Background: an optimization exercise with open tools, aiming at small area and a short achievable clock period. Do not read the settings as production practice.
RTL that was checked went through simulation tests only; none was proved equivalent to the original.
The series may have gaps, and a smaller design here may also do less where the tests do not look.
Only the layout flow was run in runs 1 and 5 to 9; the RTL was not checked for function there.

--- flow/design.v: outline only ---
// module fpu_top: 89 lines
// module out_sel: 14 lines
// module mant_mul: 1833 lines
module fpu_top(
    input         clk,
    input         rst,
    input  [31:0] a,
    input  [31:0] b,
    input  [2:0]  consig,
    output [31:0] out,
    output [2:0]  cmp_out
);
  // ...
==> flow/flow/run.sh <==
#!/bin/bash
# Standard synthesis, then a netlist pass that removes the inverters Yosys
# leaves around full adders, then the standard layout with a tighter
# timing-repair target and the smallest buffer on the ports.
set -euo pipefail
R=orfs/results/sky130hd/fpu_top/base
MARGIN=$(cat flow/margin.txt)
bash standard.sh synth > log_synth.txt 2>&1
python3 flow/fixinv.py $R/1_2_yosys.v $R/1_2_yosys_fixinv.v > log_fixinv.txt 2>&1
cp $R/1_2_yosys.v $R/1_2_yosys_orig.v
cp $R/1_2_yosys_fixinv.v $R/1_2_yosys.v
rm -f $R/1_synth.odb $R/1_synth.sdc
bash standard.sh SETUP_SLACK_MARGIN=$MARGIN "BUFFER_PORTS_ARGS=-buffer_cell sky130_fd_sc_hd__buf_1" finish > log_layout.txt 2>&1
==> flow/flow/fixinv.py <==
#!/usr/bin/env python3
"""Remove inverters around full adders in a flat Yosys netlist.

A full adder is self-dual: FA(~a, ~b, ~c) = (~cout, ~sum). Yosys's extract_fa
often leaves an inverter on a full adder's input or output. This pass picks,
for every fa cell, whether it computes in true or complemented polarity so
that as few inverters as possible remain, then rewrites the netlist with one
inverter per net that is still needed in complemented form.
usage: fixinv.py in.v out.v
"""
import re, sys

src = open(sys.argv[1]).read()
m = re.search(r'\bmodule\s+(\w+)\s*\((.*?)\);', src, re.S)
body_start = m.end()
end = src.rindex('endmodule')
header = src[:body_start]
body = src[body_start:end]

stmts = []           # (kind, data)
pos = 0
inst_re = re.compile(r'\s*(sky130_fd_sc_hd__\w+)\s+(\S+)\s*\((.*?)\);', re.S)
decl_re = re.compile(r'\s*(input|output|wire|inout)\b([^;]*);', re.S)
while True:
    mm = decl_re.match(body, pos)
    if mm:
        stmts.append(('decl', mm.group(0)))
        pos = mm.end(); continue
    mm = inst_re.match(body, pos)
    if mm:
        pins = []
        for pm in re.finditer(r'\.(\w+)\s*\(\s*([^()]*?)\s*\)', mm.group(3)):
            pins.append([pm.group(1), pm.group(2)])
        stmts.append(('cell', [mm.group(1), mm.group(2), pins]))
        pos = mm.end(); continue
    rest = body[pos:]
    if rest.strip() == '':
        break
    raise SystemExit('cannot parse near: ' + rest[:200])

OUTS = {'X', 'Y', 'Q', 'Q_N', 'SUM', 'COUT', 'HI', 'LO'}
ports_out = set(); ports_in = set()
def expand(decl):
    mm = re.match(r'\s*(input|output|wire|inout)\s*(\[(\d+):(\d+)\])?\s*(.*)', decl, re.S)
    kind, rng, hi, lo, names = mm.groups()
    res = []
    for n in names.split(','):
        n = n.strip()
        if not n: continue
        if rng:
            a, b = int(hi), int(lo)
            for i in range(min(a, b), max(a, b) + 1):
                res.append('%s[%d]' % (n, i))
        else:
            res.append(n)
    return kind, res, (rng is not None)
for k, d in stmts:
    if k == 'decl':
        kind, nets, _ = expand(d[:-1] if d.endswith(';') else d)
        if kind == 'output': ports_out.update(nets)
        if kind == 'input': ports_in.update(nets)

def is_inv(t): return re.match(r'sky130_fd_sc_hd__(clk)?inv_\d+$', t) is not None
def is_fa(t): return re.match(r'sky130_fd_sc_hd__fa_\d+$', t) is not None

cells = [d for k, d in stmts if k == 'cell']
driver = {}
for c in cells:
    for p, n in c[2]:
        if p in OUTS: driver[n] = c
# removable inverters: output not a port
removable = set()
for c in cells:
    if is_inv(c[0]):
        y = dict(c[2])['Y']
        if y not in ports_out:
            removable.add(id(c))
def root(n):
    q = 0
    seen = 0
    while n in driver and id(driver[n]) in removable:
        n = dict(driver[n][2])['A']; q ^= 1
        seen += 1
        if seen > 100: raise SystemExit('inverter loop')
    return n, q

fas = [c for c in cells if is_fa(c[0])]
fa_of_net = {}
for i, c in enumerate(fas):
    for p, n in c[2]:
        if p in ('SUM', 'COUT'): fa_of_net[n] = i
phase = [0] * len(fas)
# consumers: (fa index or -1, root, q)
cons = []
for c in cells:
    if id(c) in removable: continue
    fi = fas.index(c) if is_fa(c[0]) else -1
    for pi, (p, n) in enumerate(c[2]):
        if p in OUTS: continue
        if n.startswith("1'b") or n == '': continue
        r, q = root(n)
        cons.append((fi, r, q, c, pi))
for po in ports_out:
    # an output port driven through removable inverters is not possible (kept)
    pass

def need(fi, r, q):
    pr = phase[fa_of_net[r]] if r in fa_of_net else 0
    return pr ^ q ^ (phase[fi] if fi >= 0 else 0)

from collections import defaultdict
by_root = defaultdict(list)
by_fa = defaultdict(list)
for k, (fi, r, q, c, pi) in enumerate(cons):
    by_root[r].append(k)
    if fi >= 0: by_fa[fi].append(k)
COMPL = {'nand2_1': 'and2_1', 'and2_1': 'nand2_1', 'nor2_1': 'or2_1', 'or2_1': 'nor2_1',
         'xor2_1': 'xnor2_1', 'xnor2_1': 'xor2_1', 'clkbuf_1': 'clkinv_1', 'buf_1': 'inv_1'}
OUTPIN = {'and2_1': 'X', 'or2_1': 'X', 'nand2_1': 'Y', 'nor2_1': 'Y', 'xor2_1': 'X',
          'xnor2_1': 'Y', 'clkbuf_1': 'X', 'buf_1': 'X', 'inv_1': 'Y', 'clkinv_1': 'Y'}
AREA = {'nand2_1': 3.754, 'and2_1': 6.256, 'nor2_1': 3.754, 'or2_1': 6.256, 'xor2_1': 8.758,
        'xnor2_1': 8.758, 'clkbuf_1': 3.754, 'clkinv_1': 3.754, 'buf_1': 3.754, 'inv_1': 3.754}
INV_AREA = 3.754
def compl_delta(r):
    d = driver.get(r)
    if d is None or id(d) in removable or r in ports_out or is_fa(d[0]): return None
    t = d[0].replace('sky130_fd_sc_hd__', '')
    if t not in COMPL: return None
    return AREA[COMPL[t]] - AREA[t]
delta_of = {}
def root_cost(r):
    ns = [need(*cons[k][:3]) for k in by_root[r]]
    if not any(ns): return 0.0
    if all(ns):
        if r not in delta_of: delta_of[r] = compl_delta(r)
        dl = delta_of[r]
        if dl is not None and dl < INV_AREA: return dl
    return INV_AREA
def fa_roots(i):
    rs = set(cons[k][1] for k in by_fa[i])
    for p, n in fas[i][2]:
        if p in ('SUM', 'COUT'): rs.add(n)
    return rs
total = sum(root_cost(r) for r in by_root)
sys.stderr.write('inverters before: %d removable, cost at phase 0: %.1f\n' % (len(removable), total))
improved = True
it = 0
while improved and it < 50:
    improved = False; it += 1
    for i in range(len(fas)):
        rs = fa_roots(i)
        before = sum(root_cost(r) for r in rs)
        phase[i] ^= 1
        after = sum(root_cost(r) for r in rs)
        if after < before:
            improved = True
        else:
            phase[i] ^= 1
import random
random.seed(1)
def anneal(init):
    global phase
    phase[:] = init
    cur = sum(root_cost(r) for r in by_root)
    best = cur; bestph = phase[:]
    T = 2.0
    for step in range(150000):
        i = random.randrange(len(fas))
        rs = fa_roots(i)
        before = sum(root_cost(r) for r in rs)
        phase[i] ^= 1
        after = sum(root_cost(r) for r in rs)
        d = after - before
        if d <= 0 or random.random() < pow(2.718, -d / T):
            cur += d
            if cur < best - 1e-9:
                best = cur; bestph = phase[:]
        else:
            phase[i] ^= 1
        T = max(0.1, T * 0.99996)
    return best, bestph
res = [anneal([0] * len(fas)), anneal([1] * len(fas))]
sys.stderr.write('anneal from 0: %.1f, from 1: %.1f\n' % (res[0][0], res[1][0]))
best, bestph = min(res, key=lambda x: x[0])
phase[:] = bestph
total = sum(root_cost(r) for r in by_root)
sys.stderr.write('after %d passes: cost %.1f um2, %d adders flipped\n' % (it, total, sum(phase)))

flipped_roots = set()
for r, ks in by_root.items():
    d = driver.get(r)
    if d is None or id(d) in removable or r in ports_out: continue
    t = d[0].replace('sky130_fd_sc_hd__', '')
    if t not in COMPL or is_fa(d[0]): continue
    if all(need(*cons[k][:3]) for k in ks):
        nt = COMPL[t]
        d[0] = 'sky130_fd_sc_hd__' + nt
        for pin in d[2]:
            if pin[0] == OUTPIN[t]: pin[0] = OUTPIN[nt]
        flipped_roots.add(r)
sys.stderr.write('%d driver cells replaced by their complement\n' % len(flipped_roots))
def need2(fi, r, q):
    return need(fi, r, q) ^ (1 if r in flipped_roots else 0)

# rewrite
comp = {}
newcells = []
cnt = [0]
def compnet(r):
    if r not in comp:
        cnt[0] += 1
        comp[r] = 'fixinv_n%d' % cnt[0]
        newcells.append(('sky130_fd_sc_hd__inv_1', 'fixinv_%d' % cnt[0], [['A', r], ['Y', comp[r]]]))
    return comp[r]
for fi, r, q, c, pi in cons:
    c[2][pi][1] = compnet(r) if need2(fi, r, q) else r
removed_nets = set()
for c in cells:
    if id(c) in removable:
        removed_nets.add(dict(c[2])['Y'])
used = set()
for c in cells:
    if id(c) in removable: continue
    for p, n in c[2]: used.add(n)
def esc(n):
    return n + ' ' if n.startswith('\\') else n
out = [header]
for k, d in stmts:
    if k == 'decl':
        mm = re.match(r'(\s*)wire\s+(\S+)\s*;', d)
        if mm and not mm.group(2).startswith('[') and mm.group(2) in removed_nets and mm.group(2) not in used:
            continue
        out.append(d)
    else:
        if id(d) in removable: continue
        out.append('\n  %s %s (%s);' % (d[0], d[1], ', '.join('.%s(%s)' % (p, esc(n)) for p, n in d[2])))
for n in comp.values():
    out.append('\n  wire %s;' % n)
for t, nm, pins in newcells:
    out.append('\n  %s %s (%s);' % (t, nm, ', '.join('.%s(%s)' % (p, esc(n)) for p, n in pins)))
out.append('\nendmodule\n')
open(sys.argv[2], 'w').write(''.join(out))
==> flow/flow/margin.txt <==
7
==> flow/standard.sh <==
#!/bin/bash
# synth_recipe.tcl (not shown) runs the flow's synth.tcl, then flattens the netlist and writes it again
# the make line also repeats each setting of config.mk as NAME=value (left out here)
make -C /OpenROAD-flow-scripts/flow DESIGN_CONFIG=/design/flow/config.mk WORK_HOME=/design/flow/orfs CLKGATE_MAP_FILE= SYNTH_SCRIPT=/design/flow/synth_recipe.tcl "${@:-finish}"
==> flow/config.mk <==
export PLATFORM = sky130hd
export DESIGN_NAME = fpu_top
export DESIGN_NICKNAME = fpu_top
export VERILOG_FILES = /design/flow/design.v
export SDC_FILE = /design/flow/constraint.sdc
export NUM_CORES = 4
export LEC_CHECK = 0
export CAP_MARGIN = 20
export CORE_MARGIN = 2
export CORE_UTILIZATION = 65
export CTS_BUF_LIST = sky130_fd_sc_hd__clkbuf_4 sky130_fd_sc_hd__clkbuf_8
export SLEW_MARGIN = 20
export SYNTH_HIERARCHICAL = 1
export SYNTH_MINIMUM_KEEP_SIZE = 0
==> flow/constraint.sdc <==
create_clock -name core_clock -period 14.0 [get_ports {clk}]
set_input_delay 2.8000 -clock core_clock [delete_from_list [all_inputs] [get_ports {clk}]]
set_output_delay 2.8000 -clock core_clock [all_outputs]
set_load 0.01 [all_outputs]
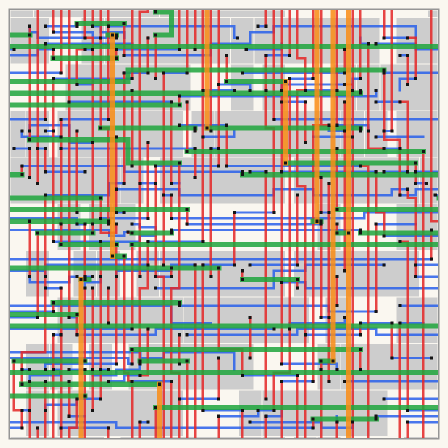
**Above:** run 1 (zoomed window).
Region (138, 38) to (163, 63) um. Cells in gray, sequential cells in the stronger gray; small squares are vias.
color	layer
red	metal 2
green	metal 3
orange	metal 4
blue	metal 1
sequential cells in the window	0
cells with their middle in the window	44
most frequent	nand2_1 (26), fa_1 (16), inv_1 (2)

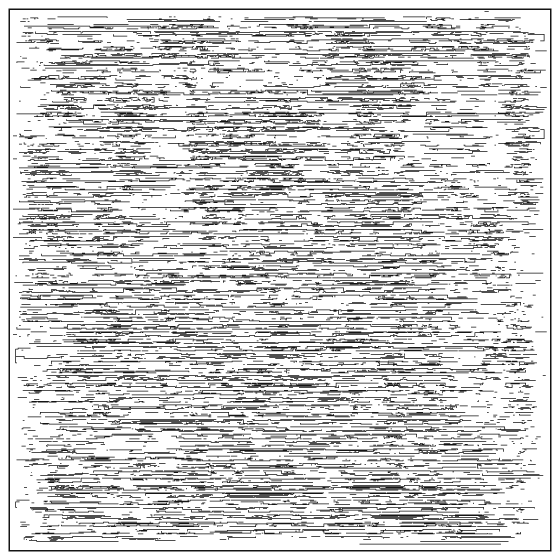
**Above:** run 1 (metal 1).
share of all routed wire	38%
wire length on this layer	29.6 mm
main direction	horizontal
longest straight run	63.0 um

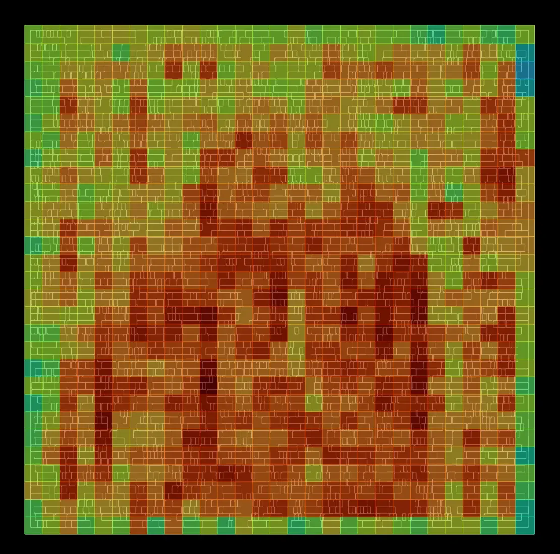
**Above:** run 1 (routing congestion map).
Total GRT Usage: 39.80%
met1 Use GR: 53.98%

==> flow_summary.yaml, run 1 <==
worst_setup_path:
  crit_arrival_ns: 4.08
  path_max_fanout: 48
  worst-path-stages: 5
  worstPathCellList: "clkbuf_8, buf_12, mux2i_1, a211oi_1, buf_1"
  path_buf_inv: 3
  cp_top_family: "buffers and inverters"
  cp-end-kind: "output pin"
  ff2ff_path_depth: 22
  critPathSlowestCell: "clkbuf_8"
  critPathMaxStageDelay_ns: 0.34
route:
  vias: 19340
  finalWirelength_um: 77510
  antenna_left: 0
  wl_per_cell_um: 25.13
  first_pass_iters: 5
  first_iter_violations: 2054
  post_drt_via_cell_ratio: 6.269
yosys:
  netlist_instances: 2472
  ys.warnings.count: 7
  syn-num-nets: 3192
placed_design:
  dpl-instance-area_um2: 25980
  io_buffers: 103
  place_congestion: 0.9802
cts:
  clk_latency_ns: 0.49
  cts_tree: "built"
  htreeDepth: 4
  cts_root_buf: "clkbuf_8"
finish:
  final_util_pct: 71.22
  largest_reg_flops: 25
  layout_common_cells: "fa_1, nand2_1, inv_1, ha_1, dfrtp_1"
  num-nets-final: 3273
  final_common_cell: "fa_1"
  area_growth_pct: 8.741
run:
  maxCapViolCount: 0
run_status:
  status: "no timing/DRC/antenna violations"
die:
  rows: 72
  fp.dieH_um: 200.6
timing:
  skew_ns: 0.01863
  min_period_ns: 6.882
  maxSlewHeadroom_pct: 28.09
  tightestPinTransition_ns: 1.056
  period_share_pct: 49.16
  rsz0062_at_grt: "false"
  finalHoldViolations: 0
  finalSetupTns_ns: 0
global_route:
  grt_pass1_vias: 20970
  antenna_found_initial: 1
worst_hold_path:
  hp-class: "flop to flop"
  hold_depth: 0
[run 1: what timing repair did]
item / CTS / global route
cloned: 3 / 8
endpoints found under the setup margin: 27 / 24
gates resized for setup: 49 / 69
pin swaps: 4 / 9
hold buffers: 0 / 0
buffers inserted: 9 / 22
hold endpoints to repair: 0 / 0
[run 1: per-layer routing]
metal,up-vias,global-route usage (%),part of all wire (%)
met1,9663,53.98,38
met4,0,14.31,4.1
met2,1314,60.42,44
met5,-,0,0
met3,262,13.47,13
li1,8096,-,-
[run 1: area by class of cell]
cell class	count	area [um2]
multi-input cells	1982	20050
fillers	2914	11040
flip-flops and latches	152	3824
repair buffers	203	1644
inverters	197	789.5
well taps	518	648.1
clock buffers	18	241.5
clock inverters	14	138.9
[run 1: metrics by stage]
step                      worst slack, ns  instances
after floorplan                     7.107       2472
after global placement              6.538       3009
after detailed placement            6.475       3010
after CTS                           7.007       3054
after global routing                6.972       3084
final                               7.118       3084
**Run 1: clock routing**

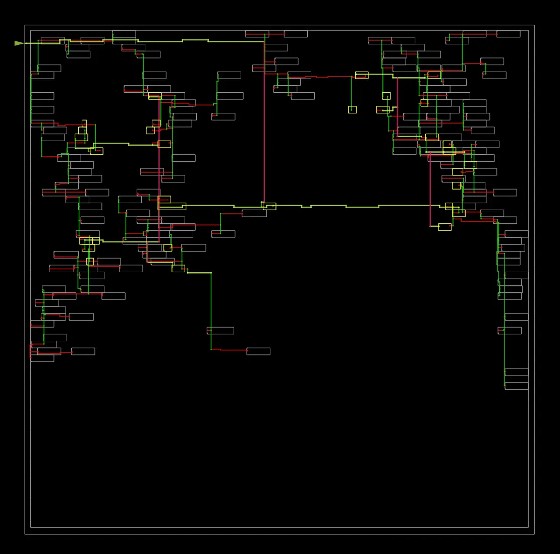

==> inputs of run 2 (changes only) <==
--- a/flow/design.v
+++ b/flow/design.v
@@ -87,18 +87,5 @@
                                 {ms, mexp, mfrac};
-    out_sel osel (.consig(consig), .add_res({sx, afrac}), .mul_res(mres),
-                  .cmp_res({sa, sb, eq}), .out(out), .cmp_out(cmp_out));
-endmodule
-module out_sel(
-    input  [2:0]  consig,
-    input  [31:0] add_res,
-    input  [31:0] mul_res,
-    input  [2:0]  cmp_res,
-    output [31:0] out,
-    output [2:0]  cmp_out
-);
-    wire sel_cmp = consig == 3'b000;
-    wire sel_add = consig == 3'b001 || consig == 3'b010;
-    wire sel_mul = consig == 3'b011;
-    assign cmp_out = {3{sel_cmp}} & cmp_res;
-    assign out = ({32{sel_add}} & add_res) | ({32{sel_mul}} & mul_res);
+    assign cmp_out = (consig == 3'b000) ? {sa, sb, eq} : 3'b000;
+    assign out = (consig == 3'b001 || consig == 3'b010) ? {sx, afrac} :
+                 (consig == 3'b011) ? mres : 32'd0;
 endmodule
--- a/flow/flow/fixinv.py
+++ b/flow/flow/fixinv.py
@@ -130,6 +130,19 @@
 delta_of = {}
+# half adders whose two inputs both arrive complemented become xor2 + nor2
+partner = {}
+ha_pins = defaultdict(dict)
+for k, (fi, r, q, c, pi) in enumerate(cons):
+    if re.match(r'sky130_fd_sc_hd__ha_1$', c[0]):
+        ha_pins[id(c)][c[2][pi][0]] = k
+for d in ha_pins.values():
+    if 'A' in d and 'B' in d:
+        partner[d['A']] = d['B']; partner[d['B']] = d['A']
+def absorbed(k):
+    return k in partner and need(*cons[k][:3]) and need(*cons[partner[k]][:3])
 def root_cost(r):
-    ns = [need(*cons[k][:3]) for k in by_root[r]]
+    ks = by_root[r]
+    ab = [absorbed(k) for k in ks]
+    ns = [need(*cons[k][:3]) and not a for k, a in zip(ks, ab)]
     if not any(ns): return 0.0
-    if all(ns):
+    if all(need(*cons[k][:3]) for k in ks) and not any(ab):
         if r not in delta_of: delta_of[r] = compl_delta(r)
@@ -142,2 +155,5 @@
         if p in ('SUM', 'COUT'): rs.add(n)
+    for r in list(rs):
+        for k in by_root[r]:
+            if k in partner: rs.add(cons[partner[k]][1])
     return rs
@@ -188,4 +204,16 @@
 
+absorbed_set = set(k for k in range(len(cons)) if absorbed(k))
+nconv = 0
+for k in absorbed_set:
+    c = cons[k][3]
+    if c[0] == 'sky130_fd_sc_hd__ha_1':
+        pins = dict(c[2])
+        c[0] = 'sky130_fd_sc_hd__xor2_1'
+        c[2] = [['A', pins['A']], ['B', pins['B']], ['X', pins['SUM']]]
+        c.append(['sky130_fd_sc_hd__nor2_1', c[1] + '_nor', [['A', pins['A']], ['B', pins['B']], ['Y', pins['COUT']]]])
+        nconv += 1
+sys.stderr.write('%d half adders turned into xor2 + nor2\n' % nconv)
 flipped_roots = set()
 for r, ks in by_root.items():
+    if any(k in absorbed_set for k in ks): continue
     d = driver.get(r)
@@ -214,3 +242,8 @@
     return comp[r]
-for fi, r, q, c, pi in cons:
+for k, (fi, r, q, c, pi) in enumerate(cons):
+    if k in absorbed_set:
+        # pins A/B keep their index in the rewritten xor2/nor2 lists
+        c[2][pi][1] = r
+        c[3][2][pi][1] = r
+        continue
     c[2][pi][1] = compnet(r) if need2(fi, r, q) else r
@@ -236,2 +269,5 @@
         out.append('\n  %s %s (%s);' % (d[0], d[1], ', '.join('.%s(%s)' % (p, esc(n)) for p, n in d[2])))
+        if len(d) > 3:
+            e = d[3]
+            out.append('\n  %s %s (%s);' % (e[0], esc(e[1]), ', '.join('.%s(%s)' % (p, esc(n)) for p, n in e[2])))
 for n in comp.values():
==> flow/flow/margin.txt (replaced) <==
7.25
--- a/flow/config.mk
+++ b/flow/config.mk
@@ -12,3 +12 @@
 export SLEW_MARGIN = 20
-export SYNTH_HIERARCHICAL = 1
-export SYNTH_MINIMUM_KEEP_SIZE = 0
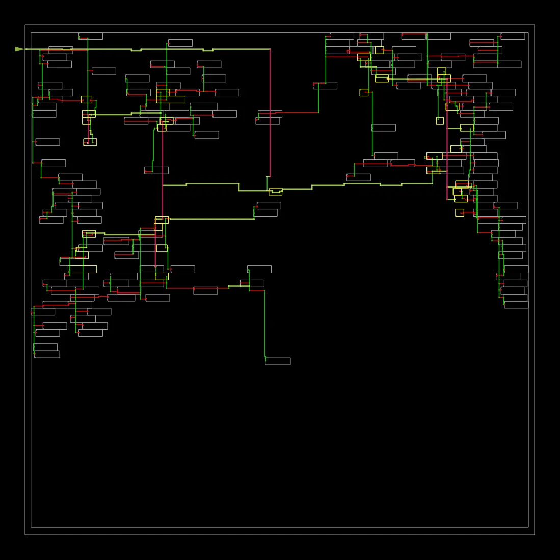
**Above:** run 2 (clock routing).
clkbuf count: 18
clock buffer count from CTS: 17
FF+latch count: 152

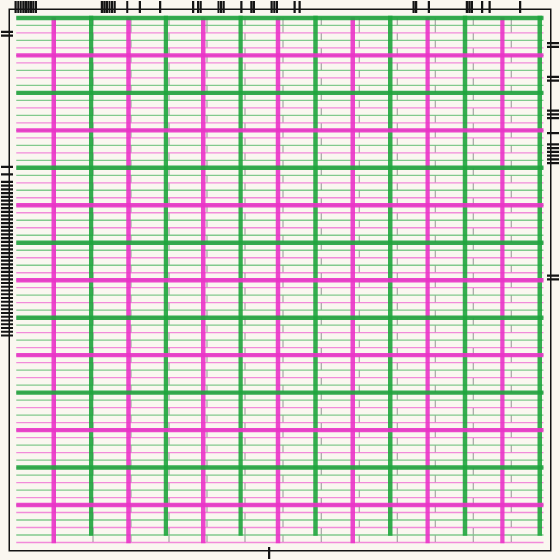
**Above:** run 2 (supply network).
Pins as bars on the die edge. Tap cells in gray.
color	net
green	VDD
magenta	VSS
met1 rails	71
tap cells	468
met5 straps	14
rows	70

==> run 2 against run 1 <==
Clock skew rose by 0.0041 ns. Still clean on timing, DRC and antenna. First-iteration DRC count fell by 3.1%. Critical endpoint is now out[13]. Synthesized area fell by 4.7%.
==> flow_summary.yaml, run 2 <==
cts:
  htreeDepth: 4
  cts_root_buf: "clkbuf_8"
timing:
  setup_ws_ns: 7.165
  period_share_pct: 48.82
  tightestPinTransition_ns: 0.9107
  min_period_ns: 6.835
  finalSetupTns_ns: 0
  maxSlewHeadroom_pct: 39.29
  skew_ns: 0.02273
worst_setup_path:
  cp-end-kind: "output pin"
  ff2ff_path_depth: 20
  path_buf_inv: 2
  cp_top_family: "simple AND/OR/NAND/NOR gates"
  worstPathCellList: "clkbuf_16, nor4bb_4, o21ai_4, or2_4, o21ai_2, buf_2"
  critPathMaxStageDelay_ns: 0.34
  worst-path-stages: 6
  path_max_fanout: 6
  critPathSlowestCell: "or2_4"
worst_hold_path:
  hold_depth: 0
die:
  fp.dieH_um: 196.0
route:
  met3_wirelength_um: 9573
  wl_per_cell_um: 25.12
  first_iter_violations: 1990
  drt-met1-wl_um: 28020
  finalWirelength_um: 74430
yosys:
  netlist_instances: 2387
  ys.warnings.count: 1
  syn-num-nets: 3070
placed_design:
  io_buffers: 103
  post-place-cells: 2881
  place_congestion: 0.9555
finish:
  layout_common_cells: "nand2_1, fa_1, dfrtp_1, nor2_1, inv_1"
  largest_reg_flops: 25
  fillers: 2746
  num-nets-final: 3165
  final_util_pct: 72.24
  final_common_cell: "nand2_1"
global_route:
  grtUsageTotal_pct: 40.59
  grt_pass1_vias: 19880
run_status:
  status: "no timing/DRC/antenna violations"
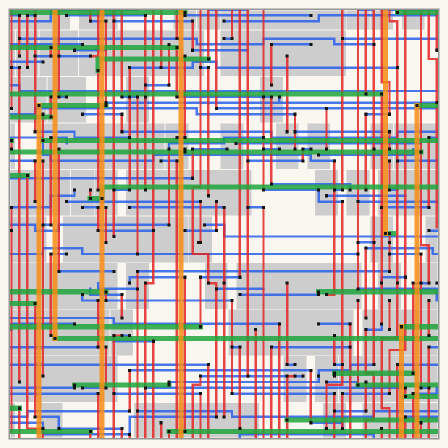
**Above:** run 2 (zoomed window).
Region (134, 36) to (159, 61) um. Cells in gray, sequential cells in the stronger gray; small squares are vias.

[run 2: cell type report]
type	instances	area, um2	share of cell area (%)
multi-input combinational	1956	19320	73.39
sequential	152	3824	14.53
timing repair buffer	206	1558	5.918
inverter	149	615.6	2.339
tap	468	585.6	2.225
clock buffer	18	241.5	0.9175
clock inverter	14	180.2	0.6845
[run 2: worst reg2reg max path: cells and delay by family, from the launching register on]
| family | cells | cell delay (ns) |
|---|---|---|
| AO/OA/AOI/OAI | 4 | 0.83 |
| flip-flops | 1 | 0.41 |
| buffers and inverters | 3 | 0.39 |
| XOR/XNOR | 1 | 0.19 |
| AND/OR/NAND/NOR | 3 | 0.96 |
| adder cells (fa/ha/maj) | 9 | 3.77 |
[run 2: per-layer routing]
layer / vias to the layer above / global-route usage [%]
met3: 263 / 11.23
met2: 1255 / 61.80
met4: 2 / 17.06
met5: - / 0
met1: 9384 / 55.64
li1: 7776 / -
[run 2: repair_timing]
action | CTS | global route
buffers inserted | 16 | 24
gates cloned | 6 | 4
gates resized for setup | 117 | 69
pin swaps | 25 | 13
setup endpoints to repair | 52 | 52
**Run 2: signal wires on met3**

The bar under the picture is 50 um long.
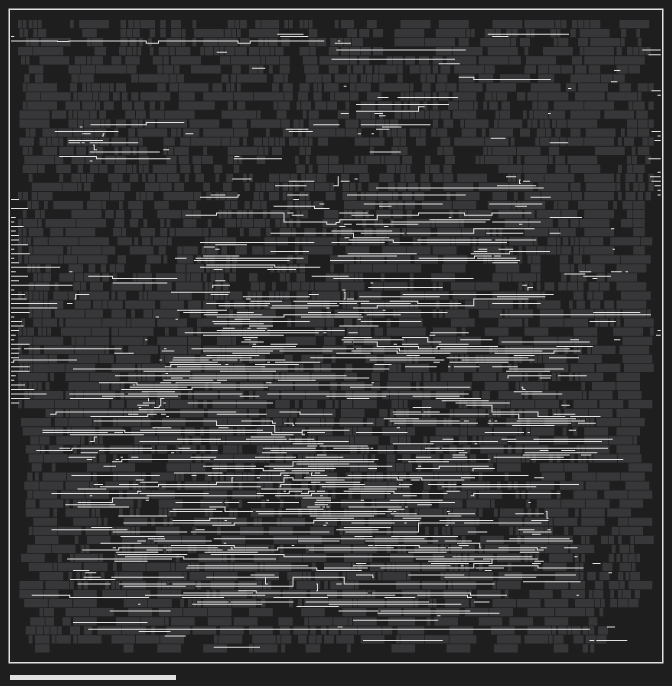

==> inputs of run 3 (changes only) <==
==> flow/flow/margin.txt (replaced) <==
7
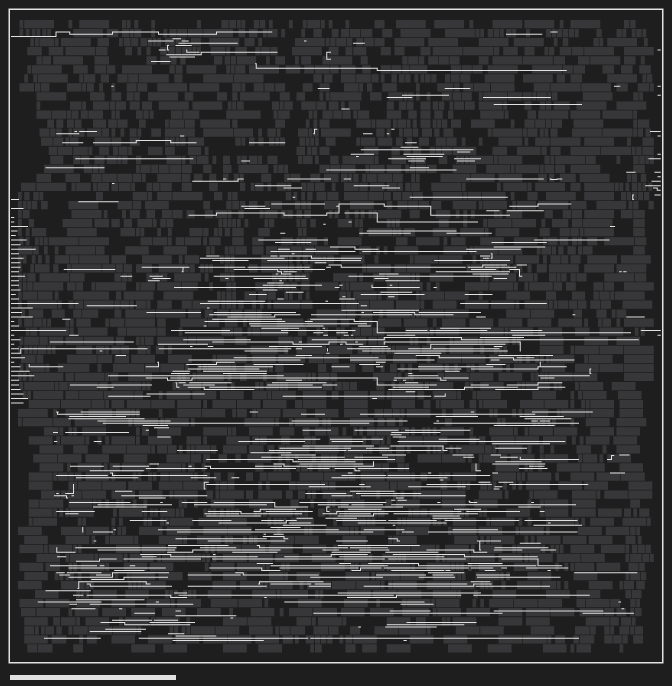
**Above:** run 3 (signal wires on met3).
The bar under the picture is 50 um long.
nets with wire on the layer	285
longest straight run	80.5 um
main direction	horizontal

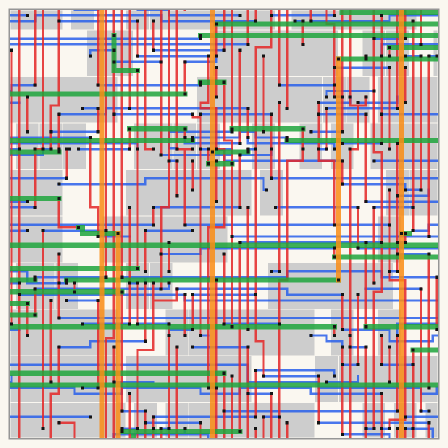
**Above:** run 3 (zoomed window).
Region (134, 36) to (159, 61) um. Cells in gray, sequential cells in the stronger gray; small squares are vias.
color	layer
orange	metal 4
green	metal 3
blue	metal 1
red	metal 2
sequential cells in the window	0
cells with their middle in the window	43
most frequent	nand2_1 (24), fa_1 (14)

==> run 3 against run 2 <==
Still clean on timing, DRC and antenna. Via count down 0.90%. Global-route usage up 0.20 points. Cell count is 1.0% lower. Synthesized area is the same. Utilization decreased by 1.8 points. Die area did not move. Fmax shrank 1.4%. Wire length fell by 0.71%. Critical endpoint is now out[12]. Highest routed layer is now met4.
==> flow_summary.yaml, run 3 <==
route:
  first_iter_violations: 1750
  wl_per_cell_um: 25.20
  met3_wirelength_um: 8820
  first_pass_iters: 6
worst_setup_path:
  cp_top_family: "simple AND/OR/NAND/NOR gates"
  worst-path-stages: 6
  ff2ff_path_depth: 21
  critPathSlowestCell: "nor4bb_4"
  cp-end-kind: "output pin"
  critPathMaxStageDelay_ns: 0.36
  path_buf_inv: 2
  crit_arrival_ns: 4.13
global_route:
  grt_util_met3_pct: 13.24
  gr-usage-met2_pct: 63.41
  grtUsageTotal_pct: 40.79
  top_usage_layer: "met2"
die:
  rows: 70
run_status:
  status: "no timing/DRC/antenna violations"
cts:
  ctsHoldBuffers: 0
  clk_latency_ns: 0.48
  cts_root_buf: "clkbuf_8"
  htreeDepth: 4
  cts_tree: "built"
timing:
  maxSlewHeadroom_pct: 23.76
  rsz0062_at_grt: "true"
  min_period_ns: 6.931
  finalHoldViolations: 0
finish:
  largest_reg_flops: 25
  area_growth_pct: 7.118
  final_common_cell: "nand2_1"
  fillers: 2786
  layout_common_cells: "nand2_1, fa_1, dfrtp_1, inv_1, nor2_1"
  final_util_pct: 70.44
run:
  maxCapViolCount: 0
yosys:
  ys.warnings.count: 1
  syn-num-nets: 3070
placed_design:
  post-place-cells: 2880
  dp_slack_ns: 6.267
worst_hold_path:
  hold_depth: 0
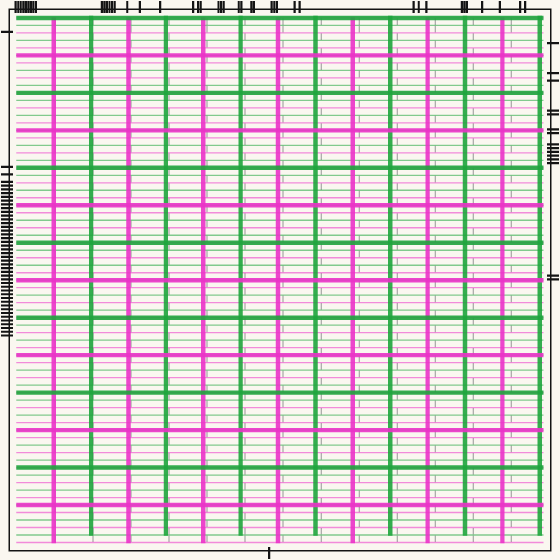
**Above:** run 3 (supply network).
Pins as bars on the die edge. Tap cells in gray.
color	net
green	VDD
magenta	VSS
rows	70
met1 rails	71
signal pins	104

## run 3: cell types whose count changed in the layout (fill, tap and decap cells not counted), moves of 8 or more
cell / before / now
buf_4: 68 / 57
fa_2: 12 / 4
fa_1: 484 / 492
o21ai_0: 46 / 63
buf_1: 69 / 92
o21ai_2: 14 / 1
buf_2: 26 / 1
## run 3: final cells by class
cell class                 instances  area, um2  share of cell area, %
multi-input combinational       1955      19170                  74.70
clock buffer                      17      234.0                 0.9116
clock inverter                    15      157.7                 0.6142
timing repair buffer             177       1100                  4.285
tap                              468      585.6                  2.281
inverter                         149      601.8                  2.345
sequential                       152       3814                  14.86
## run 3: repair_timing
| item | in CTS | in global routing |
|---|---|---|
| setup endpoints to repair | 47 | 35 |
| buffers inserted | 15 | 3 |
| cloned | 1 | 2 |
| resized for setup | 45 | 37 |
| pin swaps | 1 | 3 |
| hold endpoints to repair | 0 | 0 |
**Run 3: routing congestion map**

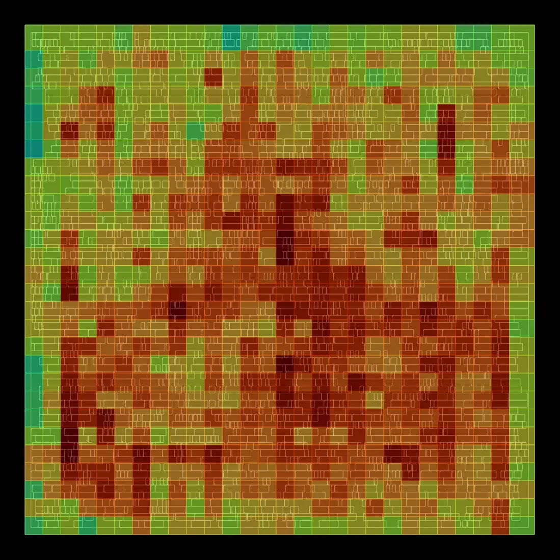

==> inputs of run 4 (changes only) <==
--- a/flow/flow/fixinv.py
+++ b/flow/flow/fixinv.py
@@ -205,12 +205,2 @@
 absorbed_set = set(k for k in range(len(cons)) if absorbed(k))
-nconv = 0
-for k in absorbed_set:
-    c = cons[k][3]
-    if c[0] == 'sky130_fd_sc_hd__ha_1':
-        pins = dict(c[2])
-        c[0] = 'sky130_fd_sc_hd__xor2_1'
-        c[2] = [['A', pins['A']], ['B', pins['B']], ['X', pins['SUM']]]
-        c.append(['sky130_fd_sc_hd__nor2_1', c[1] + '_nor', [['A', pins['A']], ['B', pins['B']], ['Y', pins['COUT']]]])
-        nconv += 1
-sys.stderr.write('%d half adders turned into xor2 + nor2\n' % nconv)
 flipped_roots = set()
@@ -229,2 +219,14 @@
 sys.stderr.write('%d driver cells replaced by their complement\n' % len(flipped_roots))
+# convert the absorbing half adders only now, so that the driver table above
+# still shows them as half adders
+nconv = 0
+for k in absorbed_set:
+    c = cons[k][3]
+    if c[0] == 'sky130_fd_sc_hd__ha_1':
+        pins = dict(c[2])
+        c[0] = 'sky130_fd_sc_hd__xor2_1'
+        c[2] = [['A', pins['A']], ['B', pins['B']], ['X', pins['SUM']]]
+        c.append(['sky130_fd_sc_hd__nor2_1', c[1] + '_nor', [['A', pins['A']], ['B', pins['B']], ['Y', pins['COUT']]]])
+        nconv += 1
+sys.stderr.write('%d half adders turned into xor2 + nor2\n' % nconv)
 def need2(fi, r, q):
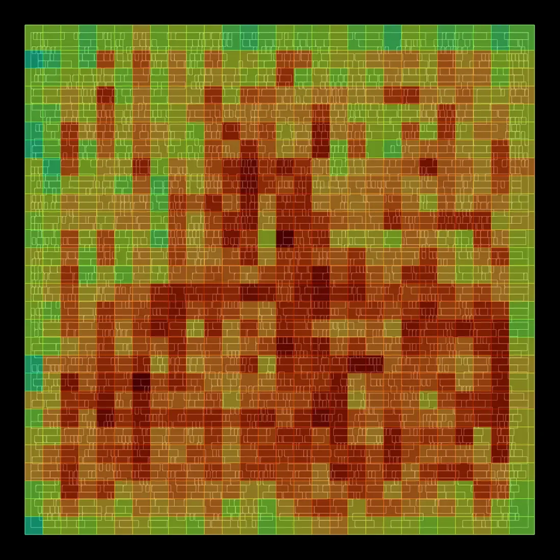
**Above:** run 4 (routing congestion map).
final core utilization: 70.88%
met1 Use GR: 55.19%
busiest grt layer: met2

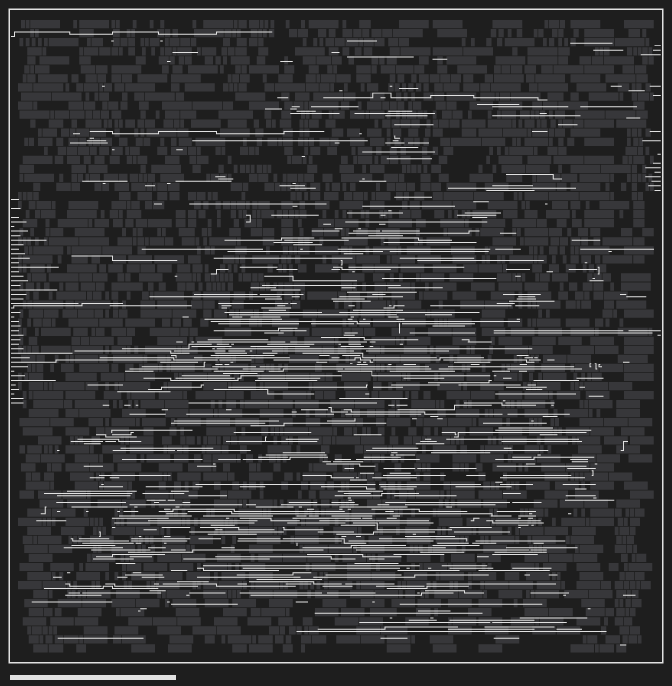
**Above:** run 4 (signal wires on met3).
The bar under the picture is 50 um long.
nets with wire on the layer	311
wire length on this layer	9,190 um
share of all routed wire	12%
longest straight run	94.5 um
main direction	horizontal
M3 GR Usage: 10.09%
DR vias: 18,590
final wirelength: 73,990 um

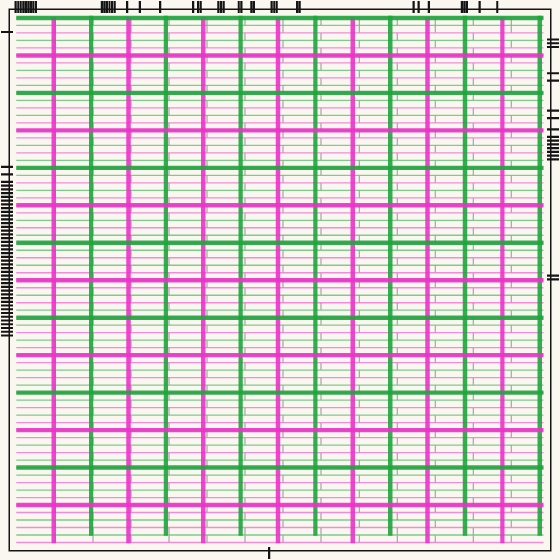
**Above:** run 4 (supply network).
Pins as bars on the die edge. Tap cells in gray.
Core Area: 36,430 um2
DIE WIDTH: 196.0 um
die height: 196.0 um

==> run 4 against run 3 <==
Highest routed layer is now met5. Count of clock-buffer cells in the layout increased by 1. Critical path type unchanged. Still clean. Critical endpoint is now out[13]. Design area increased by 0.61%. Via count increased by 0.43%.
==> flow_summary.yaml, run 4 <==
worst_setup_path:
  crit_arrival_ns: 4.18
  path_max_fanout: 6
  worst-path-stages: 6
cts:
  ctsHoldBuffers: 0
  htreeDepth: 4
  cts_resized: 26
  cts_tree: "built"
finish:
  multiInputGateArea_um2: 19150
  num-nets-final: 3145
  fillers: 2831
  final_common_cell: "nand2_1"
timing:
  skew_ns: 0.02422
  rsz0062_at_grt: "true"
  period_share_pct: 49.87
worst_hold_path:
  hp-class: "flop to flop"
  hold_depth: 0
placed_design:
  dpl-instance-area_um2: 24840
  io_buffers: 103
global_route:
  grtUsageTotal_pct: 40.14
  antenna_found_initial: 3
route:
  first_iter_violations: 1922
run_status:
  status: "no timing/DRC/antenna violations"
yosys:
  netlist_instances: 2388
  syn-num-nets: 3071
die:
  rows: 70
run 4: layout make-up:
class,instances,area share [%]
Inverter,150,2.331
Sequential cell,152,14.80
Multi-Input combinational cell,1955,74.16
Antenna cell,2,0.01938
Tap cell,468,2.268
Clock buffer,18,0.9351
Timing Repair inverter,1,0.01938
Timing Repair Buffer,185,4.874
Clock inverter,14,0.5960
run 4: worst register-to-register path, cell delays in order (launching register included):
cell        delay (ns)
dfrtp_2           0.41
buf_12            0.16
clkinvlp_4        0.15
or2_1             0.26
fa_1              0.51
fa_1              0.52
fa_1              0.42
fa_1              0.42
fa_2              0.38
fa_1              0.46
fa_1              0.43
fa_1              0.49
inv_1             0.04
ha_1              0.32
a21o_1            0.17
a21o_1            0.19
a21boi_0          0.18
o21a_2            0.21
o32ai_1           0.12
a21o_1            0.24
a211oi_2          0.30
o21bai_1          0.13
or2_1             0.21
run 4: layer usage:
| metal | track usage (%) | part of all wire, % | vias to the layer above |
|---|---|---|---|
| met5 | 0 | 0.042 | - |
| met4 | 17.28 | 5.2 | 4 |
| met3 | 10.09 | 12 | 284 |
| met2 | 61.49 | 45 | 1276 |
| met1 | 55.19 | 38 | 9290 |
| li1 | - | - | 7736 |
**Run 4: zoomed window**

Region (135, 37) to (160, 62) um. Cells in gray, sequential cells in the stronger gray; small squares are vias.
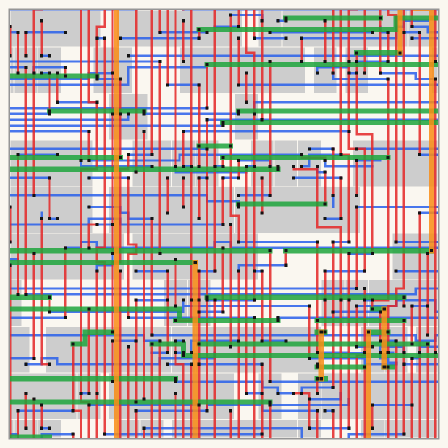

==> inputs of run 5 (changes only) <==
--- a/flow/design.v
+++ b/flow/design.v
@@ -59,4 +59,7 @@
     reg  [7:0]  me;          
-    reg         mz, mo;      
-    reg         mz0, mo1;    
+    reg         mk;          
+    reg         mi;          
+    wire        hn = prod[47];
+    wire        zero_n = ez_n | ((esum == 9'd127) & ~hn);
+    wire        inf_n  = ~zero_n & (eo_n | ((esum == 9'd381) & hn));
     always @(posedge clk or posedge rst) begin
@@ -65,4 +68,3 @@
             afrac <= 23'd0;
-            ms <= 1'b0; mp <= 25'd0; me <= 8'd0;
-            mz <= 1'b0; mo <= 1'b0; mz0 <= 1'b0; mo1 <= 1'b0;
+            ms <= 1'b0; mp <= 25'd0; me <= 8'd0; mk <= 1'b0; mi <= 1'b0;
         end else begin
@@ -73,6 +75,4 @@
             me  <= esum[7:0] + 8'd129;
-            mz  <= ez_n;
-            mo  <= eo_n;
-            mz0 <= ~ez_n & (esum == 9'd127);
-            mo1 <= ~ez_n & (esum == 9'd381);
+            mk  <= zero_n | inf_n;
+            mi  <= inf_n;
         end
@@ -80,9 +80,5 @@
     wire        h = mp[24];
-    wire        mzero = mz | (mz0 & ~h);
-    wire        minf  = ~mzero & (mo | (mo1 & h));
     wire [7:0]  mexp  = me + {7'd0, h};
     wire [22:0] mfrac = h ? mp[23:1] : mp[22:0];
-    wire [31:0] mres  = mzero ? {ms, 31'd0} :
-                        minf  ? {ms, 8'hff, 23'd0} :
-                                {ms, mexp, mfrac};
+    wire [31:0] mres  = {ms, {8{mi}} | ({8{~mk}} & mexp), {23{~mk}} & mfrac};
     assign cmp_out = (consig == 3'b000) ? {sa, sb, eq} : 3'b000;
--- a/flow/flow/fixinv.py
+++ b/flow/flow/fixinv.py
@@ -205,2 +205,12 @@
 absorbed_set = set(k for k in range(len(cons)) if absorbed(k))
+nconv = 0
+for k in absorbed_set:
+    c = cons[k][3]
+    if c[0] == 'sky130_fd_sc_hd__ha_1':
+        pins = dict(c[2])
+        c[0] = 'sky130_fd_sc_hd__xor2_1'
+        c[2] = [['A', pins['A']], ['B', pins['B']], ['X', pins['SUM']]]
+        c.append(['sky130_fd_sc_hd__nor2_1', c[1] + '_nor', [['A', pins['A']], ['B', pins['B']], ['Y', pins['COUT']]]])
+        nconv += 1
+sys.stderr.write('%d half adders turned into xor2 + nor2\n' % nconv)
 flipped_roots = set()
@@ -219,14 +229,2 @@
 sys.stderr.write('%d driver cells replaced by their complement\n' % len(flipped_roots))
-# convert the absorbing half adders only now, so that the driver table above
-# still shows them as half adders
-nconv = 0
-for k in absorbed_set:
-    c = cons[k][3]
-    if c[0] == 'sky130_fd_sc_hd__ha_1':
-        pins = dict(c[2])
-        c[0] = 'sky130_fd_sc_hd__xor2_1'
-        c[2] = [['A', pins['A']], ['B', pins['B']], ['X', pins['SUM']]]
-        c.append(['sky130_fd_sc_hd__nor2_1', c[1] + '_nor', [['A', pins['A']], ['B', pins['B']], ['Y', pins['COUT']]]])
-        nconv += 1
-sys.stderr.write('%d half adders turned into xor2 + nor2\n' % nconv)
 def need2(fi, r, q):
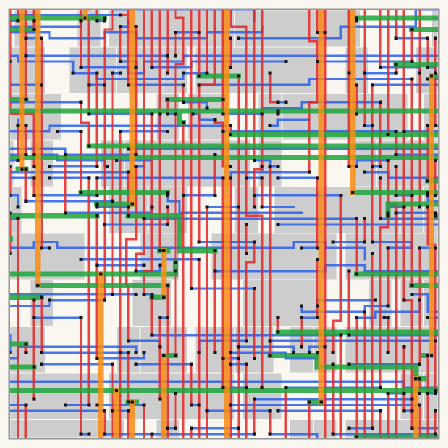
**Above:** run 5 (zoomed window).
Region (135, 37) to (160, 62) um. Cells in gray, sequential cells in the stronger gray; small squares are vias.
color	layer
red	metal 2
blue	metal 1
orange	metal 4
green	metal 3
sequential cells in the window	0
cells with their middle in the window	48
most frequent	nand2_1 (20), fa_1 (12), or2_1 (9)

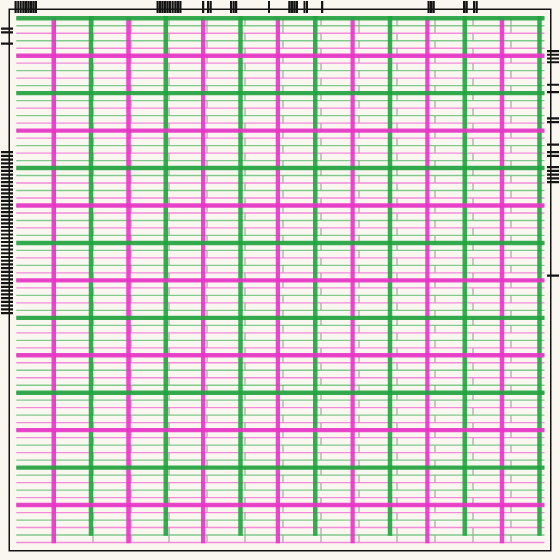
**Above:** run 5 (supply network).
Pins as bars on the die edge. Tap cells in gray.
color	net
green	VDD
magenta	VSS
met1 rails	71
rows	70

==> run 5 against run 4 <==
Utilization is 0.93 points higher. Count of clock-buffer cells in the layout is 1 lower. Critical path depth is 16 higher. Wire length is 5.4% higher. Global-route usage is 1.5 points higher. Hold slack better by 0.012 ns. Sequential cell count is 2 lower. Critical endpoint is now mk. Register-to-register slack worse by 0.07 ns. Clock skew is 0.0048 ns lower.
==> flow_summary.yaml, run 5 <==
run_status:
  status: "no timing/DRC/antenna violations"
timing:
  min_period_ns: 6.913
  skew_ns: 0.01947
  rsz0062_at_grt: "true"
  setup_ws_ns: 7.087
route:
  met3_wirelength_um: 10450
  topRoutingLayerUsed: "met5"
  drt-met1-wl_um: 28670
  vias: 19120
  first_pass_iters: 10
cts:
  cts_root_buf: "clkbuf_8"
  cts_tree: "built"
  htreeDepth: 4
  cts_setup_buffers: 21
  numCtsBuffers: 17
finish:
  largest_reg_flops: 25
  nNonClkBuffers: 221
  area_growth_pct: 9.309
  multi_input_area_share_pct: 73.33
  largestClassByArea: "multi-input gates"
  clock_area_share_pct: 1.403
  nClkBuffers: 17
  seq_area_um2: 3779
worst_setup_path:
  path_max_fanout: 10
  cp-end-kind: "flop"
die:
  fp.dieH_um: 196.1
  core_area_um2: 36520
  rows: 70
yosys:
  syn-num-nets: 3075
global_route:
  grt_pass1_vias: 20170
placed_design:
  io_buffers: 103
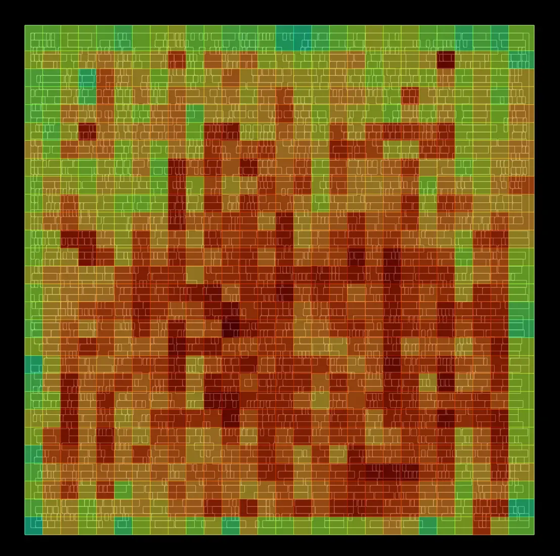
**Above:** run 5 (routing congestion map).
met2 usage in global routing: 63.28%
Total GRT Usage: 41.64%
routed len/inst: 26.12 um

run 5: layer usage:
layer,global-route usage [%],up-vias
met1,55.82,9520
li1,-,7850
met4,20.17,2
met5,0,-
met3,11.81,312
met2,63.28,1434
run 5: worst max-delay path, stage by stage (launching register included):
cell and delay [ns]:
dfrtp_2 0.41, buf_12 0.16, clkinvlp_4 0.13, or2_1 0.25, fa_1 0.49, fa_1 0.54, fa_1 0.43, fa_1 0.41
fa_1 0.41, fa_1 0.46, fa_1 0.39, fa_1 0.51, inv_1 0.07, ha_1 0.32, a21o_1 0.19, a211oi_2 0.26
o21ai_1 0.12, a31o_2 0.28, a21oi_4 0.26, o31ai_4 0.16, a21oi_2 0.20, a2bb2oi_2 0.17, o211ai_1 0.12
run 5: through the flow:
stage	hold slack [ns]	cell area, um2	instances
2_1_floorplan	0.3312	23990	2393
3_3_place_gp	0.3331	24850	2884
3_5_place_dp	0.3347	24850	2884
4_1_cts	0.3533	25520	2937
5_1_grt	0.3615	26220	2984
6_report	0.3518	26230	2986
==> inputs of run 6 (changes only) <==
--- a/flow/flow/fixinv.py
+++ b/flow/flow/fixinv.py
@@ -205,12 +205,2 @@
 absorbed_set = set(k for k in range(len(cons)) if absorbed(k))
-nconv = 0
-for k in absorbed_set:
-    c = cons[k][3]
-    if c[0] == 'sky130_fd_sc_hd__ha_1':
-        pins = dict(c[2])
-        c[0] = 'sky130_fd_sc_hd__xor2_1'
-        c[2] = [['A', pins['A']], ['B', pins['B']], ['X', pins['SUM']]]
-        c.append(['sky130_fd_sc_hd__nor2_1', c[1] + '_nor', [['A', pins['A']], ['B', pins['B']], ['Y', pins['COUT']]]])
-        nconv += 1
-sys.stderr.write('%d half adders turned into xor2 + nor2\n' % nconv)
 flipped_roots = set()
@@ -229,2 +219,14 @@
 sys.stderr.write('%d driver cells replaced by their complement\n' % len(flipped_roots))
+# convert the absorbing half adders only now, so that the driver table above
+# still shows them as half adders
+nconv = 0
+for k in absorbed_set:
+    c = cons[k][3]
+    if c[0] == 'sky130_fd_sc_hd__ha_1':
+        pins = dict(c[2])
+        c[0] = 'sky130_fd_sc_hd__xor2_1'
+        c[2] = [['A', pins['A']], ['B', pins['B']], ['X', pins['SUM']]]
+        c.append(['sky130_fd_sc_hd__nor2_1', c[1] + '_nor', [['A', pins['A']], ['B', pins['B']], ['Y', pins['COUT']]]])
+        nconv += 1
+sys.stderr.write('%d half adders turned into xor2 + nor2\n' % nconv)
 def need2(fi, r, q):
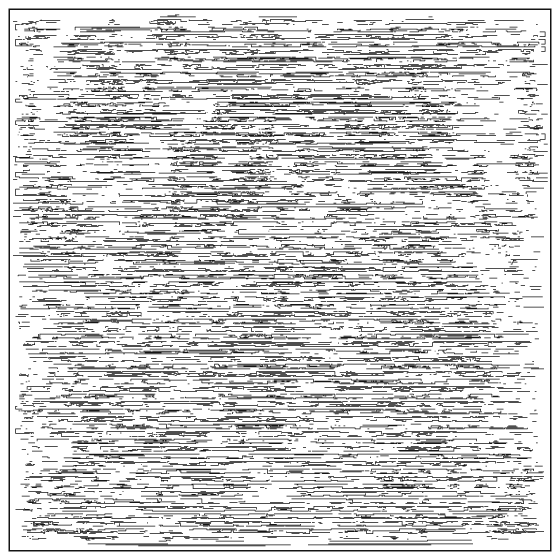
**Above:** run 6 (metal 1).
main direction	horizontal
nets with wire on the layer	2,794
longest straight run	67.2 um
share of all routed wire	37%
DR vias: 19,120
final wirelength: 78,000 um
met1 Use GR: 55.82%

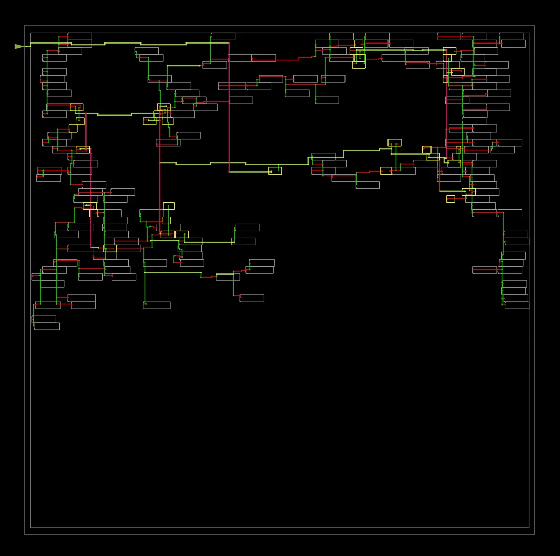
**Above:** run 6 (clock routing).
clock network latency to the later pin of the worst-skew pair: 0.49 ns

==> run 6 against run 5 <==
Still clean. Highest routed layer unchanged. Synthesized cell count unchanged. Critical endpoint unchanged. Utilization unchanged. Setup slack unchanged.
==> flow_summary.yaml, run 6 <==
finish:
  largestClassByArea: "multi-input gates"
  largest_reg_flops: 25
  antenna_cells: 3
  nFlopsAndLatches: 150
  final_cell_count_no_fill: 2986
  nMultiInputCombCells: 1965
  fillers: 2738
  multi_input_area_share_pct: 73.33
  layout_common_cells: "nand2_1, fa_1, dfrtp_1, nor2_1, inv_1"
  area_growth_pct: 9.309
  multiInputGateArea_um2: 19230
  nClkBuffers: 17
  final_util_pct: 71.81
  seq_share_pct: 14.41
  nNonClkBuffers: 221
  num-nets-final: 3184
  seq_area_um2: 3779
cts:
  cts_tree: "built"
  ctsHoldBuffers: 0
  cts_root_buf: "clkbuf_8"
  htreeDepth: 4
  cts_resized: 40
yosys:
  netlist_instances: 2393
  syn-num-nets: 3075
global_route:
  grt_pass1_vias: 20170
  antenna_found_initial: 2
worst_setup_path:
  ff2ff_path_depth: 22
  cp-end-kind: "flop"
  crit_arrival_ns: 7.24
route:
  wl_per_cell_um: 26.12
  first_pass_iters: 10
  antenna_left: 0
  first_iter_violations: 2004
timing:
  skew_ns: 0.01947
  period_share_pct: 49.38
  setup_ws_ns: 7.087
placed_design:
  post-place-cells: 2884
  dpl-instance-area_um2: 24850
  io_buffers: 103
die:
  tap_cells: 468
  rows: 70
  die_width_um: 196.1
run_status:
  status: "no timing/DRC/antenna violations"
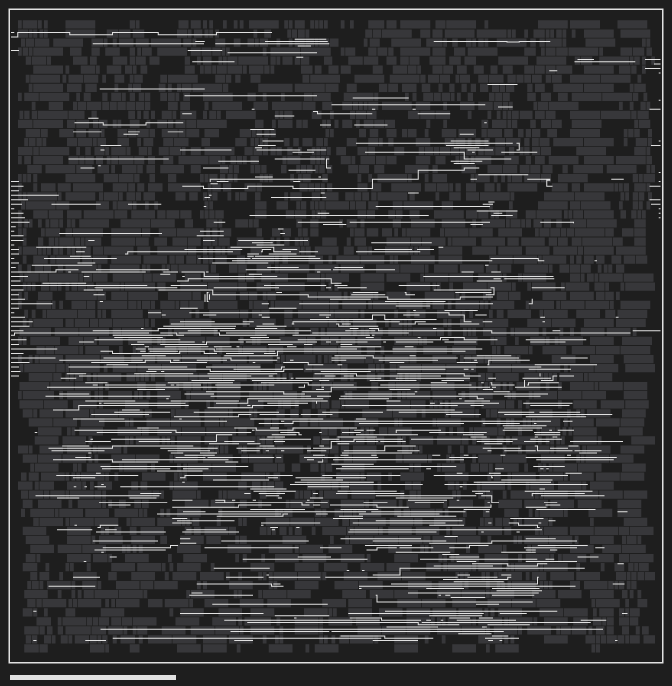
**Above:** run 6 (signal wires on met3).
The bar under the picture is 50 um long.
nets with wire on the layer	385
share of all routed wire	13%
wire length on this layer	10,400 um
main direction	horizontal
longest straight run	151 um
M3 GR Usage: 11.81%

[run 6: critical path: stages (launching register included)]
cell	delay, ns
dfrtp_2	0.41
buf_12	0.16
clkinvlp_4	0.13
or2_1	0.25
fa_1	0.49
fa_1	0.54
fa_1	0.43
fa_1	0.41
fa_1	0.41
fa_1	0.46
fa_1	0.39
fa_1	0.51
inv_1	0.07
ha_1	0.32
a21o_1	0.19
a211oi_2	0.26
o21ai_1	0.12
a31o_2	0.28
a21oi_4	0.26
o31ai_4	0.16
a21oi_2	0.20
a2bb2oi_2	0.17
o211ai_1	0.12
[run 6: routing by layer]
metal  track usage (%)  vias to the layer above  part of all wire (%)
met5                 0                        -                 0.014
met4             20.17                        2                   5.4
met3             11.81                      312                    13
met2             63.28                     1434                    44
met1             55.82                     9520                    37
li1                  -                     7850                     -
==> inputs of run 7 (changes only) <==
--- a/flow/design.v
+++ b/flow/design.v
@@ -62,4 +62,7 @@
     wire        hn = prod[47];
-    wire        zero_n = ez_n | ((esum == 9'd127) & ~hn);
-    wire        inf_n  = ~zero_n & (eo_n | ((esum == 9'd381) & hn));
+    wire        zero0 = ez_n | (esum == 9'd127);                
+    wire        inf0  = ~zero0 & eo_n;
+    wire        zero1 = ez_n;                                   
+    wire        inf1  = ~zero1 & (eo_n | (esum == 9'd381));
+    wire        k0 = zero0 | inf0, k1 = zero1 | inf1;
     always @(posedge clk or posedge rst) begin
@@ -75,4 +78,4 @@
             me  <= esum[7:0] + 8'd129;
-            mk  <= zero_n | inf_n;
-            mi  <= inf_n;
+            mk  <= hn ? k1 : k0;
+            mi  <= hn ? inf1 : inf0;
         end
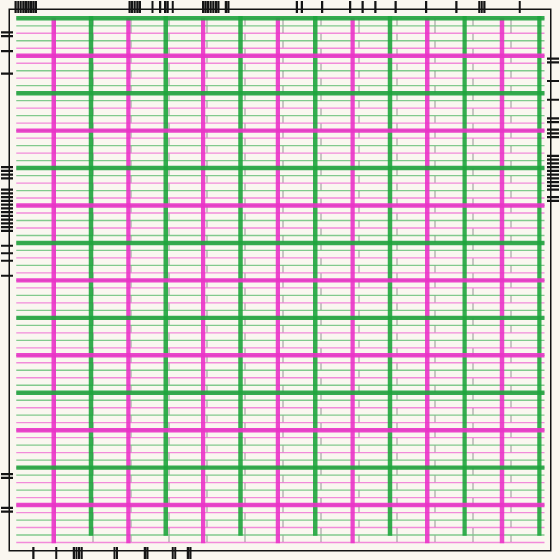
**Above:** run 7 (supply network).
Pins as bars on the die edge. Tap cells in gray.
color	net
magenta	VSS
green	VDD
signal pins	104
rows	70

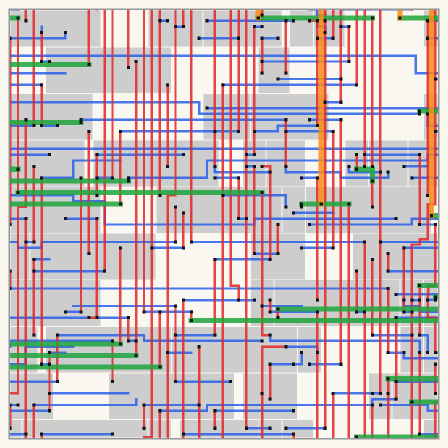
**Above:** run 7 (zoomed window).
Region (135, 37) to (160, 62) um. Cells in gray, sequential cells in the stronger gray; small squares are vias.
color	layer
red	metal 2
green	metal 3
blue	metal 1
orange	metal 4
cells with their middle in the window	36
sequential cells in the window	0
most frequent	fa_1 (15), nand2_1 (9), xor2_1 (3)

==> run 7 against run 6 <==
Clock skew is 0.0023 ns lower. Design area fell by 1.3%. Via count decreased by 1.3%. Synthesized cell count barely moved. Hold slack worse by 0.016 ns. Synthesized area barely moved.
==> flow_summary.yaml, run 7 <==
finish:
  area_growth_pct: 7.894
  seq_area_um2: 3764
  fillers: 2781
  final_util_pct: 70.89
  final_cell_count_no_fill: 2958
  layout_common_cells: "nand2_1, fa_1, dfrtp_1, inv_1, nor2_1"
route:
  antenna_left: 0
  wl_per_cell_um: 25.51
timing:
  finalHoldViolations: 0
  min_period_ns: 6.970
  rsz0062_at_grt: "true"
  tightestPinTransition_ns: 1.022
  finalSetupTns_ns: 0
worst_setup_path:
  ff2ff_path_depth: 23
  path_max_fanout: 16
  crit_arrival_ns: 4.17
cts:
  numCtsBuffers: 17
  ctsHoldBuffers: 0
  cts_tree: "built"
  cts_root_buf: "clkbuf_8"
die:
  fp.dieH_um: 196.1
  die_width_um: 196.1
yosys:
  netlist_instances: 2392
placed_design:
  dp_slack_ns: 6.567
  place_congestion: 0.9433
  post-place-cells: 2886
worst_hold_path:
  hold_depth: 0
global_route:
  grt_pass1_vias: 20420
run_status:
  status: "no timing/DRC/antenna violations"
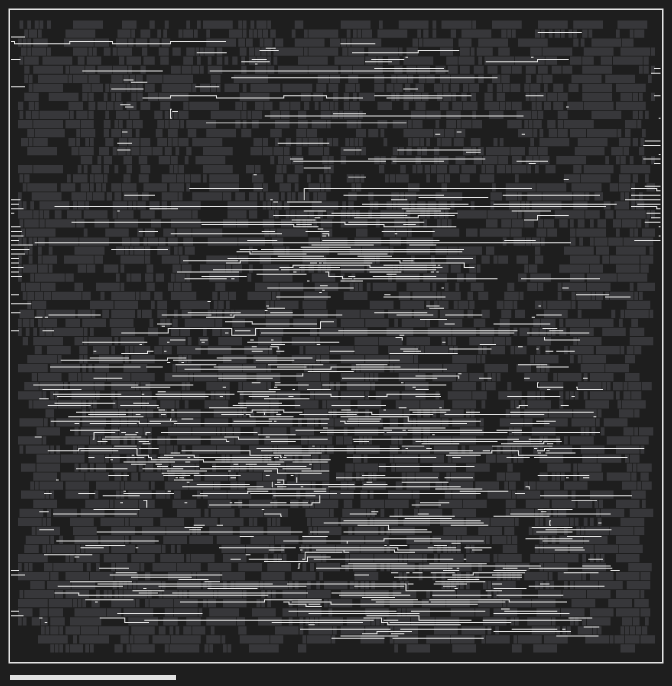
**Above:** run 7 (signal wires on met3).
The bar under the picture is 50 um long.
final wirelength: 75,450 um
DR vias: 18,860
M3 GR Usage: 12.36%

## run 7: cell type report
class                   instances  share of cell area (%)
clock inverters                14                  0.4495
flip-flops and latches        150                   14.54
multi-input cells            1961                   74.27
well taps                     468                   2.262
clock buffers                  18                  0.9327
diodes                          1                0.009666
inverters                     149                   2.383
repair buffers                197                   5.157
## run 7: metal layers
metal / track usage, % / part of all wire, %
met1: 51.90 / 37
met4: 19.64 / 5.8
met2: 64.49 / 45
met5: 0 / 0
met3: 12.36 / 12
## run 7: worst max-delay path, cell delays in order
cell and delay (ns):
clkbuf_2 0.16, buf_12 0.18, nand2_2 0.13, or3_4 0.49
o221ai_1 0.24, clkbuf_2 0.17
## run 7: what timing repair did
| item | 4_1_cts | 5_1_grt |
|---|---|---|
| resized for setup | 16 | 67 |
| endpoints found under the setup margin | 46 | 49 |
| gates cloned | 0 | 6 |
| pin swaps | 0 | 3 |
| setup buffers | 7 | 26 |
**Run 7: routing congestion map**

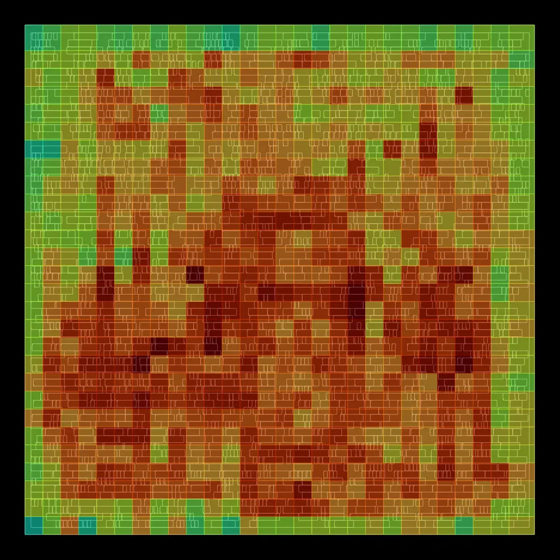

==> inputs of run 8 (changes only) <==
--- a/flow/design.v
+++ b/flow/design.v
@@ -59,10 +59,4 @@
     reg  [7:0]  me;          
-    reg         mk;          
-    reg         mi;          
-    wire        hn = prod[47];
-    wire        zero0 = ez_n | (esum == 9'd127);                
-    wire        inf0  = ~zero0 & eo_n;
-    wire        zero1 = ez_n;                                   
-    wire        inf1  = ~zero1 & (eo_n | (esum == 9'd381));
-    wire        k0 = zero0 | inf0, k1 = zero1 | inf1;
+    reg         mz, mo;      
+    reg         mz0, mo1;    
     always @(posedge clk or posedge rst) begin
@@ -71,3 +65,4 @@
             afrac <= 23'd0;
-            ms <= 1'b0; mp <= 25'd0; me <= 8'd0; mk <= 1'b0; mi <= 1'b0;
+            ms <= 1'b0; mp <= 25'd0; me <= 8'd0;
+            mz <= 1'b0; mo <= 1'b0; mz0 <= 1'b0; mo1 <= 1'b0;
         end else begin
@@ -78,4 +73,6 @@
             me  <= esum[7:0] + 8'd129;
-            mk  <= hn ? k1 : k0;
-            mi  <= hn ? inf1 : inf0;
+            mz  <= ez_n;
+            mo  <= eo_n;
+            mz0 <= ~ez_n & (esum == 9'd127);
+            mo1 <= ~ez_n & (esum == 9'd381);
         end
@@ -83,5 +80,9 @@
     wire        h = mp[24];
+    wire        mzero = mz | (mz0 & ~h);
+    wire        minf  = ~mzero & (mo | (mo1 & h));
     wire [7:0]  mexp  = me + {7'd0, h};
     wire [22:0] mfrac = h ? mp[23:1] : mp[22:0];
-    wire [31:0] mres  = {ms, {8{mi}} | ({8{~mk}} & mexp), {23{~mk}} & mfrac};
+    wire [31:0] mres  = mzero ? {ms, 31'd0} :
+                        minf  ? {ms, 8'hff, 23'd0} :
+                                {ms, mexp, mfrac};
     assign cmp_out = (consig == 3'b000) ? {sa, sb, eq} : 3'b000;
@@ -694,4 +695,4 @@
   wire c599 = (s594 & c581) | (s594 & s596) | (c581 & s596);
-  wire s600 = c583 ^ s598;
-  wire c601 = c583 & s598;
+  wire s600 = c583 ^ s598 ^ c585;
+  wire c601 = (c583 & s598) | (c583 & c585) | (s598 & c585);
   wire s602 = pp11 ^ pp33 ^ pp55;
@@ -754,4 +755,4 @@
   wire c659 = (s654 & c635) | (s654 & s656) | (c635 & s656);
-  wire s660 = c637 ^ s658;
-  wire c661 = c637 & s658;
+  wire s660 = c637 ^ s658 ^ c639;
+  wire c661 = (c637 & s658) | (c637 & c639) | (s658 & c639);
   wire s662 = pp14 ^ pp36 ^ pp58;
@@ -778,4 +779,4 @@
   wire c683 = (s678 & c657) | (s678 & s680) | (c657 & s680);
-  wire s684 = c659 ^ s682;
-  wire c685 = c659 & s682;
+  wire s684 = c659 ^ s682 ^ c661;
+  wire c685 = (c659 & s682) | (c659 & c661) | (s682 & c661);
   wire s686 = pp15 ^ pp37 ^ pp59;
@@ -804,4 +805,4 @@
   wire c709 = (s704 & c681) | (s704 & s706) | (c681 & s706);
-  wire s710 = c683 ^ s708;
-  wire c711 = c683 & s708;
+  wire s710 = c683 ^ s708 ^ c685;
+  wire c711 = (c683 & s708) | (c683 & c685) | (s708 & c685);
   wire s712 = pp16 ^ pp38 ^ pp60;
@@ -862,4 +863,4 @@
   wire c767 = (c735 & s762) | (c735 & s764) | (s762 & s764);
-  wire s768 = c737 ^ s766;
-  wire c769 = c737 & s766;
+  wire s768 = c737 ^ s766 ^ c739;
+  wire c769 = (c737 & s766) | (c737 & c739) | (s766 & c739);
   wire s770 = pp18 ^ pp40 ^ pp62;
@@ -894,4 +895,4 @@
   wire c799 = (s794 & c765) | (s794 & s796) | (c765 & s796);
-  wire s800 = c767 ^ s798;
-  wire c801 = c767 & s798;
+  wire s800 = c767 ^ s798 ^ c769;
+  wire c801 = (c767 & s798) | (c767 & c769) | (s798 & c769);
   wire s802 = pp19 ^ pp41 ^ pp63;
@@ -964,4 +965,4 @@
   wire c869 = (s864 & c831) | (s864 & s866) | (c831 & s866);
-  wire s870 = c833 ^ s868;
-  wire c871 = c833 & s868;
+  wire s870 = c833 ^ s868 ^ c835;
+  wire c871 = (c833 & s868) | (c833 & c835) | (s868 & c835);
   wire s872 = pp21 ^ pp43 ^ pp65;
@@ -1042,4 +1043,4 @@
   wire c947 = (s942 & c905) | (s942 & s944) | (c905 & s944);
-  wire s948 = c907 ^ s946;
-  wire c949 = c907 & s946;
+  wire s948 = c907 ^ s946 ^ c909;
+  wire c949 = (c907 & s946) | (c907 & c909) | (s946 & c909);
   wire s950 = pp23 ^ pp45 ^ pp67;
@@ -1128,4 +1129,4 @@
   wire c1033 = (c987 & s1028) | (c987 & s1030) | (s1028 & s1030);
-  wire s1034 = c989 ^ s1032;
-  wire c1035 = c989 & s1032;
+  wire s1034 = c989 ^ s1032 ^ c991;
+  wire c1035 = (c989 & s1032) | (c989 & c991) | (s1032 & c991);
   wire s1036 = ma[1] ^ mb[1] ^ pp69;
@@ -1636,4 +1637,4 @@
   wire c1541 = (ma[22] & mb[22]) | (ma[22] & c1537) | (mb[22] & c1537);
-  wire [47:0] r0 = {1'b0, 1'b1, c1539, c1535, c1529, c1521, c1511, c1499, c1485, c1469, c1451, c1431, c1409, c1385, c1359, c1331, c1301, c1269, c1235, c1199, c1161, c1121, c1079, c1035, c991, c949, c909, c871, c835, c801, c769, c739, c711, c685, c661, c639, c619, s618, c585, s584, s570, s558, s548, s540, s534, s530, pp2, pp1};
-  wire [47:0] r1 = {1'b0, c1541, s1540, s1538, s1534, s1528, s1520, s1510, s1498, s1484, s1468, s1450, s1430, s1408, s1384, s1358, s1330, s1300, s1268, s1234, s1198, s1160, s1120, s1078, s1034, s990, s948, s908, s870, s834, s800, s768, s738, s710, s684, s660, s638, 1'b0, s600, 1'b0, 1'b0, 1'b0, 1'b0, 1'b0, 1'b0, 1'b0, pp24, 1'b0};
+  wire [47:0] r0 = {1'b0, 1'b1, c1539, c1535, c1529, c1521, c1511, c1499, c1485, c1469, c1451, c1431, c1409, c1385, c1359, c1331, c1301, c1269, c1235, c1199, c1161, c1121, c1079, c1035, s1034, c949, s948, c871, s870, c801, s800, s768, c711, s710, s684, s660, c619, s618, s600, s584, s570, s558, s548, s540, s534, s530, pp2, pp1};
+  wire [47:0] r1 = {1'b0, c1541, s1540, s1538, s1534, s1528, s1520, s1510, s1498, s1484, s1468, s1450, s1430, s1408, s1384, s1358, s1330, s1300, s1268, s1234, s1198, s1160, s1120, s1078, 1'b0, s990, 1'b0, s908, 1'b0, s834, 1'b0, 1'b0, s738, 1'b0, 1'b0, 1'b0, s638, 1'b0, 1'b0, 1'b0, 1'b0, 1'b0, 1'b0, 1'b0, 1'b0, 1'b0, pp24, 1'b0};
   wire [47:0] g0 = r0 & r1;
--- a/flow/flow/fixinv.py
+++ b/flow/flow/fixinv.py
@@ -205,2 +205,12 @@
 absorbed_set = set(k for k in range(len(cons)) if absorbed(k))
+nconv = 0
+for k in absorbed_set:
+    c = cons[k][3]
+    if c[0] == 'sky130_fd_sc_hd__ha_1':
+        pins = dict(c[2])
+        c[0] = 'sky130_fd_sc_hd__xor2_1'
+        c[2] = [['A', pins['A']], ['B', pins['B']], ['X', pins['SUM']]]
+        c.append(['sky130_fd_sc_hd__nor2_1', c[1] + '_nor', [['A', pins['A']], ['B', pins['B']], ['Y', pins['COUT']]]])
+        nconv += 1
+sys.stderr.write('%d half adders turned into xor2 + nor2\n' % nconv)
 flipped_roots = set()
@@ -219,14 +229,2 @@
 sys.stderr.write('%d driver cells replaced by their complement\n' % len(flipped_roots))
-# convert the absorbing half adders only now, so that the driver table above
-# still shows them as half adders
-nconv = 0
-for k in absorbed_set:
-    c = cons[k][3]
-    if c[0] == 'sky130_fd_sc_hd__ha_1':
-        pins = dict(c[2])
-        c[0] = 'sky130_fd_sc_hd__xor2_1'
-        c[2] = [['A', pins['A']], ['B', pins['B']], ['X', pins['SUM']]]
-        c.append(['sky130_fd_sc_hd__nor2_1', c[1] + '_nor', [['A', pins['A']], ['B', pins['B']], ['Y', pins['COUT']]]])
-        nconv += 1
-sys.stderr.write('%d half adders turned into xor2 + nor2\n' % nconv)
 def need2(fi, r, q):
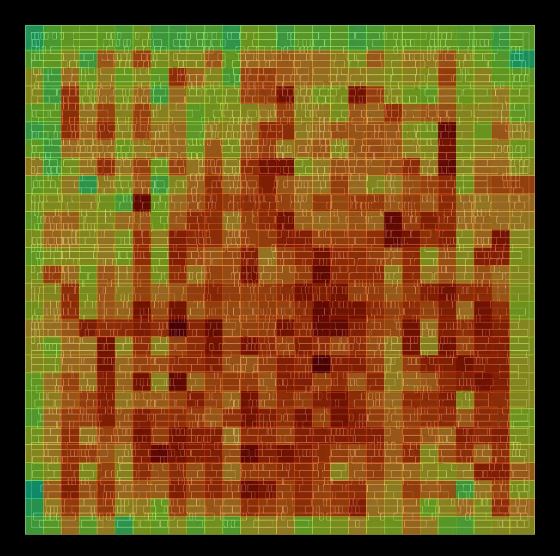
**Above:** run 8 (routing congestion map).
M3 GR Usage: 10.80%
Total GRT Usage: 40.00%
routed len/inst: 25.47 um

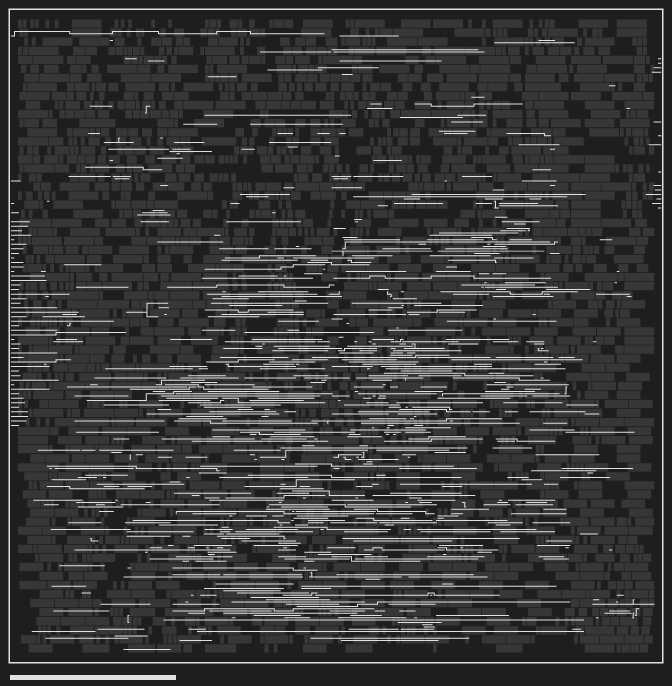
**Above:** run 8 (signal wires on met3).
The bar under the picture is 50 um long.
wire length on this layer	9,360 um
longest straight run	126 um

==> run 8 against run 7 <==
Still clean. Fmax up 0.40%. Register-to-register slack worse by 0.09 ns. Non-clock buffer count up 29. Clock skew up 0.0030 ns. Synthesized cell count down 1.3%. Largest cell class unchanged.
==> flow_summary.yaml, run 8 <==
timing:
  finalHoldViolations: 0
  finalSetupTns_ns: 0
  rsz0062_at_grt: "true"
  maxSlewHeadroom_pct: 27.23
  min_period_ns: 6.943
  skew_ns: 0.02020
run:
  maxCapViolCount: 0
finish:
  seq_area_um2: 3821
  antenna_cells: 0
  final_util_pct: 72.79
  final_cell_area_um2: 26520
  num-nets-final: 3153
  area_growth_pct: 10.86
  final_common_cell: "nand2_1"
  multiInputGateArea_um2: 19250
  fillers: 2708
  largest_reg_flops: 25
run_status:
  status: "no timing/DRC/antenna violations"
global_route:
  top_usage_layer: "met2"
  gr-usage-met2_pct: 62.49
  met1_usage_pct: 53.35
route:
  vias: 18740
  first_iter_violations: 1905
  first_pass_iters: 5
yosys:
  syn-num-nets: 3043
placed_design:
  io_buffers: 103
  place_congestion: 0.9391
  dpl-instance-area_um2: 24800
cts:
  cts_root_buf: "clkbuf_8"
  cts_tree: "built"
  htreeDepth: 4
  clk_latency_ns: 0.50
die:
  die_width_um: 195.9
worst_setup_path:
  crit_arrival_ns: 4.14
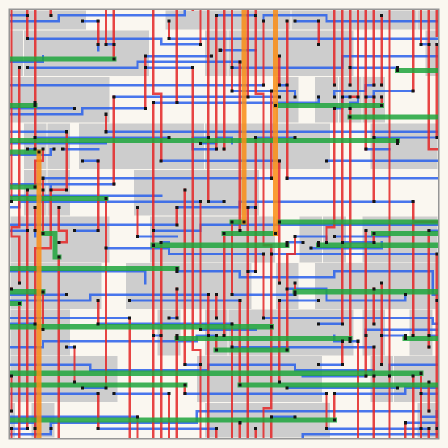
**Above:** run 8 (zoomed window).
Region (134, 36) to (159, 61) um. Cells in gray, sequential cells in the stronger gray; small squares are vias.
color	layer
blue	metal 1
red	metal 2
green	metal 3
orange	metal 4
sequential cells in the window	0
most frequent	nand2_1 (17), fa_1 (17), inv_1 (2)
cells with their middle in the window	36

## run 8: cell type report
| cell class | count | share of cell area (%) |
|---|---|---|
| Tap cell | 468 | 2.208 |
| Sequential cell | 152 | 14.41 |
| Inverter | 154 | 2.340 |
| Clock inverter | 14 | 0.6558 |
| Timing Repair Buffer | 226 | 6.911 |
| Multi-Input combinational cell | 1920 | 72.57 |
| Clock buffer | 18 | 0.9105 |
## run 8: metrics by stage
step           hold WS (ns)  setup slack (ns)
2_1_floorplan        0.3312             7.107
3_3_place_gp         0.3333             6.378
3_5_place_dp         0.3355             6.247
4_1_cts              0.3507             7.004
5_1_grt              0.3451             6.939
6_report             0.3509             7.057
## run 8: critical path: stages
cell and delay, ns:
buf_2 0.14, nor4bb_4 0.35, o21ai_4 0.15, or2_4 0.31
o21ai_0 0.21, clkbuf_2 0.17
## run 8: metal layers
| metal | routed length (um) | share of wire, % |
|---|---|---|
| met1 | 27570 | 37 |
| met2 | 34350 | 46 |
| met3 | 9355 | 12 |
| met4 | 3913 | 5.2 |
| met5 | 10 | 0.013 |
## run 8: repair_timing
item	4_1_cts	5_1_grt
gates resized for setup	55	109
buffers inserted	25	31
pin swaps	8	21
setup endpoints to repair	51	29
gates cloned	3	8
**Run 8: clock routing**

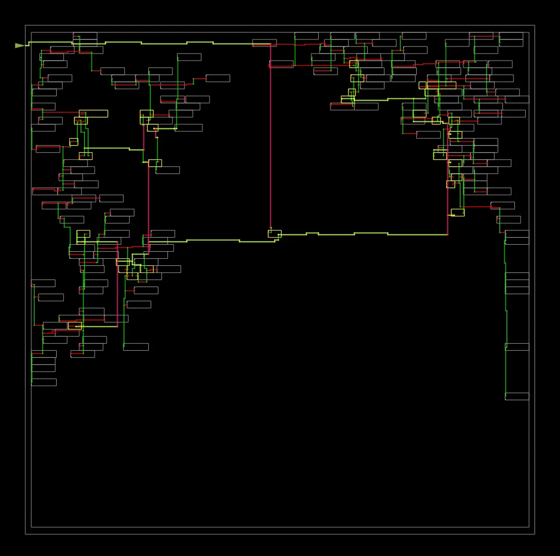

==> inputs of run 9 (changes only) <==
--- a/flow/config.mk
+++ b/flow/config.mk
@@ -9,3 +9,3 @@
 export CORE_MARGIN = 2
-export CORE_UTILIZATION = 65
+export CORE_UTILIZATION = 58
 export CTS_BUF_LIST = sky130_fd_sc_hd__clkbuf_4 sky130_fd_sc_hd__clkbuf_8
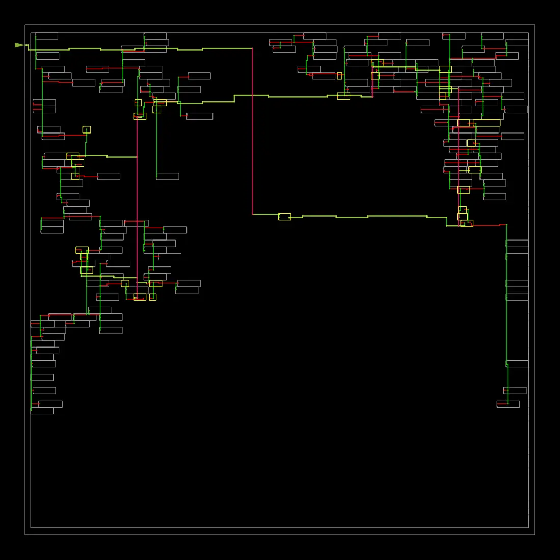
**Above:** run 9 (clock routing).
clock network latency to the later pin of the worst-skew pair: 0.50 ns

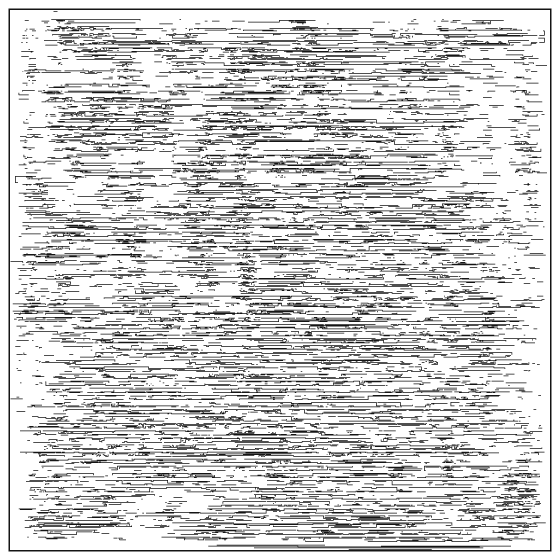
**Above:** run 9 (metal 1).
DR vias: 18,190
final wirelength: 75,070 um
met1 Use GR: 48.05%

==> run 9 against run 8 <==
Still clean. Synthesized area unchanged. Fmax shrank 0.19%. Critical path depth grew 15. Cell count grew 1.6%. Clock skew is 0.00073 ns higher. Design area decreased by 1.1%. Die area grew 12%. Global-route usage shrank 4.5 points. Setup slack got worse by 0.013 ns. Critical endpoint is now mp[23]. Largest cell class unchanged.
==> flow_summary.yaml, run 9 <==
timing:
  rsz0062_at_grt: "true"
  tightestPinTransition_ns: 1.079
  period_share_pct: 49.68
  fin_hold_ws_ns: 0.3343
  min_period_ns: 6.956
  maxSlewHeadroom_pct: 28.08
worst_setup_path:
  critPathMaxStageDelay_ns: 0.55
  path_max_fanout: 21
  ff2ff_path_depth: 21
  crit_arrival_ns: 7.35
  worstPathCellList: "buf_8, inv_1, or2_1, fa_1, fa_1, fa_1, fa_1, fa_1, fa_1, fa_1, inv_1, ha_4, nand3_1, nor3_4, nand3b_1, a31oi_4, a41oi_4, o21ai_2, a2111oi_2, or3_4, xnor2_2"
route:
  wl_per_cell_um: 25.03
  first_pass_iters: 6
  met3_wirelength_um: 7831
  dr_wl_met2_um: 34820
  topRoutingLayerUsed: "met4"
  first_iter_violations: 1700
placed_design:
  post-place-cells: 2917
  io_buffers: 103
  place_congestion: 0.9455
  dp_slack_ns: 6.229
finish:
  largest_reg_flops: 25
  fillers: 3383
  area_growth_pct: 9.639
  num-nets-final: 3136
  final_cell_count_no_fill: 2999
  layout_common_cells: "nand2_1, fa_1, inv_1, dfrtp_1, nor2_1"
die:
  core_area_um2: 40740
  die_width_um: 207.1
  fp.dieH_um: 207.1
worst_hold_path:
  hp-class: "flop to flop"
  hold_depth: 0
yosys:
  netlist_instances: 2361
  syn-num-nets: 3043
global_route:
  grt_util_met3_pct: 8.793
  grt_pass1_vias: 19730
  grtUsageTotal_pct: 35.51
  top_usage_layer: "met2"
  gr-usage-met2_pct: 56.53
  antenna_found_initial: 0
cts:
  cts_root_buf: "clkbuf_8"
  cts_tree: "built"
  numCtsBuffers: 17
  htreeDepth: 4
run_status:
  status: "no timing/DRC/antenna violations"
run:
  maxCapViolCount: 0
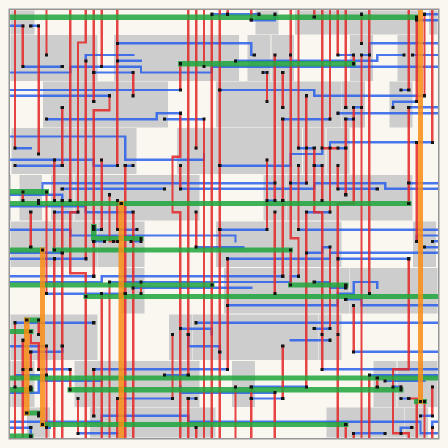
**Above:** run 9 (zoomed window).
Region (143, 39) to (168, 64) um. Cells in gray, sequential cells in the stronger gray; small squares are vias.

==> run 9: through the flow <==
step                      area (um2)  utilization, %
after floorplan                23920               -
after global placement         24880           61.07
after detailed placement       24880           61.07
after CTS                      25680           63.03
after global routing           26230           64.38
final                          26230           64.39
==> run 9: what timing repair did <==
| action | in CTS | in global routing |
|---|---|---|
| hold buffers | 0 | 0 |
| gates cloned | 3 | 6 |
| endpoints found under the setup margin | 52 | 37 |
| gates resized for setup | 45 | 71 |
| setup buffers | 23 | 18 |
| pin swaps | 8 | 16 |
==> run 9: worst max-delay path: cells and delay by family (launching register included) <==
kind	cells	cell delay, ns
fa+ha+maj	8	3.78
simple gates	5	1.25
compound gates	4	0.80
buf+inv	3	0.51
flops	1	0.36
xor+xnor	1	0.13
==> run 9: layout make-up <==
type	count	area [um2]	share of cell area [%]
diodes	1	2.502	0.009540
clock buffers	17	234.0	0.8920
clock inverters	14	137.6	0.5247
inverters	154	609.3	2.323
multi-input cells	1920	19200	73.21
flip-flops and latches	152	3817	14.55
well taps	532	665.6	2.538
repair buffers	209	1562	5.953

## separate check: timing with driven ports
No port has a modelled driver above. Below, the same layouts with a new extraction and two added sets of constraints.
Step 1 assumes that a clkbuf_16 drives the clock port and a buf_2 every other input.
Step 2 moves the port delays by t, midway between the first and last clock arrival at a register: inputs arrive t later, outputs are due t later. That takes back most of the time a late clock gives input paths.
Slacks: ideal ports / drivers / drivers and shift; pairs: ideal ports / drivers.
| run | t (ns) | setup WS [ns] | worst setup path at the end | worst slew at a driven data input, ns | cell pins on the clock port's net |
|---|---|---|---|---|---|
| run 1 | 0.528 | 7.118 / 7.084 / 7.084 | input to output | 0.04 | 1 |
| run 2 | 0.524 | 7.165 / 7.075 / 7.075 | input to output | 0.09 | 1 |
| run 3 | 0.512 | 7.069 / 7.017 / 7.017 | input to output | 0.08 | 1 |
| run 4 | 0.524 | 7.019 / 6.970 / 6.970 | input to output | 0.10 | 1 |
| run 5 | 0.527 | 7.087 / 7.065 / 7.065 | input to output | 0.07 | 1 |
| run 6 | 0.527 | 7.087 / 7.065 / 7.065 | input to output | 0.07 | 1 |
| run 7 | 0.566 | 7.030 / 7.005 / 7.005 | input to output | 0.03 | 1 |
| run 8 | 0.537 | 7.057 / 7.009 / 7.009 | input to output | 0.05 | 1 |
| run 9 | 0.536 | 7.044 / 7.009 / 7.009 | input to output | 0.06 | 1 |
After both steps setup and hold are still met in every run listed. The setup slack of run 2, which loses most, moves by -0.090 ns with the drivers and by -0.090 ns with both steps.
